Background: an optimization exercise with open tools, aiming at small area. Do not read the settings as production practice. Where RTL was checked, it was by simulation tests only, not by an equivalence proof against the original. The series may have gaps, and a smaller design here may also do less where the tests do not look. For run 5, only the layout was checked, not whether the RTL still works.

==> flow/design.v, too long to show whole: its modules and the start of the top module <==
// module Compx_4_Mull: 5005 lines
// module Multi_line: 63 lines
module Multi_line(
input clk ,
input rstn,
  input   [127:0]M_AXIS_MM2S_0_tdata,
  input   M_AXIS_MM2S_0_tvalid,
  input [4:0] MemRDcount,
  input        SampleValid,
  input [63:0] Sampledata,
  input        CalcOn,
  output[31:0] OutSumr,
  output[31:0] OutSumi
    );
  // ...
==> flow/flow/run.sh <==
#!/bin/bash
# Own flow: the standard layout (standard.sh) with these changes:
#  - synthesis maps the combinational logic with an area-oriented ABC script
#    (flow/abc_area.script) instead of ORFS's delay-oriented one;
#  - after Yosys extracts full adders, flow/fa_polarity.py flips adders (a full
#    adder is self-dual) so that fewer inverters are left between them;
#  - adders ($lcu) use Yosys's Sklansky prefix map instead of Kogge-Stone;
#  - ports are buffered with buf_1, and CTS uses small clock buffers and no
#    dummy loads.
# Registers (dfflibmap) and every other step are ORFS's own.
set -euo pipefail
W=$(pwd)
rm -rf "$W/scripts_area"
cp -r "$FLOW_HOME/scripts" "$W/scripts_area"
cp "$W/flow/abc_area.script" "$W/scripts_area/abc_speed.script"
python3 "$W/flow/patch_synth.py" "$W/scripts_area/synth.tcl" "$W/flow/fa_polarity.py"
bash standard.sh SCRIPTS_DIR="$W/scripts_area" \
  "SYNTH_OPERATIONS_ARGS=-extra-map +/choices/sklansky.v" synth > "$W/flow_synth.log" 2>&1
bash standard.sh \
  "BUFFER_PORTS_ARGS=-buffer_cell sky130_fd_sc_hd__buf_1" \
  "CTS_ARGS=-sink_clustering_enable -repair_clock_nets -dont_use_dummy_load -buf_list {sky130_fd_sc_hd__clkbuf_4 sky130_fd_sc_hd__clkbuf_8}" \
  finish > "$W/flow_finish.log" 2>&1
==> flow/flow/abc_area.script <==
strash
dch
amap
==> flow/flow/fa_polarity.py <==
#!/usr/bin/env python3
"""Choose the polarity of each extracted full adder ($fa) to save inverters.

A full adder is self-dual: FA(~a, ~b, ~c) = (~carry, ~sum). Yosys's
extract_fa picks each adder's polarity on its own, which leaves inverters
between adders that cannot be merged into anything. This pass flips adders
(complementing all three inputs and both outputs, which leaves the logic
unchanged) so that fewer inverters remain between them.

usage: fa_polarity.py IN.json OUT.json TOP
"""
import json, sys

src, dst, top = sys.argv[1], sys.argv[2], sys.argv[3]
d = json.load(open(src))
m = d["modules"][top]
cells = m["cells"]

next_bit = [max([b for n in m["netnames"].values() for b in n["bits"] if isinstance(b, int)] +
                [b for c in cells.values() for v in c["connections"].values() for b in v if isinstance(b, int)]) + 1]
def new_bit():
    b = next_bit[0]; next_bit[0] += 1
    return b

drv = {}
users = {}
for cn, c in cells.items():
    for p, bits in c["connections"].items():
        out = c.get("port_directions", {}).get(p) == "output"
        for b in bits:
            if not isinstance(b, int):
                continue
            if out:
                drv[b] = (cn, p)
            else:
                users.setdefault(b, []).append((cn, p))
portbits = set()
for pn, p in m["ports"].items():
    for b in p["bits"]:
        if isinstance(b, int):
            portbits.add(b)

fas = [cn for cn, c in cells.items() if c["type"] == "$fa" and int(str(c["parameters"].get("WIDTH", "1")), 2 if set(str(c["parameters"].get("WIDTH", "1"))) <= set("01") else 10) == 1]
faset = set(fas)
fa_out = {}
for cn in fas:
    c = cells[cn]
    fa_out[c["connections"]["X"][0]] = (cn, "X")
    fa_out[c["connections"]["Y"][0]] = (cn, "Y")

def resolve(b):
    inv = 0
    while isinstance(b, int) and b in drv and cells[drv[b][0]]["type"] == "$_NOT_":
        b = cells[drv[b][0]]["connections"]["A"][0]
        inv ^= 1
    return b, inv

# input literals of each adder
lit = {cn: {p: resolve(cells[cn]["connections"][p][0]) for p in "ABC"} for cn in fas}
EXT_LOGIC = 0.3   # an inversion at an edge to/from other logic is usually merged by ABC
EXT_HARD = 1.0

def is_hard(b):
    if b in portbits:
        return True
    if b in drv:
        t = cells[drv[b][0]]["type"]
        return t.startswith("$_DFF") or t.startswith("$_SDFF") or t.startswith("$_DLATCH") or "DFF" in t or t.startswith("$_ALDFF")
    return True

# outside consumers of each adder output (needing the true value)
def outside_users(b):
    res = []
    stack = [(b, 0)]
    seen = set()
    while stack:
        x, inv = stack.pop()
        if (x, inv) in seen:
            continue
        seen.add((x, inv))
        if x in portbits:
            res.append(("port", inv))
        for cn, p in users.get(x, []):
            t = cells[cn]["type"]
            if t == "$_NOT_":
                stack.append((cells[cn]["connections"]["Y"][0], inv ^ 1))
            elif cn in faset:
                pass
            else:
                hard = t.startswith("$_DFF") or "DFF" in t
                res.append(("hard" if hard else "logic", inv))
    return res

outs = {}
for b, (cn, p) in fa_out.items():
    u = outside_users(b)
    if u:
        outs.setdefault(cn, []).append(u)

fanout = {cn: [] for cn in fas}   # (consumer fa, pin)
for cn in fas:
    for p, (b, inv) in lit[cn].items():
        if b in fa_out:
            fanout[fa_out[b][0]].append((cn, p))

flip = {cn: 0 for cn in fas}

def fixed(cn):
    # an adder with a constant input is mapped to a half adder: keep it as it is
    return any(not isinstance(cells[cn]["connections"][p][0], int) for p in "ABC")

def edge_cost(cn, p):
    b, inv = lit[cn][p]
    if not isinstance(b, int):
        return 0.0
    if b in fa_out:
        g = fa_out[b][0]
        return 1.0 if (inv ^ flip[g] ^ flip[cn]) else 0.0
    if inv ^ flip[cn]:
        return EXT_HARD if is_hard(b) else EXT_LOGIC
    return 0.0

def out_cost(cn):
    s = 0.0
    for u in outs.get(cn, []):
        # one inverter serves all users of a net; count the worst
        need = [k for k, inv in u if (inv ^ flip[cn]) == 0 and flip[cn]] if False else None
        if flip[cn]:
            s += max((EXT_HARD if k != "logic" else EXT_LOGIC) for k, inv in u)
    return s

def local_cost(cn):
    s = sum(edge_cost(cn, p) for p in "ABC")
    s += sum(edge_cost(f, p) for f, p in fanout[cn])
    s += out_cost(cn)
    return s

def total():
    return sum(edge_cost(cn, p) for cn in fas for p in "ABC") + sum(out_cost(cn) for cn in fas)

before = total()
for it in range(50):
    changed = 0
    for cn in fas:
        if fixed(cn):
            continue
        c0 = local_cost(cn)
        flip[cn] ^= 1
        c1 = local_cost(cn)
        if c1 < c0 - 1e-9:
            changed += 1
        else:
            flip[cn] ^= 1
    if not changed:
        break
after = total()
sys.stderr.write(f"fa_polarity: {len(fas)} adders, {sum(flip.values())} flipped, cost {before:.1f} -> {after:.1f}\n")

# rewrite
phys = {}   # original output bit -> physical bit of the adder pin
notcache = {}
cnt = [0]
def add_not(a, y):
    cnt[0] += 1
    name = f"$fa_polarity$not{cnt[0]}"
    cells[name] = {"hide_name": 1, "type": "$_NOT_", "parameters": {}, "attributes": {},
                   "port_directions": {"A": "input", "Y": "output"},
                   "connections": {"A": [a], "Y": [y]}}
def not_of(b):
    if b not in notcache:
        y = new_bit()
        add_not(b, y)
        notcache[b] = y
    return notcache[b]

for cn in fas:
    if flip[cn]:
        c = cells[cn]
        for p in "XY":
            ob = c["connections"][p][0]
            pb = new_bit()
            c["connections"][p] = [pb]
            phys[ob] = pb
            add_not(pb, ob)   # keeps the original net's true value for other users
            notcache[pb] = ob
for cn in fas:
    c = cells[cn]
    for p in "ABC":
        b, inv = lit[cn][p]
        inv ^= flip[cn]
        if isinstance(b, int) and b in fa_out:
            g = fa_out[b][0]
            inv ^= flip[g]
            b = phys.get(b, b)
        if not isinstance(b, int):
            if inv and b in ("0", "1"):
                b = "1" if b == "0" else "0"
            c["connections"][p] = [b]
        else:
            c["connections"][p] = [not_of(b) if inv else b]
json.dump(d, open(dst, "w"))
==> flow/flow/patch_synth.py <==
#!/usr/bin/env python3
"""Insert the adder polarity pass after extract_fa in a copy of ORFS's synth.tcl.
usage: patch_synth.py SYNTH_TCL FA_POLARITY_PY"""
import sys
p, py = sys.argv[1], sys.argv[2]
t = open(p).read()
anchor = "  dont_use_lower_left_out_adders\n"
assert t.count(anchor) == 1
hook = anchor + f"""  write_json $::env(RESULTS_DIR)/fa_pre.json
  exec $::env(PYTHON_EXE) {py} $::env(RESULTS_DIR)/fa_pre.json $::env(RESULTS_DIR)/fa_post.json $::env(DESIGN_NAME) >@ stdout 2>@ stderr
  design -reset
  read_json $::env(RESULTS_DIR)/fa_post.json
  hierarchy -top $::env(DESIGN_NAME)
"""
open(p, "w").write(t.replace(anchor, hook))
==> flow/standard.sh <==
#!/bin/bash
# synth_recipe.tcl (not shown) runs the flow's synth.tcl, then flattens the netlist and writes it again
# the make line also repeats each setting of config.mk as NAME=value (left out here)
make -C /OpenROAD-flow-scripts/flow DESIGN_CONFIG=/design/flow/config.mk WORK_HOME=/design/flow/orfs CLKGATE_MAP_FILE= SYNTH_SCRIPT=/design/flow/synth_recipe.tcl "${@:-finish}"
==> flow/config.mk <==
export PLATFORM = sky130hd
export DESIGN_NAME = Multi_line
export DESIGN_NICKNAME = Multi_line
export VERILOG_FILES = /design/flow/design.v
export SDC_FILE = /design/flow/constraint.sdc
export NUM_CORES = 4
export LEC_CHECK = 0
export CAP_MARGIN = 20
export CORE_MARGIN = 2
export CORE_UTILIZATION = 60
export PLACE_DENSITY_LB_ADDON = 0.2
export SLEW_MARGIN = 20
==> flow/constraint.sdc <==
create_clock -name core_clock -period 10.0 [get_ports {clk}]
set_input_delay 2.0000 -clock core_clock [delete_from_list [all_inputs] [get_ports {clk}]]
set_output_delay 2.0000 -clock core_clock [all_outputs]
set_load 0.01 [all_outputs]
run_1/power_grid.png
Scale bar: 100 um. Pins as bars on the die edge.
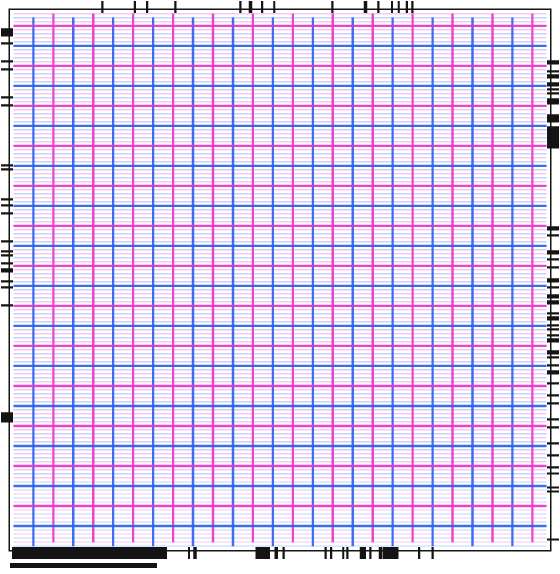
Magenta stands for VDD. Blue stands for VSS.
26 straps on met5. The core has 133 rows. 26 straps on met4. 134 met1 rails follow the rows. 266 signal pins sit on the boundary.
Die W: 367 um
CORE AREA: 131,000 um2

run_1/placement_by_type.png
Scale bar: 100 um.
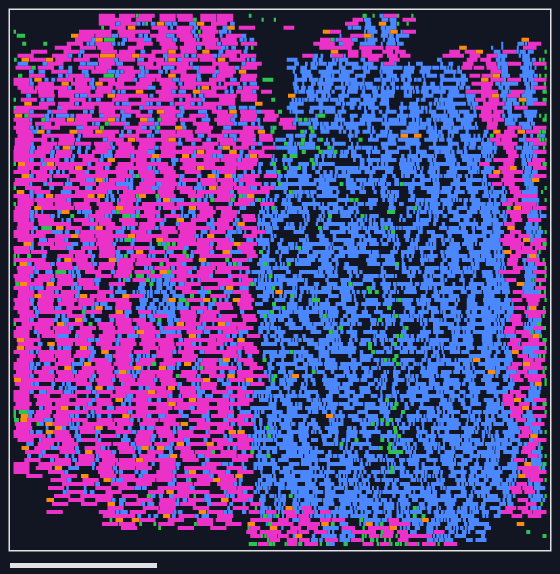
Magenta stands for flops, cells 1,368, share of their area 45%. Blue stands for combinational and other logic, cells 5,316, share of their area 49%. Orange stands for clock drivers, cells 207, share of their area 3.4%. Green stands for other buffers and delay cells, cells 339, share of their area 2.5%.

run_1/clk_routes.png
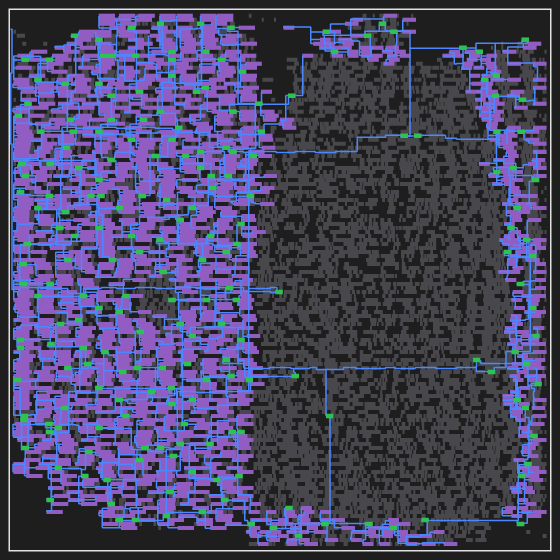
Green stands for clock drivers, count 207. Blue stands for clock wires, length 15,100 um. Purple stands for flip-flops, count 1,368.
There are 208 routed clock nets.

run_1/wires.png
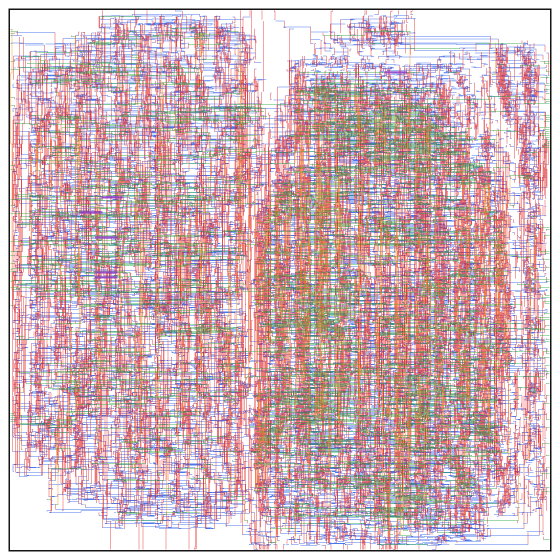
Red stands for metal 2, wire length 116 mm. Blue stands for metal 1, wire length 89.2 mm. Purple stands for metal 5, wire length 81.9 um. Orange stands for metal 4, wire length 14,900 um. Green stands for metal 3, wire length 33.5 mm.

==> results.sh, run 1 <==
export IMPL_outcome="complete, no violations"
export IMPL_fin_cells=8988
export IMPL_drv_slew=0
export IMPL_syn_area_per_cell_um2=11.8
export IMPL_worstRegToRegCells=27
export IMPL_synth_area_top_cells="edfxtp_1 (39%), fa_1 (18%), o22ai_1 (6.5%)"
export IMPL_ant_nets=0
export IMPL_dpl_cell_count=8778
export IMPL_hold_ws_ps=305
export IMPL_drive_gt1_frac=0.0710
export IMPL_route_detailed_drc=0
export IMPL_end_kind="flop"
export IMPL_yosysTopAreaCellShare=0.389
export IMPL_gp_congestion=1.02
export IMPL_syn_to_final_growth_pct=9.66
export IMPL_finalCriticalPeriod_ps=8630
export IMPL_crit_arrival_ps=9360
export IMPL_yosys_area_top_type="edfxtp_1"
export IMPL_clkLatencyLatePin_ps=990
export IMPL_clock_path_buffers=3
export IMPL_drv_cap=0
export IMPL_layout_setup_ws_ps=1370
export IMPL_drt_iter0_drc=8772
export IMPL_max_stage_delay_ps=610
export IMPL_vias=63757
export IMPL_cp_max_fo=45
export IMPL_numCtsBuffers=207
export IMPL_netlist_area_um2=79100
export IMPL_largest_reg_flops=1024
export IMPL_cp_slowest_cell="dfrtp_2"
## run 1: critical path, delay by kind of cell (launching register included)
kind | cells | cell delay (ps)
adder cells (fa/ha/maj) | 8 | 3540
AO/OA/AOI/OAI | 8 | 1760
AND/OR/NAND/NOR | 8 | 1730
buffers and inverters | 3 | 830
flip-flops | 1 | 610
## run 1: layer usage
metal,up-vias,global-route usage,part of all wire,wire (um)
met5,-,0,0.00032,81
met4,12,0.198,0.059,14900
met3,1151,0.111,0.13,33500
met2,4676,0.585,0.46,116000
met1,30606,0.470,0.35,89200
li1,27312,-,-,-
## run 1: stage by stage
stage / instance area (um2) / util
after floorplan: 79100 / -
after global placement: 83800 / 0.639
after detailed placement: 83800 / 0.639
after CTS: 86700 / 0.661
after global routing: 86700 / 0.661
final: 86700 / 0.661
## run 1: synthesized netlist by cell type, types with 9 or more instances
cell,count
a21oi_1,412
nand4_1,16
ha_1,214
nor2b_1,36
o22a_1,35
a22oi_1,361
o32ai_1,47
edfxtp_1,1024
dfxtp_1,242
nand3_1,27
nor3_1,52
clkinv_1,200
a21o_1,11
or3_1,9
fa_1,720
nor4_1,11
nand2_1,540
a31oi_1,18
or2_0,20
a211oi_1,46
o221ai_1,264
dfrtp_1,102
o21ai_0,809
nor2_1,608
o22ai_1,823
## run 1: cell families after synthesis
kind of cell / after synthesis / share of synthesized area
simple gates: 1328 / 0.0675
buf+inv: 200 / 0.00949
flops: 1368 / 0.482
compound gates: 2854 / 0.225
fa+ha+maj: 934 / 0.216
## run 1: cell type report
class,count,area [um2]
clock buffer,207,2850
tap,1755,2200
fill,9700,44400
timing repair buffer,339,2110
sequential,1368,38200
antenna,3,7.51
multi-input combinational,5116,40600
inverter,200,769
==> run 2, diff against run 1 <==
--- a/flow/flow/run.sh
+++ b/flow/flow/run.sh
@@ -5,7 +5,7 @@
 #  - after Yosys extracts full adders, flow/fa_polarity.py flips adders (a full
 #    adder is self-dual) so that fewer inverters are left between them;
 #  - adders ($lcu) use Yosys's Sklansky prefix map instead of Kogge-Stone;
-#  - ports are buffered with buf_1, and CTS uses small clock buffers and no
+#  - ports are buffered with buf_1, and CTS uses clkbuf_4 buffers and no
 #    dummy loads.
 # Registers (dfflibmap) and every other step are ORFS's own.
 set -euo pipefail
@@ -18,5 +18,5 @@
   "SYNTH_OPERATIONS_ARGS=-extra-map +/choices/sklansky.v" synth > "$W/flow_synth.log" 2>&1
 bash standard.sh \
   "BUFFER_PORTS_ARGS=-buffer_cell sky130_fd_sc_hd__buf_1" \
-  "CTS_ARGS=-sink_clustering_enable -repair_clock_nets -dont_use_dummy_load -buf_list {sky130_fd_sc_hd__clkbuf_4 sky130_fd_sc_hd__clkbuf_8}" \
+  "CTS_ARGS=-sink_clustering_enable -repair_clock_nets -dont_use_dummy_load -buf_list sky130_fd_sc_hd__clkbuf_4" \
   finish > "$W/flow_finish.log" 2>&1
--- a/flow/config.mk
+++ b/flow/config.mk
@@ -5,8 +5,8 @@
 export SDC_FILE = /design/flow/constraint.sdc
 export NUM_CORES = 4
 export LEC_CHECK = 0
-export CAP_MARGIN = 20
+export CAP_MARGIN = 10
 export CORE_MARGIN = 2
 export CORE_UTILIZATION = 60
 export PLACE_DENSITY_LB_ADDON = 0.2
-export SLEW_MARGIN = 20
+export SLEW_MARGIN = 10
run_2/clk_routes.png
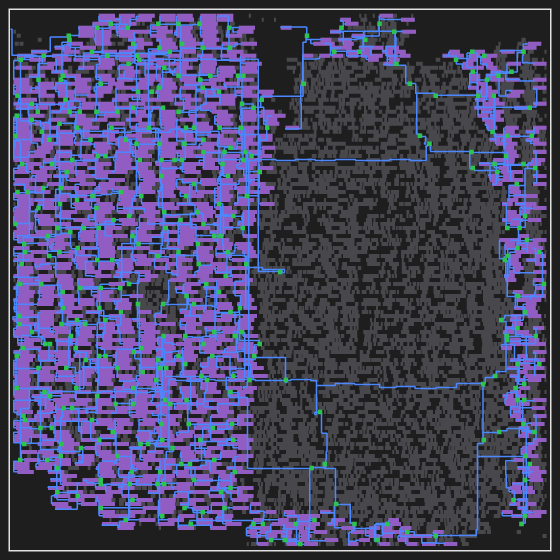
Purple stands for flip-flops, count 1,368. Blue stands for clock wires, length 15,800 um. Green stands for clock drivers, count 349.
There are 350 routed clock nets. Position of the flops: all over the die.

run_2/clock_tree.png
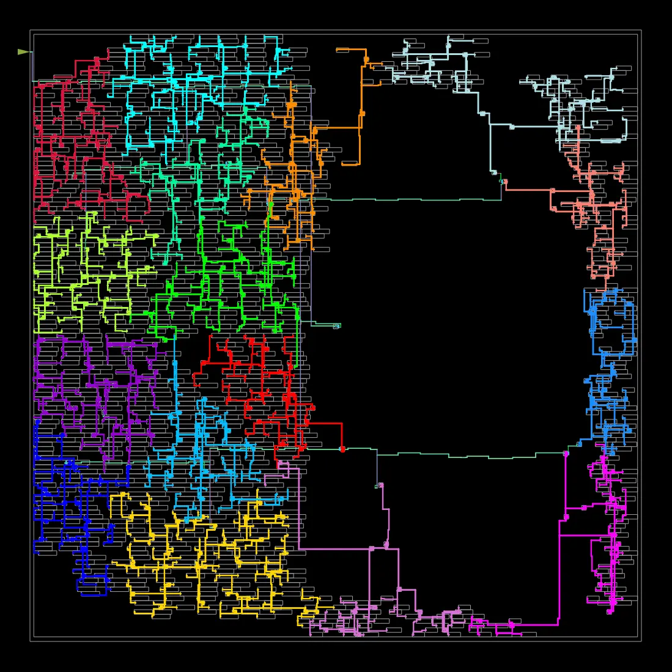
clk sinks: 1,368
Num CTS Buffers: 349
Seq cells: 1,368
htree depth: 5

==> run 2 against run 1 <==
Die area did not move. Clock-buffer cell count rose by 142. Critical path depth fell by 1. Final cell count rose by 1.7%. Flip-flop and latch count did not move. Design area fell by 0.28%. Area after synthesis did not move. Critical path type unchanged. Largest cell class unchanged. Highest routed layer unchanged.
==> results.sh, run 2 <==
export IMPL_outcome="complete, no violations"
export IMPL_clkLatencyLatePin_ps=1330
export IMPL_finalCriticalPeriod_ps=8780
export IMPL_die_w_um=367
export IMPL_yosys_area_top_type="edfxtp_1"
export IMPL_met2_length_um=115000
export IMPL_yosysTopAreaCellShare=0.389
export IMPL_ant_nets=0
export IMPL_end_kind="flop"
export IMPL_yosys_cell_count_top_type="edfxtp_1"
export IMPL_synth_area_top_cells="edfxtp_1 (39%), fa_1 (18%), o22ai_1 (6.5%)"
export IMPL_worstRegToRegCells=26
export IMPL_largest_reg_flops=1024
export IMPL_synth_common_cells="edfxtp_1 (1,024), o22ai_1 (823), o21ai_0 (809)"
export IMPL_core_area_um2=131000
export IMPL_cp_max_fo=45
export IMPL_netlist_area_um2=79100
export IMPL_syn_to_final_growth_pct=9.36
export IMPL_syn_area_per_cell_um2=11.8
export IMPL_crit_arrival_ps=9910
export IMPL_max_stage_delay_ps=680
export IMPL_clock_path_buffers=4
export IMPL_layout_setup_ws_ps=1220
export IMPL_drv_cap=0
export IMPL_cp_slowest_cell="o22ai_4"
export IMPL_wl_met3_um=34300
run_2/wires.png
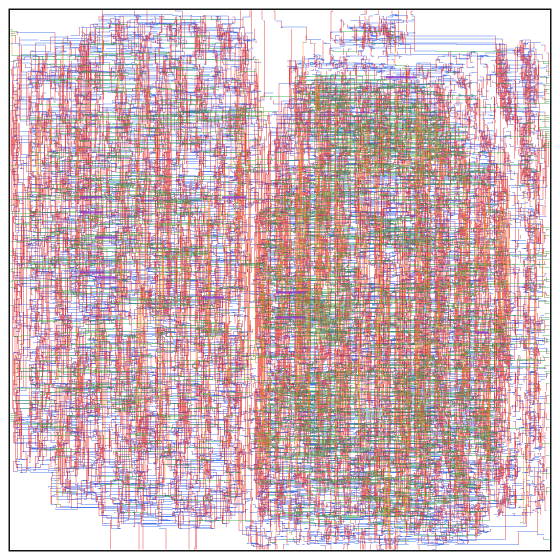
Purple stands for metal 5, wire length 163 um. Orange stands for metal 4, wire length 15,700 um. Red stands for metal 2, wire length 115 mm. Green stands for metal 3, wire length 34.3 mm. Blue stands for metal 1, wire length 88.5 mm.

## run 2: cell counts after synthesis
Identical to the previous run, type by type.
## run 2: critical path, delay by kind of cell (launching register included)
family,cells,cell delay [ps]
fa+ha+maj,8,3540
compound gates,9,2450
simple gates,6,1140
buf+inv,3,830
flops,1,620
## run 2: metrics by stage
| step | hold slack (ps) | cell area (um2) | std cells | utilization |
|---|---|---|---|---|
| 3_5_place_dp | 312 | 83800 | 8776 | 0.639 |
| 3_3_place_gp | 310 | 83800 | 8776 | 0.639 |
| 6_report | 273 | 86500 | 9137 | 0.660 |
| 2_1_floorplan | 310 | 79100 | 6684 | - |
| 5_1_grt | 262 | 86500 | 9137 | 0.660 |
| 4_1_cts | 265 | 86400 | 9125 | 0.659 |
## run 2: cells by family (layout without fill, tap and decap cells)
group,after synthesis,count (layout),synth area share
DFF,1368,1368,0.482
other,0,8,0
adders and majority gates,934,934,0.216
AOI/OAI and AO/OA,2854,2854,0.225
and+or+nand+nor,1328,1328,0.0675
buffers and inverters,200,890,0.00949
## run 2: per-layer routing
layer,vias to the layer above,global-route usage
met5,-,0
li1,27749,-
met4,22,0.213
met1,30636,0.470
met3,1206,0.113
met2,4944,0.581
## run 2: final cells by class
| class | instances | area, um2 |
|---|---|---|
| clock buffers | 349 | 2620 |
| multi-input cells | 5116 | 40600 |
| diodes | 8 | 20.0 |
| flip-flops and latches | 1368 | 38200 |
| fillers | 9918 | 44600 |
| inverters | 200 | 769 |
| well taps | 1755 | 2200 |
| repair buffers | 341 | 2090 |
==> run 3, diff against run 2 <==
==> flow/run.sh (new file) <==
#!/bin/bash
# synth_recipe.tcl (not shown) runs the flow's synth.tcl, then flattens the netlist and writes it again
# the make line also repeats each setting of config.mk as NAME=value (left out here)
make -C /OpenROAD-flow-scripts/flow DESIGN_CONFIG=/design/flow/config.mk WORK_HOME=/design/flow/orfs CLKGATE_MAP_FILE= SYNTH_SCRIPT=/design/flow/synth_recipe.tcl finish
==> flow/config.mk (replaced) <==
export PLATFORM = sky130hd
export DESIGN_NAME = Multi_line
export DESIGN_NICKNAME = Multi_line
export VERILOG_FILES = /design/flow/design.v
export SDC_FILE = /design/flow/constraint.sdc
export NUM_CORES = 4
export LEC_CHECK = 0
export ABC_AREA = 1
export CAP_MARGIN = 20
export CORE_MARGIN = 2
export CORE_UTILIZATION = 65
export CTS_BUF_LIST = sky130_fd_sc_hd__clkbuf_8
export SLEW_MARGIN = 20
removed: flow/flow/run.sh
removed: flow/flow/abc_area.script
removed: flow/flow/fa_polarity.py
removed: flow/flow/patch_synth.py
removed: flow/standard.sh
run_3/clk_routes.png
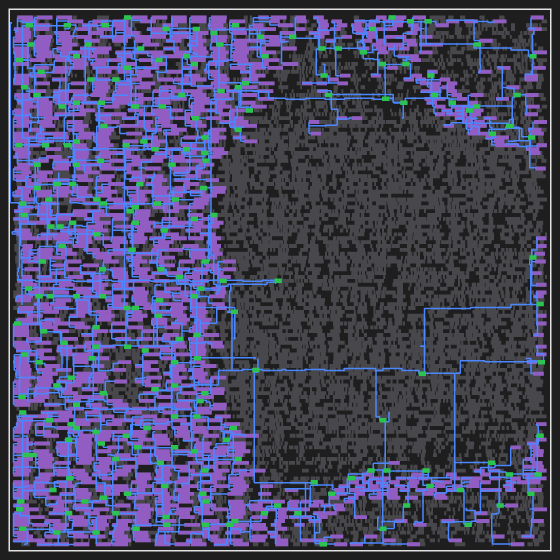
Blue stands for clock wires, length 16,700 um. Green stands for clock drivers, count 214. Purple stands for flip-flops, count 1,368.
Position of the flops: all over the die. There are 215 routed clock nets.

run_3/placement_by_type.png
Scale bar: 100 um.
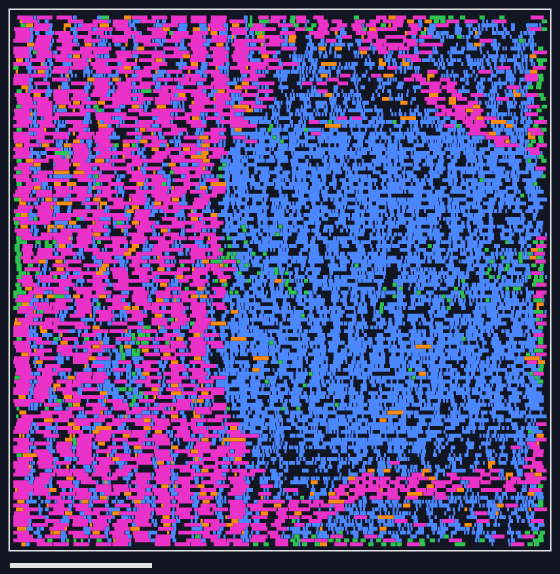
Magenta stands for flops, cells 1,368, share of their area 40%. Green stands for other buffers and delay cells, cells 334, share of their area 3.0%. Blue stands for combinational and other logic, cells 7,091, share of their area 53%. Orange stands for clock drivers and dummy loads, cells 397, share of their area 4.7%.
final instance area: 98,600 um2
CORE AREA: 140,000 um2
row count: 137

==> run 3 against run 2 <==
Still clean. Register-to-register slack gained 990 ps. Die area grew 6.7%. Worst setup slack gained 990 ps. Largest cell class unchanged.
==> results.sh, run 3 <==
export IMPL_seq_area_um2=38200
export IMPL_worst_path_buf_inv=5
export IMPL_synth_common_cells="inv_1 (1,164), nand2_1 (1,097), edfxtp_1 (1,024)"
export IMPL_ant_nets=0
export IMPL_numCtsBuffers=214
export IMPL_cp_top_family="adder cells"
export IMPL_cp_max_fo=35
export IMPL_synth_seq_area_share=0.417
export IMPL_cts_root_buf="clkbuf_8"
export IMPL_drv_slew=0
export IMPL_cp_depth=21
export IMPL_syn_area_per_cell_um2=10.1
export IMPL_synth_yosys_warnings=1
export IMPL_yosysTopAreaCellShare=0.336
export IMPL_path_common_cell="fa_1"
export IMPL_clkLatencyLatePin_ps=1030
export IMPL_synthFlopType="edfxtp_1"
export IMPL_syn_to_final_growth_pct=7.74
export IMPL_yosys_area_top_type="edfxtp_1"
export IMPL_fill_cells=10538
export IMPL_synth_distinct_cells=45
export IMPL_clock_path_buffers=3
export IMPL_multiInputGateArea_um2=46200
export IMPL_gp_congestion=1.00
export IMPL_outcome="complete, no violations"
export IMPL_finalCriticalPeriod_ps=7790
export IMPL_end_kind="flop"
export IMPL_clock_sinks=1368
export IMPL_route_detailed_drc=0
export IMPL_crit_arrival_ps=8570
export IMPL_drive_gt1_frac=0.0724
export IMPL_drt_iter0_drc=8640
export IMPL_cp_slowest_cell="dfrtp_1"
export IMPL_worstRegToRegCells=21
export IMPL_die_w_um=379
export IMPL_htree_levels=4
export IMPL_grt_setup_unrepaired="false"
export IMPL_synth_area_top_cells="edfxtp_1 (34%), fa_1 (15%), xor2_1 (7.9%)"
export IMPL_max_stage_delay_ps=1030
export IMPL_netlist_area_um2=91500
export IMPL_yosys_cell_count_top_type="inv_1"
export IMPL_drv_cap=0
export IMPL_largest_reg_flops=1024
run_3/wires.png
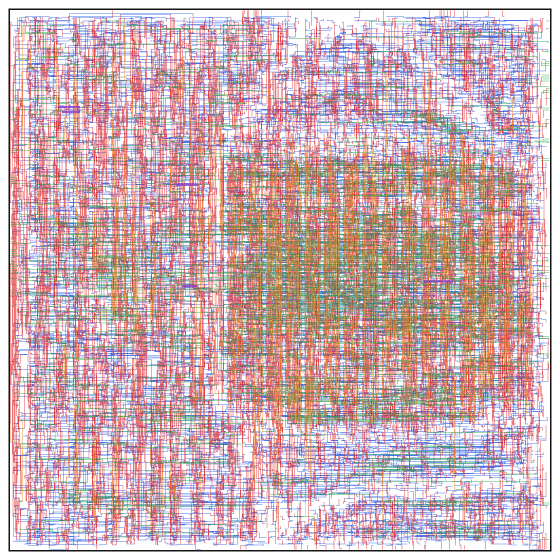
Purple stands for metal 5, wire length 67.2 um. Green stands for metal 3, wire length 38.0 mm. Red stands for metal 2, wire length 125 mm. Orange stands for metal 4, wire length 20.3 mm. Blue stands for metal 1, wire length 104 mm.
number of vias in the routed layout: 71,032
wire length per cell: 26.0 um
All-Layer GR Usage: 0.401

-- run 3: cell types whose count changed after synthesis, moves of 271 or more --
cell / before / now
o21ai_0: 809 / 321
a22oi_1: 361 / 1
xor2_1: 0 / 826
inv_1: 0 / 1164
o21bai_1: 4 / 275
nand2_1: 540 / 1097
-- run 3: worst register-to-register path, delay by kind of cell, from the launching register on --
kind,cells,cell delay (ps)
fa+ha+maj,7,3030
flops,1,1030
buf+inv,5,900
compound gates,4,1070
xor+xnor,2,390
simple gates,3,1230
-- run 3: logic make-up (layout without fill, tap and decap cells) --
| family | count (synthesis) | count (layout) | share of synthesized area |
|---|---|---|---|
| xor gates and xnor gates | 837 | 837 | 0.0801 |
| buffers and inverters | 1813 | 1917 | 0.0829 |
| other | 0 | 3 | 0 |
| AOI/OAI and AO/OA | 1886 | 1886 | 0.138 |
| and+or+nand+nor | 2260 | 2260 | 0.0979 |
| DFF | 1368 | 1368 | 0.417 |
| adders and majority gates | 922 | 922 | 0.184 |
-- run 3: layer usage --
metal,global-route usage,vias up,wire [um]
met3,0.127,1391,38000
met2,0.598,5002,125000
met5,0.000343,-,67
li1,-,30384,-
met1,0.519,34245,104000
met4,0.231,10,20300
-- run 3: layout make-up --
| type | count | share of cell area |
|---|---|---|
| clock inverter | 158 | 0.0127 |
| inverter | 1186 | 0.0453 |
| tap | 1876 | 0.0238 |
| timing repair buffer | 334 | 0.0294 |
| sequential | 1368 | 0.387 |
| antenna | 3 | 0.0000761 |
| multi-input combinational | 5905 | 0.468 |
| clock buffer | 239 | 0.0334 |
-- run 3: metrics by stage --
step                setup slack (ps)   util  area, um2  cells  hold slack [ps]
floorplan                       4460      -      91500   9086              310
CTS                             2540  0.706      98600  11065              244
detailed placement              2520  0.673      94100  10668              312
global route                    2080  0.706      98600  11068              230
global placement                2620  0.673      94100  10668              310
finish                          2210  0.706      98600  11069              216
==> run 4, diff against run 3 <==
==> flow/flow/run.sh (new file) <==
#!/bin/bash
# Own flow: the standard layout (standard.sh), except that the synthesis maps
# the combinational logic with an area-oriented ABC script (flow/abc_area.script)
# instead of ORFS's delay-oriented one. Registers, FA extraction and every later
# step are ORFS's own.
set -euo pipefail
W=$(pwd)
rm -rf "$W/scripts_area"
cp -r "$FLOW_HOME/scripts" "$W/scripts_area"
cp "$W/flow/abc_area.script" "$W/scripts_area/abc_speed.script"
bash standard.sh SCRIPTS_DIR="$W/scripts_area" synth > "$W/flow_synth.log" 2>&1
bash standard.sh finish > "$W/flow_finish.log" 2>&1
==> flow/flow/abc_area.script (new file) <==
strash
dch
amap
==> flow/standard.sh (new file) <==
#!/bin/bash
# synth_recipe.tcl (not shown) runs the flow's synth.tcl, then flattens the netlist and writes it again
# the make line also repeats each setting of config.mk as NAME=value (left out here)
make -C /OpenROAD-flow-scripts/flow DESIGN_CONFIG=/design/flow/config.mk WORK_HOME=/design/flow/orfs CLKGATE_MAP_FILE= SYNTH_SCRIPT=/design/flow/synth_recipe.tcl "${@:-finish}"
==> flow/config.mk (replaced) <==
export PLATFORM = sky130hd
export DESIGN_NAME = Multi_line
export DESIGN_NICKNAME = Multi_line
export VERILOG_FILES = /design/flow/design.v
export SDC_FILE = /design/flow/constraint.sdc
export NUM_CORES = 4
export LEC_CHECK = 0
export CAP_MARGIN = 20
export CORE_MARGIN = 2
export CORE_UTILIZATION = 40
export SLEW_MARGIN = 20
removed: flow/run.sh
run_4/placement_by_type.png
Scale bar: 100 um.
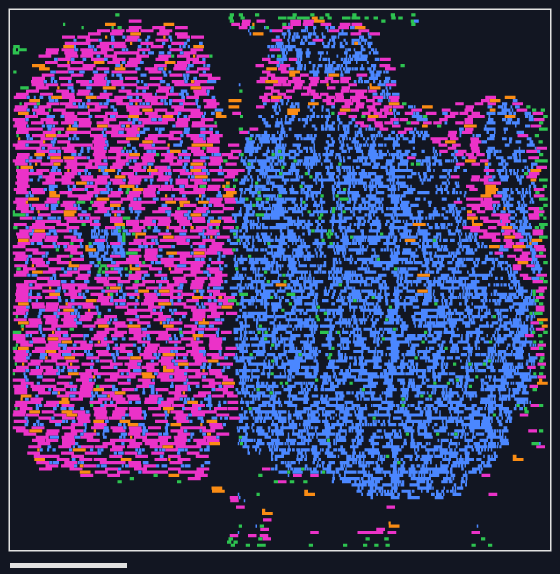
Orange stands for clock drivers and dummy loads, cells 270, share of their area 5.3%. Magenta stands for flops, cells 1,368, share of their area 41%. Blue stands for combinational and other logic, cells 6,421, share of their area 50%. Green stands for other buffers and delay cells, cells 352, share of their area 3.4%.
row count: 168
Seq area share: 0.397
CORE AREA: 209,000 um2
Util after Layout: 0.459
final instance area: 96,100 um2

run_4/power_grid.png
Scale bar: 100 um. Pins as bars on the die edge.
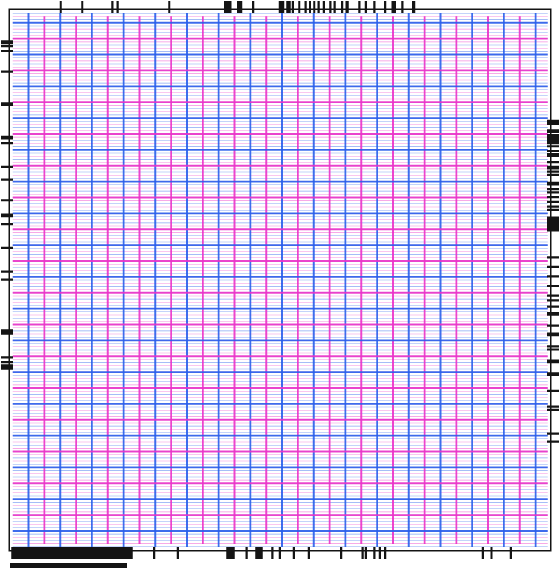
Magenta stands for VDD. Blue stands for VSS.
The core has 168 rows. 33 straps on met4. 169 met1 rails follow the rows. 33 straps on met5.

==> run 4 against run 3 <==
Still clean. Routed wire length up 6.5%. Clock skew is 90 ps lower. Non-clock buffer count increased by 18. Register-to-register slack worse by 800 ps. Area after synthesis down 8.1%. Critical path type unchanged. Critical endpoint is now P2i[31]. Highest routed layer unchanged.
==> results.sh, run 4 <==
export IMPL_yosys_area_share_simple=0.0718
export IMPL_yosys_cell_count_top_type="edfxtp_1"
export IMPL_syn_area_per_cell_um2=10.8
export IMPL_cts_root_buf="clkbuf_16"
export IMPL_synth_distinct_cells=41
export IMPL_finalCriticalPeriod_ps=8590
export IMPL_largest_reg_flops=1024
export IMPL_cp_depth=26
export IMPL_drt_iter0_drc=8623
export IMPL_synth_top_family_by_area="compound AO/OA/AOI/OAI gates"
export IMPL_yosys_area_top_type="edfxtp_1"
export IMPL_synth_xor_area_share=0
export IMPL_synth_common_cells="edfxtp_1 (1,024), clkinv_1 (867), o22ai_1 (833)"
export IMPL_route_detailed_drc=0
export IMPL_syn_to_final_growth_pct=14.3
export IMPL_netlist_area_um2=84100
export IMPL_outcome="complete, no violations"
export IMPL_drv_cap=0
export IMPL_grt_setup_unrepaired="false"
export IMPL_yosysTopAreaCellShare=0.366
export IMPL_end_kind="flop"
export IMPL_htree_levels=4
export IMPL_synth_yosys_warnings=1
export IMPL_ant_nets=0
export IMPL_vias=69739
run_4/clk_routes.png
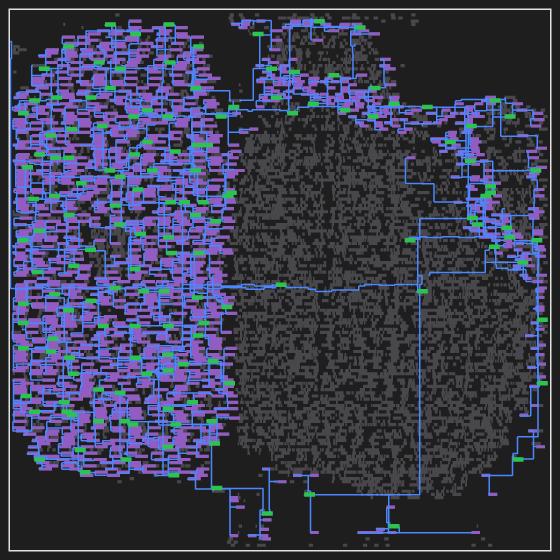
Purple stands for flip-flops, count 1,368. Green stands for clock drivers, count 148. Blue stands for clock wires, length 17,100 um.
Position of the flops: all over the die. There are 149 routed clock nets.
Fin Clk Skew: 40.4 ps

## run 4: cells by family (layout without fill, tap and decap cells)
family / after synthesis / count (layout)
adder cells (fa/ha/maj): 922 / 922
AND/OR/NAND/NOR: 1468 / 1468
buffers and inverters: 867 / 1489
other: 0 / 5
flip-flops: 1368 / 1368
AO/OA/AOI/OAI: 3164 / 3164
## run 4: area by class of cell
cell class / count / area (um2)
fillers: 19459 / 113000
multi-input cells: 5554 / 43100
flip-flops and latches: 1368 / 38200
clock buffers: 177 / 3930
well taps: 2805 / 3510
inverters: 867 / 3270
repair buffers: 352 / 3110
clock inverters: 93 / 972
diodes: 5 / 12.5
## run 4: per-stage QoR
step / worst slack [ps] / instance area, um2 / hold slack (ps) / utilization
4_1_cts: 1760 / 96100 / 307 / 0.459
6_report: 1410 / 96100 / 307 / 0.459
2_1_floorplan: 483 / 84100 / 310 / -
5_1_grt: 1120 / 96100 / 317 / 0.459
3_3_place_gp: 1810 / 91200 / 310 / 0.436
3_5_place_dp: 1800 / 91200 / 312 / 0.436
## run 4: routing by layer
layer  track usage  vias to the layer above  part of all wire
met5             0                        -           0.00037
met4         0.162                       16             0.069
met3        0.0658                     1030              0.10
met2         0.448                     4140              0.45
met1         0.352                    33932              0.38
li1              -                    30621                 -
==> run 5: a larger rewrite; changed files in full <==
removed: flow/flow/run.sh
removed: flow/flow/abc_area.script
removed: flow/standard.sh
==> flow/design.v <==
`timescale 1ns / 1ps
module Compx_4_Mull(
input clk ,
input [24:0] ar,
input [24:0] ai,
input [15:0] br,
input [15:0] bi,
output [31:0] pr,    
output [31:0] pi
);
reg signed [24:0]	ar_d, ai_d;
reg signed [15:0]	br_d, bi_d;
always @(posedge clk)
  begin
    ar_d <= ar;
    ai_d <= ai;
    br_d <= br;
    bi_d <= bi;
  end
reg signed [40:0]	arbr;
reg signed [40:0]	arbi;
reg signed [40:0]	aibr;
reg signed [40:0]	aibi;
always @(posedge clk)
 begin
    arbr <= ar_d*br_d;
    arbi <= ar_d*bi_d;
    aibr <= ai_d*br_d;
    aibi <= ai_d*bi_d;
 end
reg signed [40:0]	Mulr;
reg signed [40:0]	Muli;
always @(posedge clk)
 begin
    Mulr <= arbr - aibi;
    Muli <= arbi + aibr;
 end
assign pr = Mulr[40:9];    
assign pi = Muli[40:9];
endmodule
`timescale 1ns / 1ps
module Multi_line(
input clk ,
input rstn,
  input   [127:0]M_AXIS_MM2S_0_tdata,
  input   M_AXIS_MM2S_0_tvalid,
  input [4:0] MemRDcount,
  input        SampleValid,
  input [63:0] Sampledata,
  input        CalcOn,
  output[31:0] OutSumr, 
  output[31:0] OutSumi 
    );
reg [31:0] LineMEM [0:64];
reg [31:0] Out_LineMEM;
reg [5:0] MemWRcount;
always @(posedge clk or negedge rstn)
	if (!rstn) MemWRcount <= 5'h00;
     else if (M_AXIS_MM2S_0_tvalid) MemWRcount <= MemWRcount + 1;	
always @(posedge clk) 
	if (M_AXIS_MM2S_0_tvalid) LineMEM[MemWRcount] <= M_AXIS_MM2S_0_tdata[31:0];
always @(posedge clk) 	
	Out_LineMEM <= LineMEM[MemRDcount];
reg [63:0] Sampledata1;
reg [63:0] Sampledata2;
always @(posedge clk or negedge rstn)
	if (!rstn) begin 
		 Sampledata1 <= 64'h0000000000000000;
		 Sampledata2 <= 64'h0000000000000000;
			end 
	 else  begin 
		 Sampledata1 <= Sampledata;
		 Sampledata2 <= Sampledata1;
			end 
wire [31:0] Mulr;	
wire [31:0] Muli;	
Compx_4_Mull Compx_4_Mull_inst(
.clk(clk) ,
.ar(Sampledata1[24: 0]),
.ai(Sampledata1[56:32]),
.br(Out_LineMEM[15: 0]),
.bi(Out_LineMEM[31:16]),
.pr(Mulr),    
.pi(Muli)
);
reg [31:0] Sumr;	
reg [31:0] Sumi;	
always @(posedge clk or negedge rstn)
    if (!rstn) begin 
         Sumr <= 32'h00000000;	
         Sumi <= 32'h00000000;	
            end
     else if (!(SampleValid || CalcOn)) begin 
         Sumr <= 32'h00000000;	
         Sumi <= 32'h00000000;	
            end
     else  begin 
         Sumr <= Sumr + Mulr;	
         Sumi <= Sumi + Muli;	
            end
  assign OutSumr = Sumr; 
  assign OutSumi = Sumi;
endmodule
==> flow/run.sh <==
#!/bin/bash
# synth_recipe.tcl (not shown) runs the flow's synth.tcl, then flattens the netlist and writes it again
# the make line also repeats each setting of config.mk as NAME=value (left out here)
make -C /OpenROAD-flow-scripts/flow DESIGN_CONFIG=/design/flow/config.mk WORK_HOME=/design/flow/orfs CLKGATE_MAP_FILE= SYNTH_SCRIPT=/design/flow/synth_recipe.tcl finish
run_5/clock_tree.png
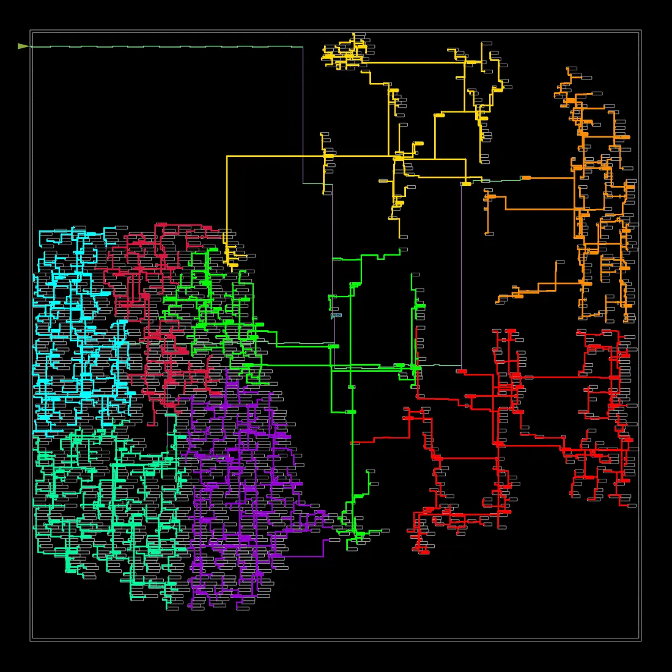
clk sinks: 1,486
CTS root buf: clkbuf_16

run_5/wires.png
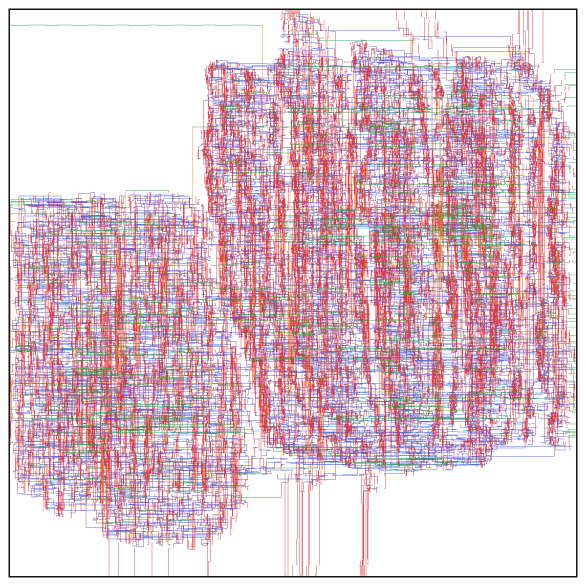
Blue stands for metal 1, wire length 115 mm. Orange stands for metal 4, wire length 7,410 um. Red stands for metal 2, wire length 140 mm. Green stands for metal 3, wire length 18,400 um. Purple stands for metal 5, wire length 129 um.
wire length per cell: 21.2 um
number of vias in the routed layout: 68,032
All-Layer GR Usage: 0.199

==> run 5 against run 4 <==
Critical path type unchanged. Die area rose by 33%. Utilization fell by 1.7 points. Fmax rose by 8.0%. Design area rose by 28%. Global-route usage fell by 8.2 points. Sequential share of layout area fell by 6.7 points. Area after synthesis rose by 33%. Clock-buffer cell count rose by 34. Highest routed layer unchanged.
==> results.sh, run 5 <==
export IMPL_outcome="complete, no violations"
export IMPL_synth_compound_area_frac=0.0388
export IMPL_syn_area_per_cell_um2=12.0
export IMPL_netlist_area_um2=112000
export IMPL_synth_area_top_cells="fa_1 (28%), edfxtp_1 (28%), mux4_2 (6.4%)"
export IMPL_synth_xor_area_share=0.0226
export IMPL_htree_levels=4
export IMPL_largest_reg_flops=1024
export IMPL_hold_ws_ps=317
export IMPL_hold_path_depth=0
export IMPL_grt_first_pass_wirelength_um=434000
export IMPL_yosysTopAreaCellShare=0.278
export IMPL_crit_arrival_ps=8650
export IMPL_final_cell_mix="inv_1 (1,841), fa_1 (1,554), edfxtp_1 (1,024), nand2_1 (986), and2_1 (648)"
export IMPL_ant_nets=0
export IMPL_grt_max_degree=137
export IMPL_synthFlopType="edfxtp_1"
export IMPL_syn_to_final_growth_pct=10.3
export IMPL_grt_setup_unrepaired="false"
export IMPL_route_detailed_drc=0
export IMPL_synth_edff_count=1024
export IMPL_yosys_area_share_simple=0.0930
export IMPL_finalCriticalPeriod_ps=7950
export IMPL_drive_gt1_frac=0.0882
export IMPL_clock_path_buffers=4
export IMPL_drt_iter0_drc=4650
export IMPL_yosys_area_top_type="fa_1"
export IMPL_synth_seq_area_share=0.363
export IMPL_antenna_found_initial=28
export IMPL_cp_max_fo=39
export IMPL_synth_yosys_warnings=2
export IMPL_numCtsBuffers=173
export IMPL_yosys_cell_count_top_type="inv_1"
export IMPL_synth_top_family_by_area="adder cells"
export IMPL_clkLatencyLatePin_ps=860
export IMPL_ios=266
export IMPL_drv_slew=0
export IMPL_drv_cap=0
export IMPL_worstRegToRegCells=21
export IMPL_finalClockSkew_ps=95.0
export IMPL_synth_common_cells="inv_1 (1,841), fa_1 (1,554), edfxtp_1 (1,024)"
export IMPL_synthMuxAreaShare=0.0679
export IMPL_end_kind="flop"
export IMPL_fp_row_count=194
export IMPL_gp_congestion=0.890
export IMPL_synthAdderAreaFrac=0.339
export IMPL_synth_distinct_cells=77
export IMPL_worstMarginPinSlew_ps=1140
export IMPL_hold_class="flop to flop"
run_5/power_grid.png
Scale bar: 200 um. Pins as bars on the die edge.
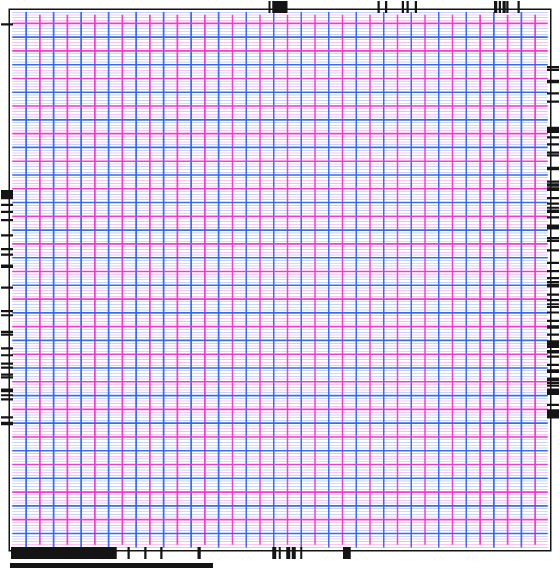
Blue stands for VSS. Magenta stands for VDD.
38 straps on met4. The core has 194 rows. 38 straps on met5. 266 signal pins sit on the boundary. 195 met1 rails follow the rows.
die extent in y: 533 um
Die W: 533 um
CORE AREA: 279,000 um2

[run 5: cell types whose count changed in the layout (fill, tap and decap cells not counted), moves of 320 or more]
| cell | change |
|---|---|
| nor2_1 | -336 |
| nand2_1 | +384 |
| mux4_2 | +320 |
| clkinv_1 | -856 |
| o21ai_0 | -757 |
| fa_1 | +846 |
| o22ai_1 | -814 |
| ha_1 | +327 |
| and2_1 | +648 |
| inv_1 | +1841 |
| a22oi_1 | -377 |
[run 5: layer usage]
layer | vias up | global-route usage | routed length [um]
li1 | 29830 | - | -
met1 | 35700 | 0.255 | 115000
met2 | 1984 | 0.347 | 140000
met3 | 498 | 0.0348 | 18400
met4 | 20 | 0.0547 | 7410
met5 | - | 0 | 128
[run 5: area by class of cell]
type,instances,area [um2]
multi-input combinational,5598,63000
clock inverter,91,878
sequential,1486,40600
clock buffer,211,4620
antenna,6,15.0
timing repair buffer,287,2570
fill,25516,155000
tap,3724,4660
inverter,1842,6910
[run 5: cell families after synthesis]
logic type / Yosys count
xor+xnor: 289
flops: 1486
fa+ha+maj: 2095
compound gates: 673
buf+inv: 2255
mux: 354
simple gates: 2187
[run 5: per-stage QoR]
stage	setup WS, ps	instances	utilization	area, um2
after detailed placement	2230	12935	0.422	118000
after global routing	1740	13240	0.442	123000
after CTS	2160	13237	0.442	123000
after floorplan	3630	9339	-	112000
final	2050	13245	0.442	123000
after global placement	2270	12935	0.422	118000
[run 5: worst max-delay path, stage by stage, from the launching register on]
cell and delay, ps:
dfxtp_2 1050, nand2_1 180, fa_1 530, fa_1 520, fa_1 510, inv_1 50
fa_1 490, fa_1 490, inv_1 50, fa_1 470, inv_1 40, ha_1 380
nand4_1 200, o22ai_1 170, a221oi_1 380, a31oi_1 290, a221oi_1 760, o21ai_1 240
o21ai_2 250, o21ai_1 130, a221oi_1 410, xnor2_1 160
==> run 6: too many edits to list; what changed since run 5 <==
flow/design.v: 103 -> 4482 lines; modules unchanged: 0
  Compx_4_Mull: edited, 39 -> 4407 lines
  Multi_line: edited, 62 -> 73 lines
==> module Multi_line as of run 6 <==
module Multi_line(
input clk ,
input rstn,
  input   [127:0]M_AXIS_MM2S_0_tdata,
  input   M_AXIS_MM2S_0_tvalid,
  input [4:0] MemRDcount,
  input        SampleValid,
  input [63:0] Sampledata,
  input        CalcOn,
  output[31:0] OutSumr,
  output[31:0] OutSumi
    );
reg [31:0] LineMEM [0:31];
reg [5:0] MemWRcount;
always @(posedge clk or negedge rstn)
	if (!rstn) MemWRcount <= 6'h00;
     else if (M_AXIS_MM2S_0_tvalid) MemWRcount <= MemWRcount + 1;
always @(posedge clk)
	if (M_AXIS_MM2S_0_tvalid && !MemWRcount[5]) LineMEM[MemWRcount[4:0]] <= M_AXIS_MM2S_0_tdata[31:0];
wire signed [24:0] ar = Sampledata[24:0];
wire signed [24:0] ai = Sampledata[56:32];
wire signed [25:0] sp = ar + ai;
wire signed [25:0] sm = ai - ar;
wire [31:0] Rd = LineMEM[MemRDcount];
wire signed [15:0] br = Rd[15:0];
wire signed [15:0] bi = Rd[31:16];
wire signed [16:0] bt = br + bi;
reg [76:0] Samp;
reg [48:0] Coef;
always @(posedge clk)
	Samp <= {ar, sp, sm};
always @(posedge clk or negedge rstn)
	if (!rstn) Coef <= 49'h0;
	else Coef <= {br, bi, bt};
wire [31:0] Mulr;
wire [31:0] Muli;
Compx_4_Mull Compx_4_Mull_inst(
.ar(Samp[76:52]),
.sp(Samp[51:26]),
.sm(Samp[25:0]),
.br(Coef[48:33]),
.bi(Coef[32:17]),
.bt(Coef[16:0]),
.pr(Mulr),
.pi(Muli)
);
reg [31:0] P2r, P2i;
always @(posedge clk) begin
	P2r <= Mulr; P2i <= Muli;
end
reg [31:0] P3r, P3i, P4r, P4i;
always @(posedge clk) begin
	P3r <= P2r; P3i <= P2i;
	P4r <= P3r; P4i <= P3i;
end
reg [31:0] Sumr;
reg [31:0] Sumi;
always @(posedge clk or negedge rstn)
    if (!rstn) begin
         Sumr <= 32'h00000000;
         Sumi <= 32'h00000000;
            end
     else if (!(SampleValid || CalcOn)) begin
         Sumr <= 32'h00000000;
         Sumi <= 32'h00000000;
            end
     else  begin
         Sumr <= Sumr + P4r;
         Sumi <= Sumi + P4i;
            end
  assign OutSumr = Sumr;
  assign OutSumi = Sumi;
endmodule
==> flow/flow/run.sh (new file) <==
#!/bin/bash
# Own flow: the standard layout (standard.sh) with these changes:
#  - synthesis maps the combinational logic with an area-oriented ABC script
#    (flow/abc_area.script) instead of ORFS's delay-oriented one;
#  - after Yosys extracts full adders, flow/fa_polarity.py flips adders (a full
#    adder is self-dual) so that fewer inverters are left between them;
#  - adders ($lcu) use Yosys's Sklansky prefix map instead of Kogge-Stone;
#  - ports are buffered with buf_1, and CTS uses small clock buffers and no
#    dummy loads.
# Registers (dfflibmap) and every other step are ORFS's own.
set -euo pipefail
W=$(pwd)
rm -rf "$W/scripts_area"
cp -r "$FLOW_HOME/scripts" "$W/scripts_area"
cp "$W/flow/abc_area.script" "$W/scripts_area/abc_speed.script"
python3 "$W/flow/patch_synth.py" "$W/scripts_area/synth.tcl" "$W/flow/fa_polarity.py"
bash standard.sh SCRIPTS_DIR="$W/scripts_area" \
  "SYNTH_OPERATIONS_ARGS=-extra-map +/choices/sklansky.v" synth > "$W/flow_synth.log" 2>&1
bash standard.sh \
  "BUFFER_PORTS_ARGS=-buffer_cell sky130_fd_sc_hd__buf_1" \
  "CTS_ARGS=-sink_clustering_enable -repair_clock_nets -dont_use_dummy_load -buf_list {sky130_fd_sc_hd__clkbuf_4 sky130_fd_sc_hd__clkbuf_8}" \
  finish > "$W/flow_finish.log" 2>&1
==> flow/flow/abc_area.script (new file) <==
strash
dch
amap
==> flow/flow/fa_polarity.py (new file) <==
#!/usr/bin/env python3
"""Choose the polarity of each extracted full adder ($fa) to save inverters.

A full adder is self-dual: FA(~a, ~b, ~c) = (~carry, ~sum). Yosys's
extract_fa picks each adder's polarity on its own, which leaves inverters
between adders that cannot be merged into anything. This pass flips adders
(complementing all three inputs and both outputs, which leaves the logic
unchanged) so that fewer inverters remain between them.

usage: fa_polarity.py IN.json OUT.json TOP
"""
import json, sys

src, dst, top = sys.argv[1], sys.argv[2], sys.argv[3]
d = json.load(open(src))
m = d["modules"][top]
cells = m["cells"]

next_bit = [max([b for n in m["netnames"].values() for b in n["bits"] if isinstance(b, int)] +
                [b for c in cells.values() for v in c["connections"].values() for b in v if isinstance(b, int)]) + 1]
def new_bit():
    b = next_bit[0]; next_bit[0] += 1
    return b

drv = {}
users = {}
for cn, c in cells.items():
    for p, bits in c["connections"].items():
        out = c.get("port_directions", {}).get(p) == "output"
        for b in bits:
            if not isinstance(b, int):
                continue
            if out:
                drv[b] = (cn, p)
            else:
                users.setdefault(b, []).append((cn, p))
portbits = set()
for pn, p in m["ports"].items():
    for b in p["bits"]:
        if isinstance(b, int):
            portbits.add(b)

fas = [cn for cn, c in cells.items() if c["type"] == "$fa" and int(str(c["parameters"].get("WIDTH", "1")), 2 if set(str(c["parameters"].get("WIDTH", "1"))) <= set("01") else 10) == 1]
faset = set(fas)
fa_out = {}
for cn in fas:
    c = cells[cn]
    fa_out[c["connections"]["X"][0]] = (cn, "X")
    fa_out[c["connections"]["Y"][0]] = (cn, "Y")

def resolve(b):
    inv = 0
    while isinstance(b, int) and b in drv and cells[drv[b][0]]["type"] == "$_NOT_":
        b = cells[drv[b][0]]["connections"]["A"][0]
        inv ^= 1
    return b, inv

# input literals of each adder
lit = {cn: {p: resolve(cells[cn]["connections"][p][0]) for p in "ABC"} for cn in fas}
EXT_LOGIC = 0.3   # an inversion at an edge to/from other logic is usually merged by ABC
EXT_HARD = 1.0

def is_hard(b):
    if b in portbits:
        return True
    if b in drv:
        t = cells[drv[b][0]]["type"]
        return t.startswith("$_DFF") or t.startswith("$_SDFF") or t.startswith("$_DLATCH") or "DFF" in t or t.startswith("$_ALDFF")
    return True

# outside consumers of each adder output (needing the true value)
def outside_users(b):
    res = []
    stack = [(b, 0)]
    seen = set()
    while stack:
        x, inv = stack.pop()
        if (x, inv) in seen:
            continue
        seen.add((x, inv))
        if x in portbits:
            res.append(("port", inv))
        for cn, p in users.get(x, []):
            t = cells[cn]["type"]
            if t == "$_NOT_":
                stack.append((cells[cn]["connections"]["Y"][0], inv ^ 1))
            elif cn in faset:
                pass
            else:
                hard = t.startswith("$_DFF") or "DFF" in t
                res.append(("hard" if hard else "logic", inv))
    return res

outs = {}
for b, (cn, p) in fa_out.items():
    u = outside_users(b)
    if u:
        outs.setdefault(cn, []).append(u)

fanout = {cn: [] for cn in fas}   # (consumer fa, pin)
for cn in fas:
    for p, (b, inv) in lit[cn].items():
        if b in fa_out:
            fanout[fa_out[b][0]].append((cn, p))

flip = {cn: 0 for cn in fas}

def fixed(cn):
    # an adder with a constant input is mapped to a half adder: keep it as it is
    return any(not isinstance(cells[cn]["connections"][p][0], int) for p in "ABC")

def edge_cost(cn, p):
    b, inv = lit[cn][p]
    if not isinstance(b, int):
        return 0.0
    if b in fa_out:
        g = fa_out[b][0]
        return 1.0 if (inv ^ flip[g] ^ flip[cn]) else 0.0
    if inv ^ flip[cn]:
        return EXT_HARD if is_hard(b) else EXT_LOGIC
    return 0.0

def out_cost(cn):
    s = 0.0
    for u in outs.get(cn, []):
        # one inverter serves all users of a net; count the worst
        need = [k for k, inv in u if (inv ^ flip[cn]) == 0 and flip[cn]] if False else None
        if flip[cn]:
            s += max((EXT_HARD if k != "logic" else EXT_LOGIC) for k, inv in u)
    return s

def local_cost(cn):
    s = sum(edge_cost(cn, p) for p in "ABC")
    s += sum(edge_cost(f, p) for f, p in fanout[cn])
    s += out_cost(cn)
    return s

def total():
    return sum(edge_cost(cn, p) for cn in fas for p in "ABC") + sum(out_cost(cn) for cn in fas)

before = total()
for it in range(50):
    changed = 0
    for cn in fas:
        if fixed(cn):
            continue
        c0 = local_cost(cn)
        flip[cn] ^= 1
        c1 = local_cost(cn)
        if c1 < c0 - 1e-9:
            changed += 1
        else:
            flip[cn] ^= 1
    if not changed:
        break
after = total()
sys.stderr.write(f"fa_polarity: {len(fas)} adders, {sum(flip.values())} flipped, cost {before:.1f} -> {after:.1f}\n")

# rewrite
phys = {}   # original output bit -> physical bit of the adder pin
notcache = {}
cnt = [0]
def add_not(a, y):
    cnt[0] += 1
    name = f"$fa_polarity$not{cnt[0]}"
    cells[name] = {"hide_name": 1, "type": "$_NOT_", "parameters": {}, "attributes": {},
                   "port_directions": {"A": "input", "Y": "output"},
                   "connections": {"A": [a], "Y": [y]}}
def not_of(b):
    if b not in notcache:
        y = new_bit()
        add_not(b, y)
        notcache[b] = y
    return notcache[b]

for cn in fas:
    if flip[cn]:
        c = cells[cn]
        for p in "XY":
            ob = c["connections"][p][0]
            pb = new_bit()
            c["connections"][p] = [pb]
            phys[ob] = pb
            add_not(pb, ob)   # keeps the original net's true value for other users
            notcache[pb] = ob
for cn in fas:
    c = cells[cn]
    for p in "ABC":
        b, inv = lit[cn][p]
        inv ^= flip[cn]
        if isinstance(b, int) and b in fa_out:
            g = fa_out[b][0]
            inv ^= flip[g]
            b = phys.get(b, b)
        if not isinstance(b, int):
            if inv and b in ("0", "1"):
                b = "1" if b == "0" else "0"
            c["connections"][p] = [b]
        else:
            c["connections"][p] = [not_of(b) if inv else b]
json.dump(d, open(dst, "w"))
==> flow/flow/patch_synth.py (new file) <==
#!/usr/bin/env python3
"""Insert the adder polarity pass after extract_fa in a copy of ORFS's synth.tcl.
usage: patch_synth.py SYNTH_TCL FA_POLARITY_PY"""
import sys
p, py = sys.argv[1], sys.argv[2]
t = open(p).read()
anchor = "  dont_use_lower_left_out_adders\n"
assert t.count(anchor) == 1
hook = anchor + f"""  write_json $::env(RESULTS_DIR)/fa_pre.json
  exec $::env(PYTHON_EXE) {py} $::env(RESULTS_DIR)/fa_pre.json $::env(RESULTS_DIR)/fa_post.json $::env(DESIGN_NAME) >@ stdout 2>@ stderr
  design -reset
  read_json $::env(RESULTS_DIR)/fa_post.json
  hierarchy -top $::env(DESIGN_NAME)
"""
open(p, "w").write(t.replace(anchor, hook))
==> flow/standard.sh (new file) <==
#!/bin/bash
# synth_recipe.tcl (not shown) runs the flow's synth.tcl, then flattens the netlist and writes it again
# the make line also repeats each setting of config.mk as NAME=value (left out here)
make -C /OpenROAD-flow-scripts/flow DESIGN_CONFIG=/design/flow/config.mk WORK_HOME=/design/flow/orfs CLKGATE_MAP_FILE= SYNTH_SCRIPT=/design/flow/synth_recipe.tcl "${@:-finish}"
--- a/flow/config.mk
+++ b/flow/config.mk
@@ -8,4 +8,5 @@
 export CAP_MARGIN = 20
 export CORE_MARGIN = 2
-export CORE_UTILIZATION = 40
+export CORE_UTILIZATION = 60
+export PLACE_DENSITY_LB_ADDON = 0.2
 export SLEW_MARGIN = 20
removed: flow/run.sh
run_6/power_grid.png
Scale bar: 100 um. Pins as bars on the die edge.
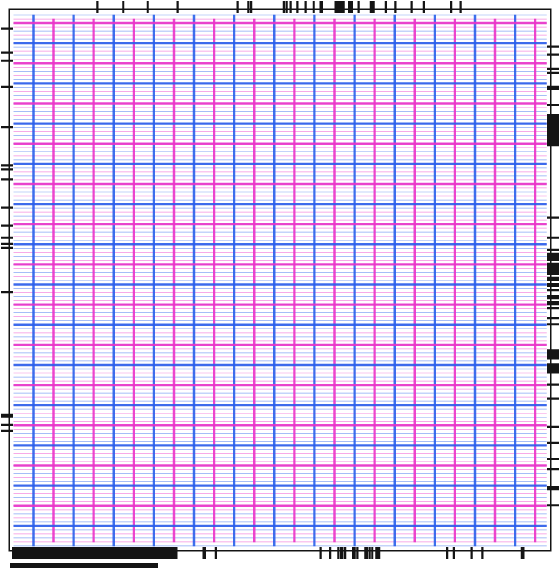
Magenta stands for VDD. Blue stands for VSS.
The core has 132 rows. 133 met1 rails follow the rows. 26 straps on met5. 26 straps on met4.

run_6/clk_routes.png
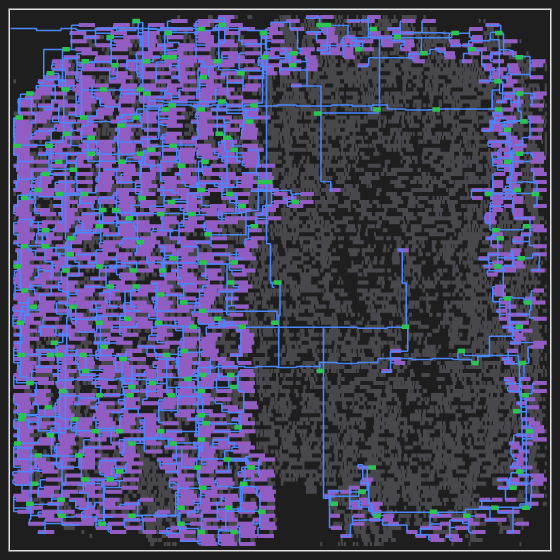
Purple stands for flip-flops, count 1,411. Green stands for clock drivers, count 211. Blue stands for clock wires, length 15,600 um.
There are 212 routed clock nets.
clock latency on the worst-skew pair: 940 ps
Fin Clk Skew: 152 ps

==> run 6 against run 5 <==
Design area fell by 30%. Worst setup slack got worse by 1400 ps. Critical endpoint is now P2r[23]. Routed wire length fell by 16%. Global-route usage rose by 16 points. Area after synthesis fell by 30%.
==> results.sh, run 6 <==
export IMPL_multiInputGateArea_um2=38300
export IMPL_die_w_um=365
export IMPL_htree_levels=4
export IMPL_ios=266
export IMPL_worstRegToRegCells=30
export IMPL_yosys_cell_count_top_type="edfxtp_1"
export IMPL_worstMarginPinSlew_ps=1130
export IMPL_synth_distinct_cells=40
export IMPL_gp_congestion=0.999
export IMPL_grt_setup_unrepaired="false"
export IMPL_max_stage_delay_ps=890
export IMPL_fill_cells=9740
export IMPL_hold_ws_ps=227
export IMPL_clock_sinks=1411
export IMPL_drive_gt1_frac=0.0672
export IMPL_grt_first_pass_wirelength_um=354000
export IMPL_final_cell_mix="edfxtp_1 (1,024), o21ai_0 (699), o22ai_1 (674), fa_1 (633), nor2_1 (557)"
export IMPL_cts_root_buf="clkbuf_8"
export IMPL_die_area_um2=133000
export IMPL_cp_max_fo=37
export IMPL_crit_arrival_ps=9990
export IMPL_numCtsBuffers=211
export IMPL_hold_path_depth=0
export IMPL_finalCriticalPeriod_ps=9330
export IMPL_synth_common_cells="edfxtp_1 (1,024), o21ai_0 (699), o22ai_1 (689)"
export IMPL_outcome="complete, no violations"
export IMPL_synth_seq_area_share=0.500
export IMPL_yosysTopAreaCellShare=0.393
export IMPL_fp_dieH_um=365
export IMPL_synth_edff_count=1024
export IMPL_drt_iter0_drc=7034
export IMPL_drv_cap=0
export IMPL_antenna_found_initial=8
export IMPL_hold_class="flop to flop"
export IMPL_cp_slowest_cell="fa_1"
export IMPL_syn_to_final_growth_pct=9.56
export IMPL_cp_depth=30
export IMPL_grtUsageTotal=0.356
export IMPL_vias=59331
export IMPL_seq_area_um2=39100
export IMPL_route_detailed_drc=0
export IMPL_wl_per_cell_um=26.9
export IMPL_ant_nets=0
export IMPL_overflow=0
export IMPL_fin_nets=8210
export IMPL_grt_max_degree=247
export IMPL_largest_reg_flops=1024
export IMPL_yosys_area_top_type="edfxtp_1"
export IMPL_clock_path_buffers=3
export IMPL_syn_area_per_cell_um2=12.0
export IMPL_worst_path_buf_inv=9
export IMPL_synthFlopType="edfxtp_1"
run_6/placement_by_type.png
Scale bar: 100 um.
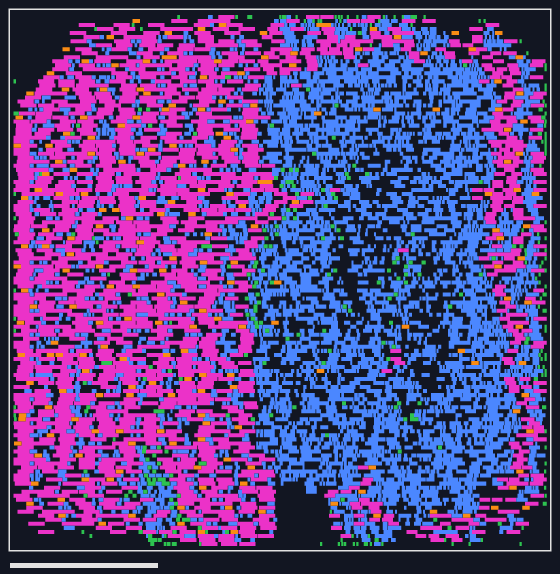
Green stands for other buffers and delay cells, cells 334, share of their area 2.4%. Orange stands for clock drivers, cells 211, share of their area 3.5%. Magenta stands for flops, cells 1,411, share of their area 47%. Blue stands for combinational and other logic, cells 5,108, share of their area 47%.
Util after Layout: 0.662
final instance area: 85,700 um2
row count: 132
CORE AREA: 129,000 um2
Seq area share: 0.456

==> run 6: cell count changes after synthesis, moves of 546 or more <==
cell and change:
inv_1 -1841, fa_1 -921, o22ai_1 +684, and2_1 -648
o21ai_0 +625, nand2_1 -546
==> run 6: per-layer routing <==
metal / vias up / global-route usage / wire length (um)
met2: 3407 / 0.564 / 110000
met3: 758 / 0.0721 / 22600
met1: 28747 / 0.443 / 86300
li1: 26415 / - / -
met5: - / 0 / 31
met4: 4 / 0.247 / 18400
==> run 6: final cells by class <==
cell class	instances	share of cell area
Sequential cell	1411	0.456
Multi-Input combinational cell	4795	0.447
Clock buffer	211	0.0339
Tap cell	1742	0.0254
Timing Repair Buffer	334	0.0235
Inverter	313	0.0139
Antenna cell	5	0.000146
==> run 6: kinds of logic after synthesis <==
family,count (synthesis),synth area share
AO/OA/AOI/OAI,2589,0.207
flip-flops,1411,0.500
AND/OR/NAND/NOR,1258,0.0662
adder cells (fa/ha/maj),942,0.211
buffers and inverters,313,0.0150
XOR/XNOR,6,0.000672
==> run 6: through the flow <==
step	std cells	worst slack, ps
3_5_place_dp	8595	821
3_3_place_gp	8594	928
4_1_cts	8806	788
2_1_floorplan	6519	15.4
6_report	8811	672
5_1_grt	8809	261
==> run 6: worst register-to-register path: cells and delay by family, from the launching register on <==
family                     cells  cell delay (ps)
adders and majority gates     10             4690
buffers and inverters          9             2070
AOI/OAI and AO/OA              5             1160
and+or+nand+nor                6              930
DFF                            1              320
==> run 7, diff against run 6 <==
--- a/flow/flow/run.sh
+++ b/flow/flow/run.sh
@@ -5,7 +5,7 @@
 #  - after Yosys extracts full adders, flow/fa_polarity.py flips adders (a full
 #    adder is self-dual) so that fewer inverters are left between them;
 #  - adders ($lcu) use Yosys's Sklansky prefix map instead of Kogge-Stone;
-#  - ports are buffered with buf_1, and CTS uses small clock buffers and no
+#  - ports are buffered with buf_1, and CTS uses clkbuf_4 buffers and no
 #    dummy loads.
 # Registers (dfflibmap) and every other step are ORFS's own.
 set -euo pipefail
@@ -18,5 +18,5 @@
   "SYNTH_OPERATIONS_ARGS=-extra-map +/choices/sklansky.v" synth > "$W/flow_synth.log" 2>&1
 bash standard.sh \
   "BUFFER_PORTS_ARGS=-buffer_cell sky130_fd_sc_hd__buf_1" \
-  "CTS_ARGS=-sink_clustering_enable -repair_clock_nets -dont_use_dummy_load -buf_list {sky130_fd_sc_hd__clkbuf_4 sky130_fd_sc_hd__clkbuf_8}" \
+  "CTS_ARGS=-sink_clustering_enable -repair_clock_nets -dont_use_dummy_load -buf_list sky130_fd_sc_hd__clkbuf_4" \
   finish > "$W/flow_finish.log" 2>&1
==> flow/flow/abc_area.script (replaced) <==
strash
dc2
dc2
dch -f
amap
--- a/flow/config.mk
+++ b/flow/config.mk
@@ -5,8 +5,8 @@
 export SDC_FILE = /design/flow/constraint.sdc
 export NUM_CORES = 4
 export LEC_CHECK = 0
-export CAP_MARGIN = 20
+export CAP_MARGIN = 10
 export CORE_MARGIN = 2
 export CORE_UTILIZATION = 60
 export PLACE_DENSITY_LB_ADDON = 0.2
-export SLEW_MARGIN = 20
+export SLEW_MARGIN = 10
run_7/clk_routes.png
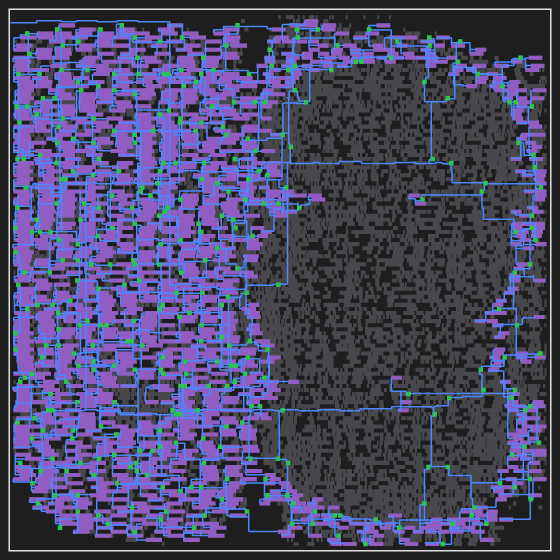
Blue stands for clock wires, length 16,600 um. Purple stands for flip-flops, count 1,411. Green stands for clock drivers, count 357.
Position of the flops: all over the die.
clock latency on the worst-skew pair: 1280 ps
Fin Clk Skew: 164 ps

run_7/clock_tree.png
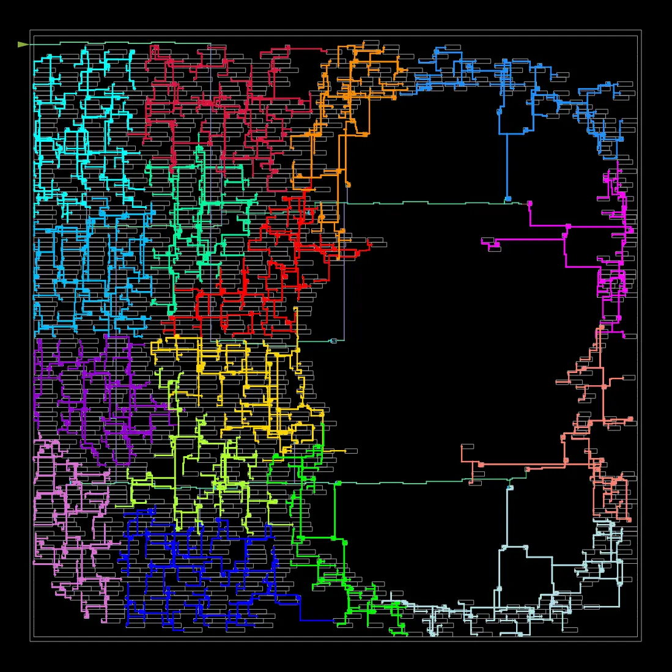
clk sinks: 1,411
Seq cells: 1,411

==> run 7 against run 6 <==
Now fails the layout checks on setup timing. Clock-buffer cell count rose by 146. Non-clock buffer count rose by 408. Die area fell by 1.4%. Largest cell class unchanged.
==> results.sh, run 7 <==
export IMPL_setup_viol=8
export IMPL_yosysTopAreaCellShare=0.399
export IMPL_fin_nets=8529
export IMPL_path_common_cell="a21o_1"
export IMPL_max_stage_delay_ps=530
export IMPL_layout_setup_ws_ps=-472
export IMPL_syn_to_final_growth_pct=14.8
export IMPL_grt_max_degree=209
export IMPL_cts_root_buf="clkbuf_4"
export IMPL_cp_slowest_cell="fa_1"
export IMPL_synth_edff_count=1024
export IMPL_crit_arrival_ps=11550
export IMPL_worstRegToRegCells=53
export IMPL_gp_congestion=1.03
export IMPL_hold_ws_ps=263
export IMPL_vias=61409
export IMPL_yosys_area_top_type="edfxtp_1"
export IMPL_grtUsageTotal=0.364
export IMPL_drv_cap=0
export IMPL_core_area_um2=128000
export IMPL_final_util=0.695
export IMPL_route_detailed_drc=0
export IMPL_ios=266
export IMPL_end_kind="flop"
export IMPL_outcome="failed layout checks"
export IMPL_htree_levels=5
export IMPL_cp_depth=53
export IMPL_die_area_um2=131000
export IMPL_syn_area_per_cell_um2=12.3
export IMPL_clock_path_buffers=4
export IMPL_overflow=0
export IMPL_via_per_inst=6.78
export IMPL_grt_first_pass_wirelength_um=357000
export IMPL_yosys_cell_count_top_type="edfxtp_1"
export IMPL_synth_distinct_cells=40
export IMPL_violatedChecks="setup timing"
export IMPL_worstMarginPinSlew_ps=1400
export IMPL_synth_seq_area_share=0.507
export IMPL_ant_nets=0
export IMPL_synth_yosys_warnings=1
export IMPL_largest_reg_flops=1024
export IMPL_drive_gt1_frac=0.159
export IMPL_fp_row_count=131
export IMPL_hold_path_depth=0
export IMPL_fin_cells=9057
export IMPL_synth_area_top_cells="edfxtp_1 (40%), fa_1 (16%), dfxtp_1 (7.0%)"
export IMPL_cp_max_fo=8
export IMPL_grt_setup_unrepaired="true"
export IMPL_dp_worst_setup_slack_ps=-614
export IMPL_final_cell_mix="edfxtp_1 (1,024), nor2_1 (707), o22ai_1 (698), fa_1 (606), buf_4 (542)"
export IMPL_cp_top_family="adder cells"
export IMPL_finalCriticalPeriod_ps=10470
export IMPL_fp_dieH_um=363
run_7/wires.png
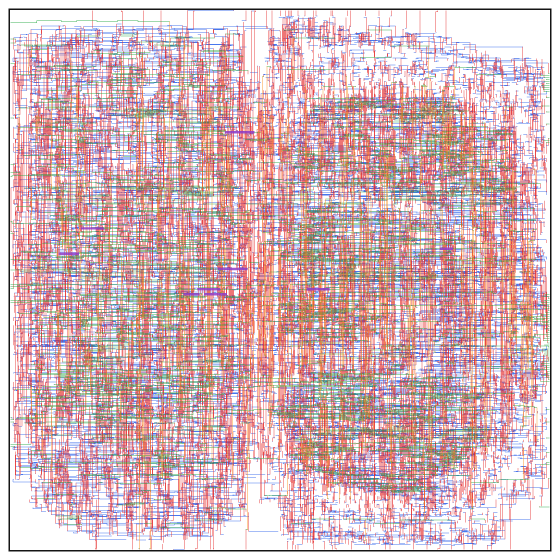
Green stands for metal 3, wire length 27.9 mm. Blue stands for metal 1, wire length 83.3 mm. Red stands for metal 2, wire length 111 mm. Orange stands for metal 4, wire length 18,500 um. Purple stands for metal 5, wire length 121 um.
wire length per cell: 26.6 um
Total Wirelength: 241,000 um

==> run 7: metrics by stage <==
stage	instance area, um2
finish	88600
global route	88600
CTS	87900
detailed placement	84400
global placement	84400
floorplan	77500
==> run 7: timing repair <==
item                                    in CTS  in global routing
cloned                                       1                  1
buffers inserted                            65                 36
pin swaps                                   50                 27
gates resized for setup                     69                 85
endpoints found under the setup margin       8                 13
==> run 7: layout make-up <==
class	instances	area, um2
clock buffer	357	2680
timing repair buffer	742	5440
antenna	12	30.0
inverter	273	1090
fill	9117	38900
tap	1662	2080
sequential	1411	39100
multi-input combinational	4600	38100
==> run 7: logic make-up (layout without fill, tap and decap cells) <==
family                     after synthesis  count (layout)  synth area share
and+or+nand+nor                       1222            1222            0.0634
other                                    0              12                 0
buffers and inverters                  273            1372            0.0133
AOI/OAI and AO/OA                     2436            2436             0.202
adders and majority gates              942             942             0.214
DFF                                   1411            1411             0.507
==> run 7: layer usage <==
layer / wire length (um) / vias to the layer above / part of all wire / track usage
met5: 120 / - / 0.00050 / 0
met4: 18500 / 18 / 0.077 / 0.239
met3: 27900 / 900 / 0.12 / 0.0863
met2: 111000 / 4099 / 0.46 / 0.568
met1: 83300 / 29488 / 0.35 / 0.458
li1: - / 26904 / - / -
==> run 8, diff against run 7 <==
==> flow/flow/abc_area.script (replaced) <==
strash
dch
amap
run_8/clock_tree.png
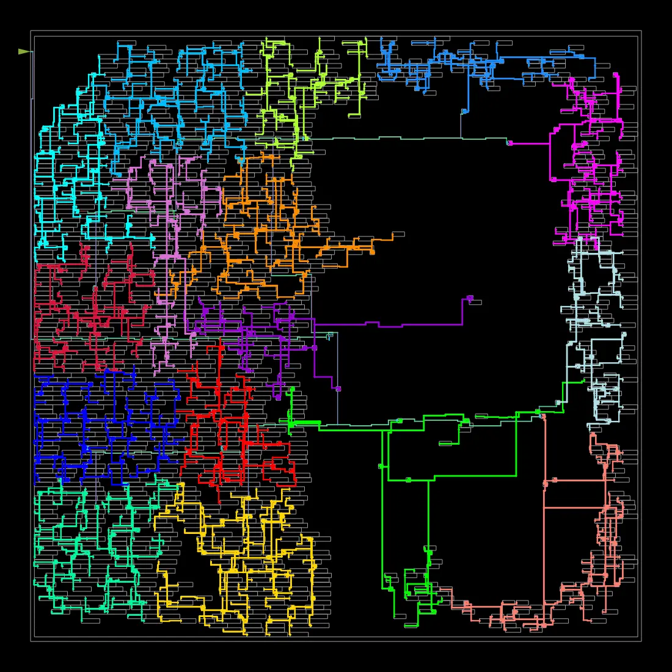
CTS root buf: clkbuf_4
Num CTS Buffers: 360

run_8/clk_routes.png
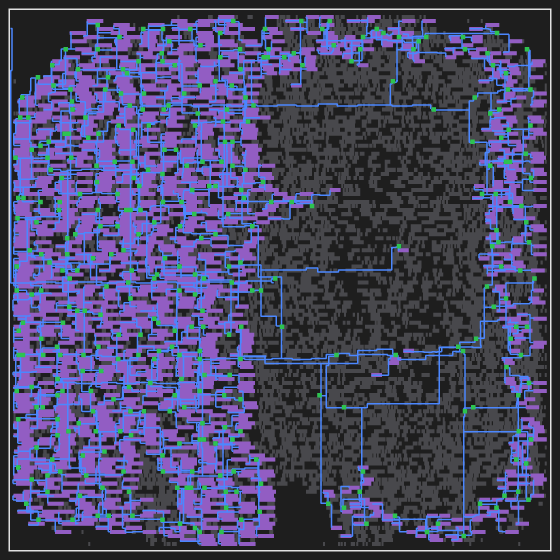
Blue stands for clock wires, length 17,000 um. Green stands for clock drivers, count 360. Purple stands for flip-flops, count 1,411.
There are 361 routed clock nets. Position of the flops: all over the die.
Fin Clk Skew: 171 ps

==> run 8 against run 7 <==
The run now finishes clean. Global-route usage fell by 0.46 points. Non-clock buffer count fell by 406. Worst setup slack improved by 1200 ps. Register-to-register slack improved by 1200 ps. Die area rose by 1.4%. Flip-flop and latch count did not move.
==> results.sh, run 8 <==
export IMPL_cts_resized=0
export IMPL_end_kind="flop"
export IMPL_ios=266
export IMPL_synth_yosys_warnings=1
export IMPL_synth_edff_count=1024
export IMPL_syn_area_per_cell_um2=12.0
export IMPL_synth_distinct_cells=40
export IMPL_path_common_cell="fa_1"
export IMPL_outcome="complete, no violations"
export IMPL_clkLatencyLatePin_ps=1350
export IMPL_drive_gt1_frac=0.0840
export IMPL_gp_congestion=0.999
export IMPL_synthFlopType="edfxtp_1"
export IMPL_grt_max_degree=247
export IMPL_via_per_inst=6.73
export IMPL_worstRegToRegCells=30
export IMPL_yosysTopAreaCellShare=0.393
export IMPL_ant_nets=0
export IMPL_cp_max_fo=37
export IMPL_die_area_um2=133000
export IMPL_post_cts_buffers=0
export IMPL_fp_dieH_um=365
export IMPL_max_stage_delay_ps=930
export IMPL_final_cell_mix="edfxtp_1 (1,024), o21ai_0 (699), o22ai_1 (674), fa_1 (633), nor2_1 (557)"
export IMPL_setup_viol=0
export IMPL_syn_to_final_growth_pct=9.31
export IMPL_grt_setup_unrepaired="false"
export IMPL_htree_levels=5
export IMPL_yosys_area_top_type="edfxtp_1"
export IMPL_cp_slowest_cell="fa_1"
export IMPL_fill_cells=9812
export IMPL_crit_arrival_ps=10390
export IMPL_drv_cap=0
export IMPL_synth_common_cells="edfxtp_1 (1,024), o21ai_0 (699), o22ai_1 (689)"
export IMPL_drv_slew=0
export IMPL_route_detailed_drc=0
export IMPL_largest_reg_flops=1024
export IMPL_die_w_um=365
export IMPL_drt_iter0_drc=7111
export IMPL_fp_row_count=132
export IMPL_seq_area_um2=39100
export IMPL_multiInputGateArea_um2=38300
export IMPL_clock_sinks=1411
export IMPL_wirelength_um=239000
export IMPL_finalCriticalPeriod_ps=9300
export IMPL_wl_per_cell_um=26.6
export IMPL_synth_area_top_cells="edfxtp_1 (39%), fa_1 (16%), dfxtp_1 (6.9%)"
run_8/placement_by_type.png
Scale bar: 100 um.
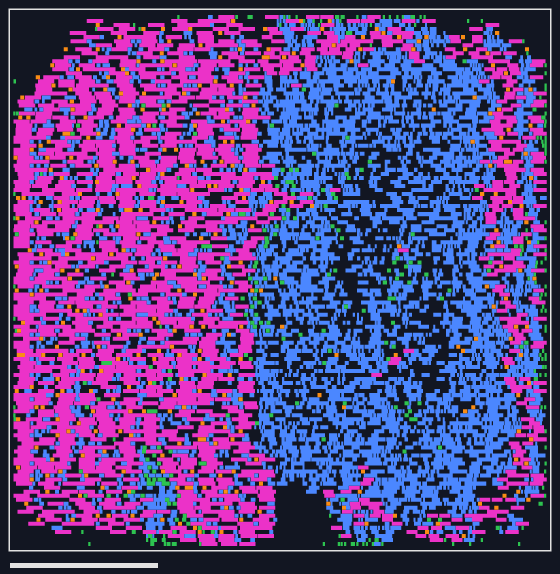
Blue stands for combinational and other logic, cells 5,108, share of their area 47%. Magenta stands for flops, cells 1,411, share of their area 47%. Orange stands for clock drivers, cells 360, share of their area 3.2%. Green stands for other buffers and delay cells, cells 336, share of their area 2.4%.
Seq area share: 0.457
Util after Layout: 0.661

-- run 8: changes by cell type after synthesis, moves of 29 or more --
cell,before,now
a22oi_1,111,374
o21ai_0,438,699
a221oi_1,206,2
nor2_1,766,590
nand2_1,274,440
o221ai_1,108,258
a21oi_1,496,415
a31oi_1,76,4
o32ai_1,69,26
o22ai_1,731,689
clkinv_1,273,313
a21o_1,45,11
o21a_1,38,9
-- run 8: cell type report --
type                    instances  area share
diodes                         10    0.000293
clock buffers                 360      0.0316
inverters                     313      0.0140
multi-input cells            4795       0.448
flip-flops and latches       1411       0.457
well taps                    1742      0.0255
repair buffers                336      0.0235
-- run 8: worst max-delay path: cells and delay by family (launching register included) --
| family | cells | cell delay [ps] |
|---|---|---|
| fa+ha+maj | 10 | 4730 |
| buf+inv | 9 | 1990 |
| compound gates | 5 | 1140 |
| simple gates | 6 | 930 |
| flops | 1 | 320 |
-- run 8: metrics by stage --
| step | cell area, um2 | setup WS (ps) | cells | hold slack, ps |
|---|---|---|---|---|
| 6_report | 85500 | 702 | 8967 | 263 |
| 5_1_grt | 85500 | 179 | 8966 | 300 |
| 4_1_cts | 85500 | 839 | 8954 | 269 |
| 3_5_place_dp | 82800 | 819 | 8594 | 312 |
| 3_3_place_gp | 82800 | 928 | 8594 | 310 |
| 2_1_floorplan | 78300 | 15.4 | 6519 | 310 |
-- run 8: cell families after synthesis --
kind of cell / count (synthesis) / share of synthesized area
flops: 1411 / 0.500
compound gates: 2589 / 0.207
simple gates: 1258 / 0.0662
fa+ha+maj: 942 / 0.211
buf+inv: 313 / 0.0150
xor+xnor: 6 / 0.000672
-- run 8: routing by layer --
metal | share of wire | wire length (um) | track usage
met5 | 0.00034 | 82 | 0
met3 | 0.098 | 23500 | 0.0838
met1 | 0.36 | 85900 | 0.437
met4 | 0.075 | 17900 | 0.248
met2 | 0.47 | 111000 | 0.572
==> run 9, diff against run 8 <==
--- a/flow/config.mk
+++ b/flow/config.mk
@@ -7,6 +7,6 @@
 export LEC_CHECK = 0
 export CAP_MARGIN = 10
 export CORE_MARGIN = 2
-export CORE_UTILIZATION = 60
+export CORE_UTILIZATION = 70
 export PLACE_DENSITY_LB_ADDON = 0.2
 export SLEW_MARGIN = 10
run_9/clock_tree.png
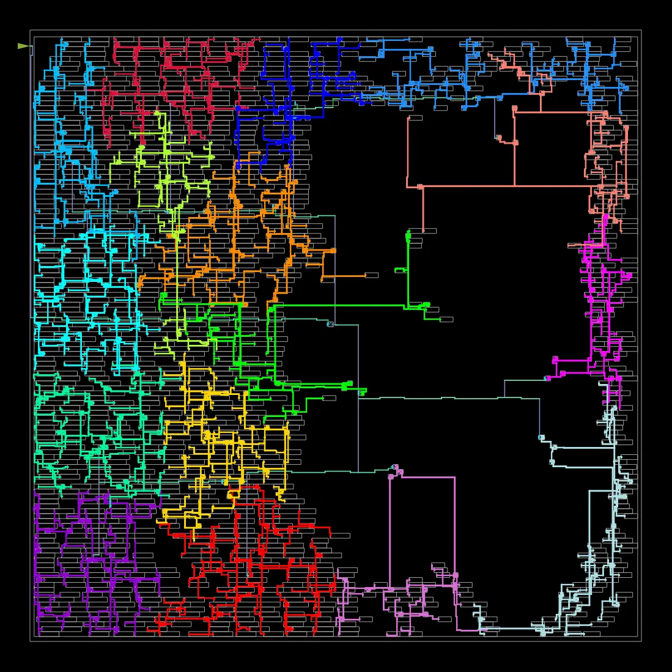
Num CTS Buffers: 354

run_9/placement_by_type.png
Scale bar: 100 um.
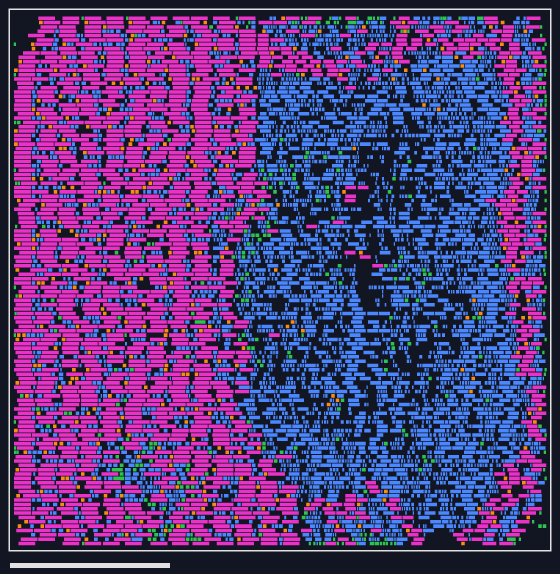
Green stands for other buffers and delay cells, cells 334, share of their area 2.4%. Blue stands for combinational and other logic, cells 5,108, share of their area 47%. Orange stands for clock drivers, cells 354, share of their area 3.2%. Magenta stands for flops, cells 1,411, share of their area 47%.

==> run 9 against run 8 <==
Final cell count shrank 2.8%. Sequential share of layout area is 0.18 points higher. First-iteration DRC count grew 15%. Largest cell class unchanged. Fmax fell by 1.7%. Clock-buffer cell count is 6 lower.
==> results.sh, run 9 <==
export IMPL_fin_nets=8353
export IMPL_synth_yosys_warnings=1
export IMPL_wirelength_um=237000
export IMPL_layout_setup_ws_ps=538
export IMPL_met2_length_um=108000
export IMPL_ant_nets=0
export IMPL_synth_distinct_cells=40
export IMPL_ios=266
export IMPL_synth_edff_count=1024
export IMPL_core_area_um2=111000
export IMPL_drt_iter0_drc=8166
export IMPL_vias=61396
export IMPL_worstRegToRegCells=29
export IMPL_htree_levels=5
export IMPL_drive_gt1_frac=0.0835
export IMPL_top_layer="met5"
export IMPL_grt_setup_unrepaired="false"
export IMPL_wl_met3_um=28700
export IMPL_end_kind="flop"
export IMPL_final_area_um2=85200
export IMPL_cp_top_family="adder cells"
export IMPL_drv_cap=0
export IMPL_outcome="complete, no violations"
export IMPL_clock_path_buffers=4
export IMPL_synth_seq_area_share=0.500
export IMPL_antenna_found_initial=15
export IMPL_grtUsageTotal=0.414
export IMPL_cp_depth=29
export IMPL_synthFlopType="edfxtp_1"
export IMPL_wl_per_cell_um=27.1
export IMPL_syn_area_per_cell_um2=12.0
export IMPL_final_util=0.769
export IMPL_clock_sinks=1411
export IMPL_hold_class="flop to flop"
export IMPL_cts_root_buf="clkbuf_4"
export IMPL_worst_path_buf_inv=5
export IMPL_fp_dieH_um=338
export IMPL_gp_congestion=1.07
export IMPL_grt_first_pass_wirelength_um=357000
export IMPL_yosys_area_top_type="edfxtp_1"
export IMPL_crit_arrival_ps=10580
export IMPL_via_per_inst=7.04
export IMPL_worstMarginPinSlew_ps=1280
export IMPL_fin_cells=8716
export IMPL_cp_max_fo=44
export IMPL_grt_max_degree=221
export IMPL_route_detailed_drc=0
export IMPL_met1_length_um=80000
export IMPL_drv_slew=0
run_9/clk_routes.png
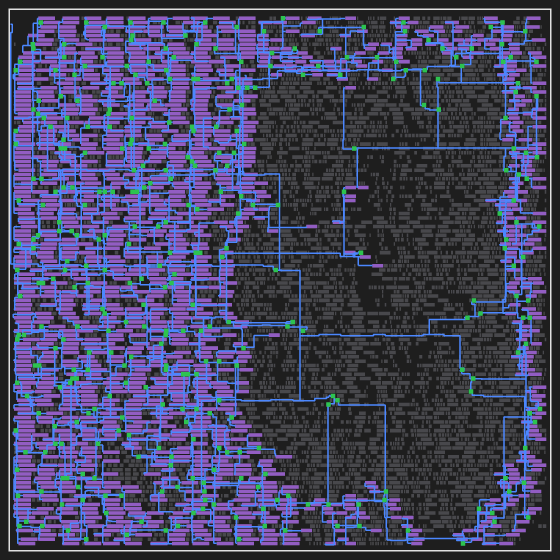
Blue stands for clock wires, length 16,500 um. Green stands for clock drivers, count 354. Purple stands for flip-flops, count 1,411.
Position of the flops: all over the die.

==> run 9: cell type report <==
cell class	count	area [um2]	share of cell area
well taps	1488	1860	0.0219
flip-flops and latches	1411	39100	0.459
clock buffers	354	2660	0.0312
multi-input cells	4795	38400	0.450
diodes	21	52.6	0.000617
repair buffers	334	2000	0.0234
inverters	313	1190	0.0140
==> run 9: cell families (layout without fill, tap and decap cells) <==
family                   count (synthesis)  count (layout)  synth area share
flip-flops                            1411            1411             0.500
adder cells (fa/ha/maj)                942             942             0.211
AND/OR/NAND/NOR                       1258            1258            0.0662
buffers and inverters                  313            1001            0.0150
other                                    0              21                 0
AO/OA/AOI/OAI                         2589            2589             0.207
XOR/XNOR                                 6               6          0.000672
==> run 9: metal layers <==
metal	vias to the layer above	track usage
met5	-	0
met4	8	0.296
met3	947	0.106
met2	4462	0.641
met1	29149	0.513
li1	26830	-
==> run 9: through the flow <==
step / hold WS, ps
5_1_grt: 255
3_5_place_dp: 312
6_report: 234
4_1_cts: 237
3_3_place_gp: 310
2_1_floorplan: 310
--- run 10: outline of the changes from run 9 ---
flow/design.v: 4482 -> 4402 lines; modules unchanged: 1
  Compx_4_Mull: edited, 4407 -> 4327 lines
--- a/flow/config.mk
+++ b/flow/config.mk
@@ -8,5 +8,5 @@
 export CAP_MARGIN = 10
 export CORE_MARGIN = 2
-export CORE_UTILIZATION = 70
+export CORE_UTILIZATION = 60
 export PLACE_DENSITY_LB_ADDON = 0.2
 export SLEW_MARGIN = 10
run_10/placement_by_type.png
Scale bar: 100 um.
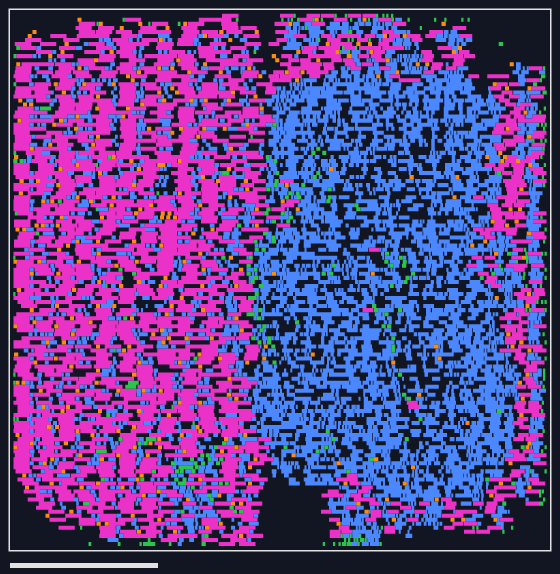
Orange stands for clock drivers, cells 362, share of their area 3.3%. Blue stands for combinational and other logic, cells 5,114, share of their area 47%. Green stands for other buffers and delay cells, cells 315, share of their area 2.3%. Magenta stands for flops, cells 1,411, share of their area 47%.

run_10/clock_tree.png
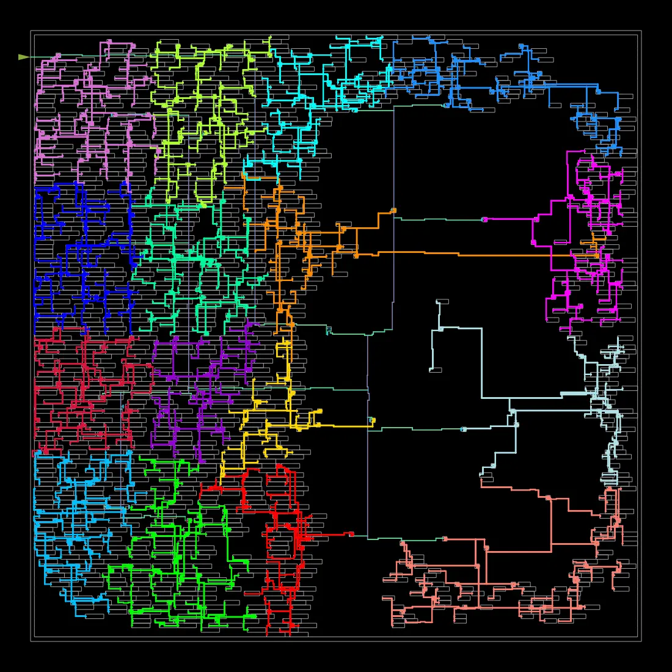
Num CTS Buffers: 362

==> run 10 against run 9 <==
First-iteration DRC count decreased by 7.1%. Flip-flop and latch count unchanged. Routed wire length decreased by 0.22%. Critical path type unchanged.
==> results.sh, run 10 <==
export IMPL_outcome="complete, no violations"
export IMPL_grt_use_met1=0.438
export IMPL_hold_ws_ps=262
export IMPL_htree_levels=5
export IMPL_syn_to_final_growth_pct=9.22
export IMPL_crit_arrival_ps=10440
export IMPL_synth_yosys_warnings=1
export IMPL_cts_root_buf="clkbuf_4"
export IMPL_antenna_found_initial=11
export IMPL_clock_path_buffers=4
export IMPL_end_kind="flop"
export IMPL_gp_congestion=1.01
export IMPL_ant_nets=0
export IMPL_grt_max_degree=199
export IMPL_vias=60466
export IMPL_yosys_cell_count_top_type="edfxtp_1"
export IMPL_drt_iter0_drc=7590
export IMPL_hold_path_depth=0
export IMPL_grt_util_met2=0.558
export IMPL_route_detailed_drc=0
export IMPL_ios=266
export IMPL_cp_max_fo=47
export IMPL_path_common_cell="fa_1"
export IMPL_max_stage_delay_ps=700
export IMPL_wirelength_um=236000
export IMPL_yosys_area_top_type="edfxtp_1"
export IMPL_setup_viol=0
export IMPL_synth_common_cells="edfxtp_1 (1,024), o21ai_0 (709), o22ai_1 (695)"
export IMPL_drv_cap=0
export IMPL_layout_setup_ws_ps=703
export IMPL_grt_util_met3=0.0919
export IMPL_yosysTopAreaCellShare=0.395
export IMPL_largest_reg_flops=1024
export IMPL_grt_busiest_layer="met2"
export IMPL_finalCriticalPeriod_ps=9300
export IMPL_grt_setup_unrepaired="false"
export IMPL_synth_distinct_cells=42
export IMPL_fp_dieH_um=364
export IMPL_synth_seq_area_share=0.502
export IMPL_via_per_inst=6.75
export IMPL_drive_gt1_frac=0.0818
export IMPL_netlist_area_um2=77900
export IMPL_final_cell_mix="edfxtp_1 (1,024), o21ai_0 (709), o22ai_1 (681), fa_1 (621), nor2_1 (569)"
export IMPL_cts_resized=0
export IMPL_cp_slowest_cell="fa_1"
export IMPL_overflow=0
export IMPL_drv_slew=0
export IMPL_hold_class="flop to flop"
export IMPL_worstRegToRegCells=29
run_10/clk_routes.png
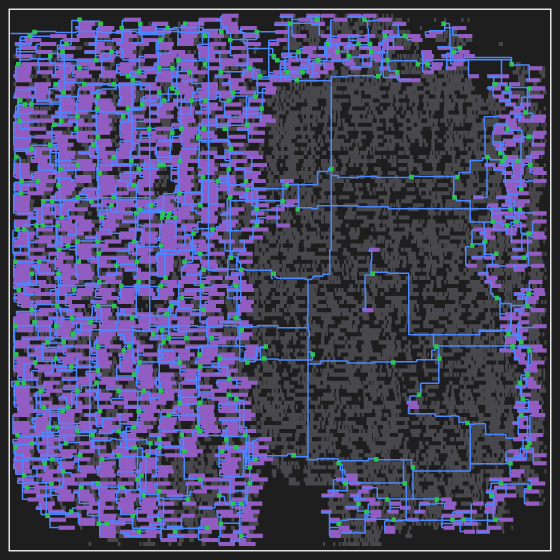
Blue stands for clock wires, length 17,000 um. Green stands for clock drivers, count 362. Purple stands for flip-flops, count 1,411.
Position of the flops: all over the die. There are 363 routed clock nets.
clock latency on the worst-skew pair: 1360 ps
Fin Clk Skew: 132 ps

[run 10: layout make-up]
| cell class | instances | area (um2) |
|---|---|---|
| Tap cell | 1742 | 2180 |
| Multi-Input combinational cell | 4787 | 37900 |
| Sequential cell | 1411 | 39100 |
| Clock buffer | 362 | 2720 |
| Fill cell | 9758 | 44100 |
| Antenna cell | 11 | 27.5 |
| Timing Repair Buffer | 315 | 1890 |
| Inverter | 327 | 1250 |
[run 10: metrics by stage]
step           instances  utilization  area [um2]
6_report            8955        0.659       85100
5_1_grt             8952        0.659       85100
4_1_cts             8943        0.658       85000
3_5_place_dp        8581        0.637       82300
3_3_place_gp        8581        0.637       82300
2_1_floorplan       6525            -       77900
[run 10: logic make-up after synthesis]
family                   count (synthesis)  synth area share
AND/OR/NAND/NOR                       1281            0.0679
buffers and inverters                  327            0.0158
adder cells (fa/ha/maj)                909             0.206
flip-flops                            1411             0.502
AO/OA/AOI/OAI                         2595             0.208
XOR/XNOR                                 2          0.000225
[run 10: routing by layer]
metal / wire (um) / part of all wire
met1: 83900 / 0.36
met3: 25700 / 0.11
met4: 17600 / 0.075
met2: 109000 / 0.46
met5: 74 / 0.00031
[run 10: critical path: cells and delay by family (launching register included)]
| kind | cells | cell delay (ps) |
|---|---|---|
| AOI/OAI and AO/OA | 8 | 1510 |
| and+or+nand+nor | 6 | 870 |
| DFF | 1 | 320 |
| buffers and inverters | 5 | 1680 |
| adders and majority gates | 10 | 4770 |
==> run 11, diff against run 10 <==
--- a/flow/design.v
+++ b/flow/design.v
@@ -4350,7 +4350,14 @@
 wire signed [24:0] ai = Sampledata[56:32];
 wire signed [25:0] sp = ar + ai;
 wire signed [25:0] sm = ai - ar;
-wire [31:0] Rd = LineMEM[MemRDcount];
+wire [31:0] RdSel = 32'd1 << MemRDcount;
+reg [31:0] Rd;
+integer n;
+always @* begin
+	Rd = 32'h00000000;
+	for (n = 0; n < 32; n = n + 1)
+		Rd = Rd | (LineMEM[n] & {32{RdSel[n]}});
+end
 wire signed [15:0] br = Rd[15:0];
 wire signed [15:0] bi = Rd[31:16];
 wire signed [16:0] bt = br + bi;
==> flow/flow/abc_area.script (replaced) <==
strash
dc2
dch
amap
run_11/placement_by_type.png
Scale bar: 100 um.
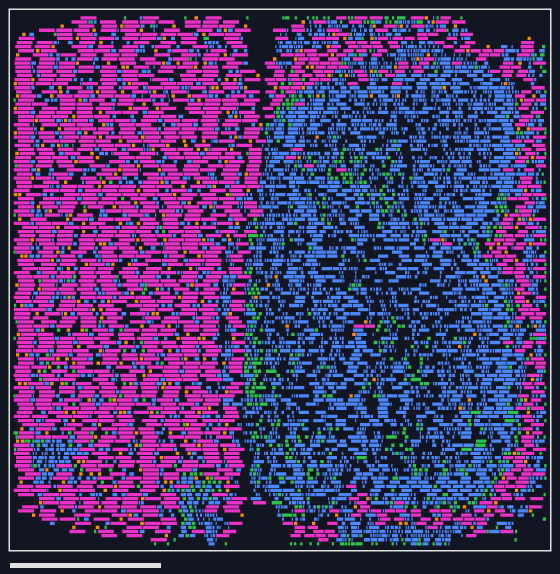
Orange stands for clock drivers, cells 356, share of their area 3.2%. Green stands for other buffers and delay cells, cells 613, share of their area 5.1%. Magenta stands for flops, cells 1,411, share of their area 47%. Blue stands for combinational and other logic, cells 4,590, share of their area 45%.
row count: 129
final instance area: 85,200 um2
CORE AREA: 124,000 um2
Util after Layout: 0.688
Seq area share: 0.459

run_11/clk_routes.png
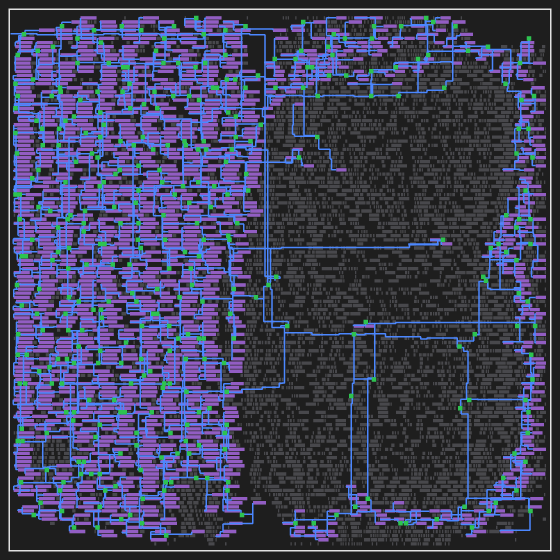
Purple stands for flip-flops, count 1,411. Blue stands for clock wires, length 16,300 um. Green stands for clock drivers, count 356.
Position of the flops: all over the die.
Fin Clk Skew: 174 ps
clock latency on the worst-skew pair: 1340 ps

==> run 11 against run 10 <==
Now fails the layout checks on setup timing. Worst setup slack worse by 870 ps. Utilization increased by 3.0 points. Critical path depth increased by 19. Die area decreased by 3.7%. Flip-flop and latch count is the same.
==> results.sh, run 11 <==
export IMPL_outcome="failed layout checks"
export IMPL_violatedChecks="setup timing"
export IMPL_clock_sinks=1411
export IMPL_synth_edff_count=1024
export IMPL_layout_setup_ws_ps=-165
export IMPL_synth_seq_area_share=0.521
export IMPL_synthMuxAreaShare=0
export IMPL_setup_viol=3
export IMPL_hold_class="flop to flop"
export IMPL_fin_nets=8083
export IMPL_synth_top_family_by_area="adder cells"
export IMPL_yosys_area_share_simple=0.0765
export IMPL_synth_yosys_warnings=1
export IMPL_dpl_cell_count=8205
export IMPL_cts_root_buf="clkbuf_4"
export IMPL_grt_util_met3=0.0878
export IMPL_syn_area_per_cell_um2=12.5
export IMPL_syn_to_final_growth_pct=13.7
export IMPL_yosys_cell_count_top_type="edfxtp_1"
export IMPL_crit_arrival_ps=11270
export IMPL_die_area_um2=128000
export IMPL_wirelength_um=254000
export IMPL_seq_area_um2=39100
export IMPL_die_w_um=357
export IMPL_ios=266
export IMPL_cp_max_fo=11
export IMPL_fin_cells=8618
export IMPL_hold_path_depth=0
export IMPL_grt_first_pass_wirelength_um=367000
export IMPL_path_common_cell="buf_4"
export IMPL_drt_iter0_drc=8561
export IMPL_synth_distinct_cells=50
export IMPL_gp_congestion=1.05
export IMPL_grt_util_met2=0.623
export IMPL_finalCriticalPeriod_ps=10160
export IMPL_synthAdderAreaFrac=0.214
export IMPL_grt_setup_unrepaired="true"
export IMPL_worstRegToRegCells=48
export IMPL_synth_area_top_cells="edfxtp_1 (41%), fa_1 (17%), dfxtp_1 (7.2%)"
export IMPL_antenna_found_initial=9
export IMPL_via_per_inst=6.80
export IMPL_largest_reg_flops=1024
export IMPL_clock_path_buffers=4
export IMPL_worstMarginPinSlew_ps=1260
export IMPL_htree_levels=5
export IMPL_cp_slowest_cell="fa_2"
export IMPL_route_detailed_drc=0
export IMPL_synth_xor_area_share=0.000117
export IMPL_yosys_area_top_type="edfxtp_1"
export IMPL_drv_cap=0
run_11/clock_tree.png
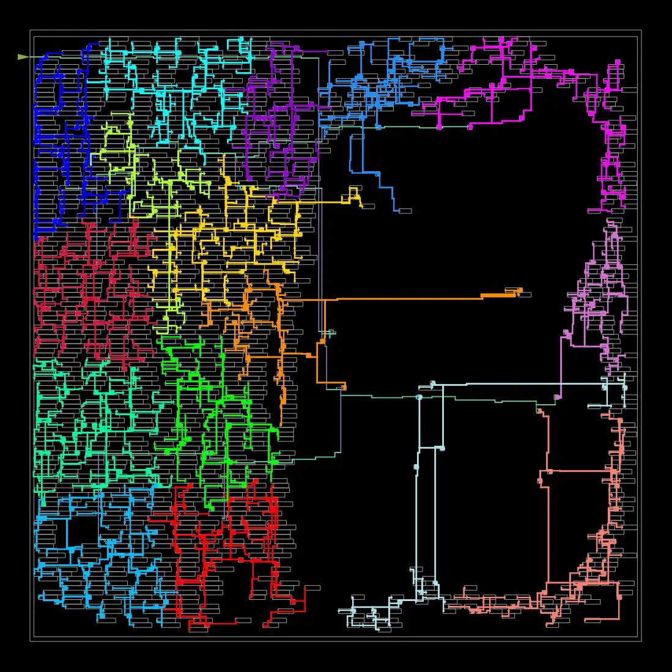
Num CTS Buffers: 356

run 11: changes by cell type in the layout (fill, tap and decap cells not counted), moves of 156 or more:
cell / previous run / this run
o221ai_1: 256 / 0
o21ai_0: 709 / 440
a22oi_1: 374 / 116
o22ai_1: 681 / 525
buf_4: 153 / 429
a222oi_1: 0 / 194
run 11: cell type report:
class / count / area share
Sequential cell: 1411 / 0.459
Multi-Input combinational cell: 4274 / 0.421
Timing Repair Buffer: 613 / 0.0502
Clock buffer: 356 / 0.0314
Tap cell: 1637 / 0.0240
Inverter: 316 / 0.0140
Antenna cell: 11 / 0.000323
run 11: cell families (layout without fill, tap and decap cells):
logic type / count (synthesis) / after routing
other: 0 / 11
AO/OA/AOI/OAI: 1997 / 1997
adder cells (fa/ha/maj): 909 / 909
flip-flops: 1411 / 1411
XOR/XNOR: 1 / 1
AND/OR/NAND/NOR: 1367 / 1367
buffers and inverters: 316 / 1285
run 11: timing repair:
action	in CTS	in global routing
gates resized for setup	25	140
endpoints found under the hold margin	0	0
buffers inserted	14	31
pin swaps	5	117
gates cloned	0	0
endpoints found under the setup margin	5	12
run 11: metal layers:
layer,vias up,share of wire
met5,-,0.00023
met2,4345,0.46
met4,8,0.092
met1,27917,0.33
met3,1110,0.12
li1,25204,-
run 11: critical path: cells and delay by family, from the launching register on:
family          cells  cell delay, ps
fa+ha+maj          10            4240
simple gates       10            1170
compound gates     10            1980
buf+inv            18            2080
flops               1             440
run 11: through the flow:
| step | setup TNS [ps] | worst slack (ps) | hold slack [ps] | area, um2 |
|---|---|---|---|---|
| 5_1_grt | -2000 | -488 | 264 | 85200 |
| 3_3_place_gp | -196 | -98.8 | 310 | 81500 |
| 6_report | -350 | -165 | 252 | 85200 |
| 2_1_floorplan | 0 | 0.801 | 310 | 75100 |
| 3_5_place_dp | -863 | -264 | 312 | 81500 |
| 4_1_cts | -130 | -93.3 | 244 | 84400 |
==> run 12, diff against run 11 <==
==> flow/flow/abc_area.script (replaced) <==
strash
dch
amap
strash
dch
amap
strash
dch
amap
run_12/wires.png
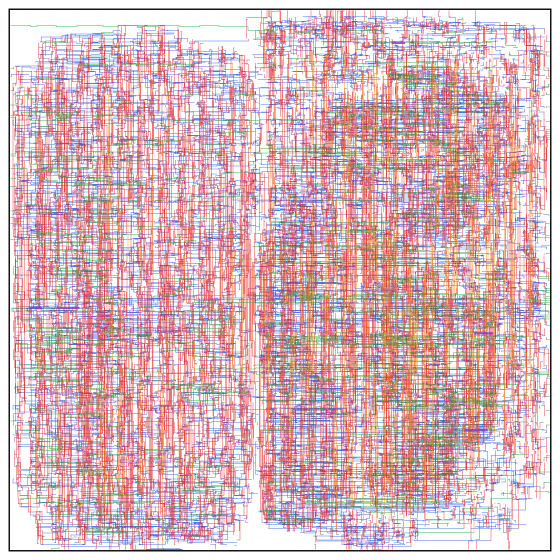
Purple stands for metal 5, wire length 53.4 um. Orange stands for metal 4, wire length 18,200 um. Red stands for metal 2, wire length 107 mm. Blue stands for metal 1, wire length 79.1 mm. Green stands for metal 3, wire length 18,600 um.
Total Wirelength: 223,000 um
wire length per cell: 25.4 um

run_12/placement_by_type.png
Scale bar: 100 um.
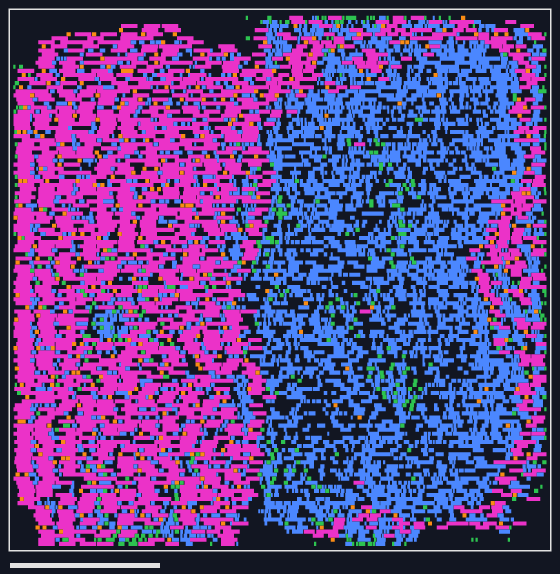
Magenta stands for flops, cells 1,411, share of their area 48%. Green stands for other buffers and delay cells, cells 430, share of their area 3.3%. Blue stands for combinational and other logic, cells 4,907, share of their area 46%. Orange stands for clock drivers, cells 360, share of their area 3.3%.

==> run 12 against run 11 <==
The run now finishes clean. Fmax grew 6.2%. Clock-buffer cell count grew 4. Flip-flop and latch count is the same. Area after synthesis grew 1.6%. First-iteration DRC count shrank 34%. Worst setup slack gained 600 ps. Global-route usage shrank 5.1 points. Critical endpoint is now P2i[31]. Highest routed layer unchanged.
==> results.sh, run 12 <==
export IMPL_outcome="complete, no violations"
export IMPL_setup_tns_ps=0
export IMPL_antenna_found_initial=13
export IMPL_die_area_um2=130000
export IMPL_drive_gt1_frac=0.108
export IMPL_syn_to_final_growth_pct=10.4
export IMPL_worstRegToRegCells=38
export IMPL_crit_arrival_ps=10660
export IMPL_ant_nets=0
export IMPL_hold_class="flop to flop"
export IMPL_synthAdderAreaFrac=0.211
export IMPL_setup_viol=0
export IMPL_route_detailed_drc=0
export IMPL_synth_xor_area_share=0
export IMPL_grtUsageTotal=0.347
export IMPL_drv_cap=0
export IMPL_synthMuxAreaShare=0
export IMPL_synth_top_family_by_area="adder cells"
export IMPL_synth_distinct_cells=46
export IMPL_numCtsBuffers=360
export IMPL_cp_slowest_cell="fa_2"
export IMPL_grt_max_degree=67
export IMPL_synth_area_top_cells="edfxtp_1 (40%), fa_1 (16%), dfxtp_1 (7.0%)"
export IMPL_final_cell_mix="edfxtp_1 (1,024), fa_1 (618), o22ai_1 (593), nand2_1 (548), nor2_1 (537)"
export IMPL_htree_levels=5
export IMPL_synthFlopType="edfxtp_1"
export IMPL_core_area_um2=126000
export IMPL_via_per_inst=6.39
export IMPL_die_w_um=360
export IMPL_hold_path_depth=0
run_12/clk_routes.png
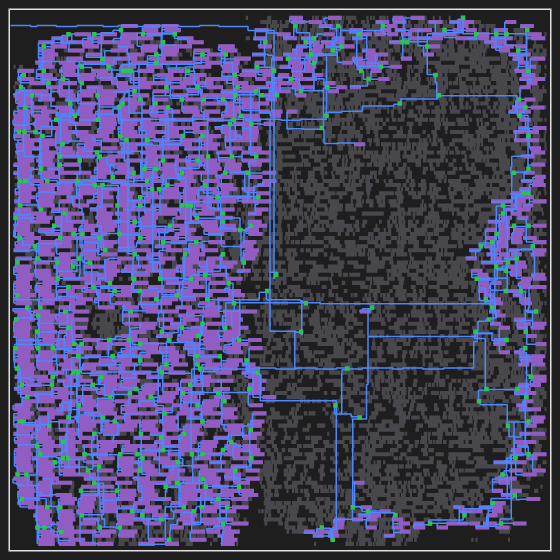
Blue stands for clock wires, length 16,900 um. Purple stands for flip-flops, count 1,411. Green stands for clock drivers, count 360.
There are 361 routed clock nets.
clock latency on the worst-skew pair: 1250 ps

run 12: cell count changes after synthesis, moves of 35 or more:
cell and change:
a21boi_0 +79, o32ai_1 -35, nand2_1 +52, clkinv_1 +106, a21oi_1 +77, o22ai_1 +57
a222oi_1 -149, a221o_1 +38
run 12: kinds of logic after synthesis:
| group | count (synthesis) |
|---|---|
| AOI/OAI and AO/OA | 2118 |
| DFF | 1411 |
| buffers and inverters | 422 |
| adders and majority gates | 909 |
| and+or+nand+nor | 1458 |
run 12: layout make-up:
cell class                      instances  area share
Inverter                              422      0.0189
Clock buffer                          360      0.0321
Sequential cell                      1411       0.465
Timing Repair Buffer                  430      0.0320
Antenna cell                           10    0.000298
Tap cell                             1650      0.0246
Multi-Input combinational cell       4485       0.427
run 12: timing repair:
item                                    4_1_cts  5_1_grt
gates resized for setup                       4       46
pin swaps                                     0        6
buffers inserted                              0       10
endpoints found under the setup margin        3       10
run 12: routing by layer:
layer / global-route usage / vias up / wire [um]
li1: - / 25426 / -
met1: 0.408 / 26840 / 79100
met2: 0.569 / 2967 / 107000
met3: 0.0723 / 743 / 18600
met4: 0.255 / 10 / 18200
met5: 0 / - / 53
run 12: stage by stage:
step	setup slack, ps	utilization
after floorplan	1.61	-
after global placement	76.3	0.645
after detailed placement	-120	0.645
after CTS	75.2	0.667
after global routing	-1.81	0.669
final	431	0.669
run 12: worst max-delay path: cells and delay by family (launching register included):
family,cells,cell delay (ps)
compound gates,14,3760
buf+inv,6,1320
fa+ha+maj,5,2410
flops,1,470
simple gates,13,1500
==> run 13, diff against run 12 <==
==> flow/flow/abc_area.script (replaced) <==
strash
dch
amap
run_13/clock_tree.png
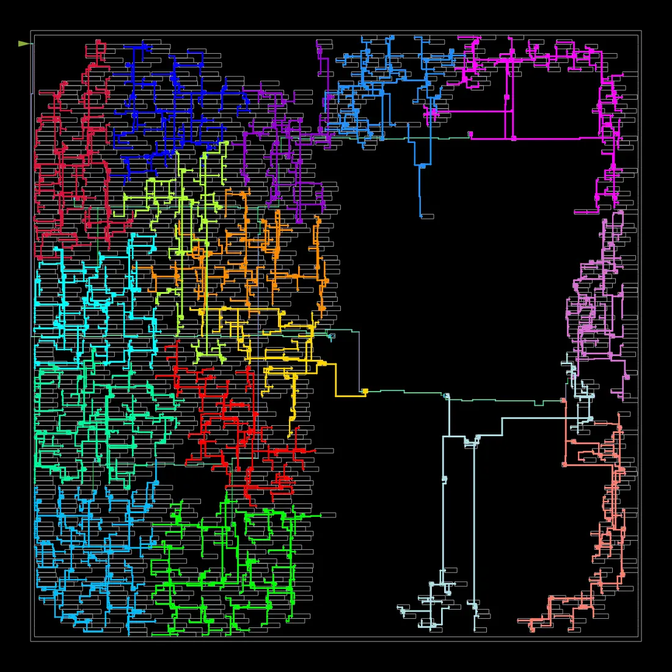
Num CTS Buffers: 359

run_13/placement_by_type.png
Scale bar: 100 um.
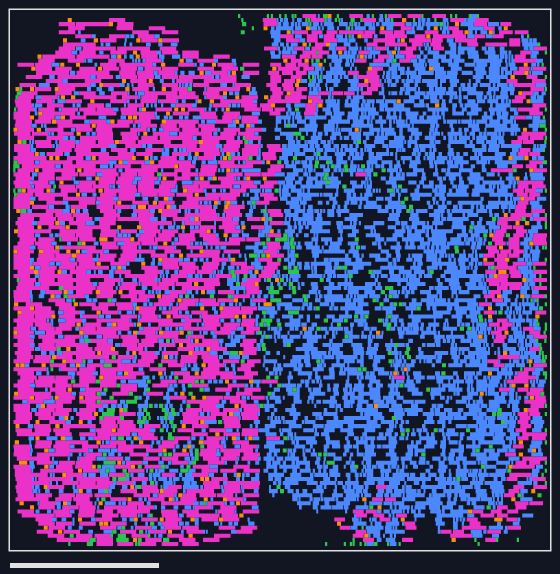
Blue stands for combinational and other logic, cells 5,092, share of their area 46%. Orange stands for clock drivers, cells 359, share of their area 3.3%. Magenta stands for flops, cells 1,411, share of their area 47%. Green stands for other buffers and delay cells, cells 442, share of their area 3.4%.
final instance area: 84,700 um2
row count: 131
Seq area share: 0.461
Util after Layout: 0.665
CORE AREA: 127,000 um2

==> run 13 against run 12 <==
Still clean on timing, DRC and antenna. First-iteration DRC count up 4.6%. Routed wire length is 0.53% lower. Fmax grew 2.6%. Global-route usage down 0.53 points. Clock skew rose by 23 ps. Critical path type unchanged. Critical endpoint unchanged.
==> results.sh, run 13 <==
export IMPL_outcome="complete, no violations"
export IMPL_gp_congestion=1.02
export IMPL_fill_cells=9649
export IMPL_setup_tns_ps=0
export IMPL_hold_ws_ps=271
export IMPL_drv_cap=0
export IMPL_hold_class="flop to flop"
export IMPL_clock_path_buffers=4
export IMPL_antenna_found_initial=5
export IMPL_yosys_area_top_type="edfxtp_1"
export IMPL_syn_to_final_growth_pct=10.3
export IMPL_hold_path_depth=0
export IMPL_wirelength_um=222000
export IMPL_synth_seq_area_share=0.509
export IMPL_grt_first_pass_wirelength_um=339000
export IMPL_end_kind="flop"
export IMPL_max_stage_delay_ps=660
export IMPL_grt_setup_unrepaired="false"
export IMPL_clkLatencyLatePin_ps=1250
export IMPL_synth_edff_count=1024
export IMPL_largest_reg_flops=1024
export IMPL_overflow=0
export IMPL_cts_root_buf="clkbuf_4"
export IMPL_synth_area_top_cells="edfxtp_1 (40%), fa_1 (16%), dfxtp_1 (7.0%)"
export IMPL_met2_length_um=108000
export IMPL_drive_gt1_frac=0.100
export IMPL_synth_common_cells="edfxtp_1 (1,024), nand2_1 (670), o22ai_1 (649)"
export IMPL_ant_nets=0
export IMPL_post_cts_buffers=0
export IMPL_finalClockSkew_ps=135
export IMPL_path_common_cell="fa_1"
run_13/wires.png
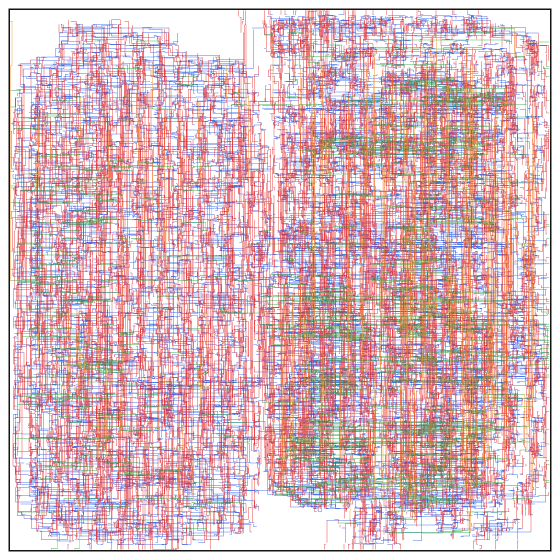
Blue stands for metal 1, wire length 77.2 mm. Green stands for metal 3, wire length 19,100 um. Red stands for metal 2, wire length 108 mm. Orange stands for metal 4, wire length 17,800 um.

-- run 13: critical path: cells and delay by family (launching register included) --
family / cells / cell delay (ps)
adders and majority gates: 9 / 4150
and+or+nand+nor: 10 / 1850
AOI/OAI and AO/OA: 9 / 1820
buffers and inverters: 5 / 970
DFF: 1 / 410
-- run 13: stage by stage --
step / setup slack (ps) / instances / instance area, um2
2_1_floorplan: 448 / 6503 / 76800
3_3_place_gp: -187 / 8607 / 82000
3_5_place_dp: -253 / 8607 / 82000
4_1_cts: 249 / 8966 / 84700
5_1_grt: 113 / 8974 / 84700
6_report: 676 / 8974 / 84700
-- run 13: cell families (layout without fill, tap and decap cells) --
kind of cell	after synthesis	count (layout)	synth area share
AOI/OAI and AO/OA	2260	2260	0.181
buffers and inverters	443	1244	0.0217
DFF	1411	1411	0.509
adders and majority gates	909	909	0.209
other	0	8	0
xor gates and xnor gates	2	2	0.000228
and+or+nand+nor	1478	1478	0.0791
-- run 13: timing repair --
action                     4_1_cts  5_1_grt
resized for setup                0        3
setup endpoints to repair        0        4
hold buffers                     0        0
-- run 13: layer usage --
| layer | vias up | GRT usage |
|---|---|---|
| li1 | 26015 | - |
| met3 | 748 | 0.0711 |
| met4 | 0 | 0.248 |
| met2 | 3123 | 0.574 |
| met5 | - | 0 |
| met1 | 27491 | 0.391 |
-- run 13: cell type report --
type	instances	area share
repair buffers	442	0.0333
multi-input cells	4649	0.429
well taps	1662	0.0245
clock buffers	359	0.0318
flip-flops and latches	1411	0.461
diodes	8	0.000236
inverters	443	0.0196

==> what the ideal ports hide <==
Ports are ideal in the flow. The routed layouts listed here were re-timed in OpenROAD. Step 1 assumes that a clkbuf_16 drives the clock port and a buf_2 every other input. Step 2 moves the port delays by t, midway between the first and last clock arrival at a register: inputs arrive t later, outputs are due t later. That takes back most of the time a late clock gives input paths. Three values: no drivers, after step 1, after step 2; two values: the first two.
run	t, ns	slack for setup (ns)	slew at the worst register clock pin (ns)
run 1	0.982	1.372 / 1.372 / 1.372	0.06 / 0.06
run 2	1.325	1.221 / 1.221 / 1.221	0.07 / 0.07
run 3	1.040	2.214 / 2.214 / 2.214	0.08 / 0.08
run 4	0.885	1.409 / 1.409 / 1.409	0.07 / 0.07
run 5	0.907	2.049 / 2.049 / 2.049	0.07 / 0.07
run 6	0.940	0.672 / 0.672 / 0.672	0.07 / 0.07
run 7	1.287	-0.472 / -0.472 / -0.472	0.07 / 0.07
run 8	1.340	0.702 / 0.702 / 0.702	0.07 / 0.07
run 9	1.345	0.538 / 0.538 / 0.538	0.08 / 0.08
run 10	1.357	0.703 / 0.703 / 0.703	0.08 / 0.08
run 11	1.331	-0.165 / -0.165 / -0.165	0.07 / 0.07
run 12	1.275	0.431 / 0.431 / -0.166	0.07 / 0.07
run 13	1.251	0.676 / 0.676 / -0.317	0.07 / 0.07
With both steps, setup timing fails in run 12 and run 13, where it was met with ideal ports. For run 13, which loses most, drivers alone change the setup slack by 0.000 ns; drivers and shift together by -0.993 ns.
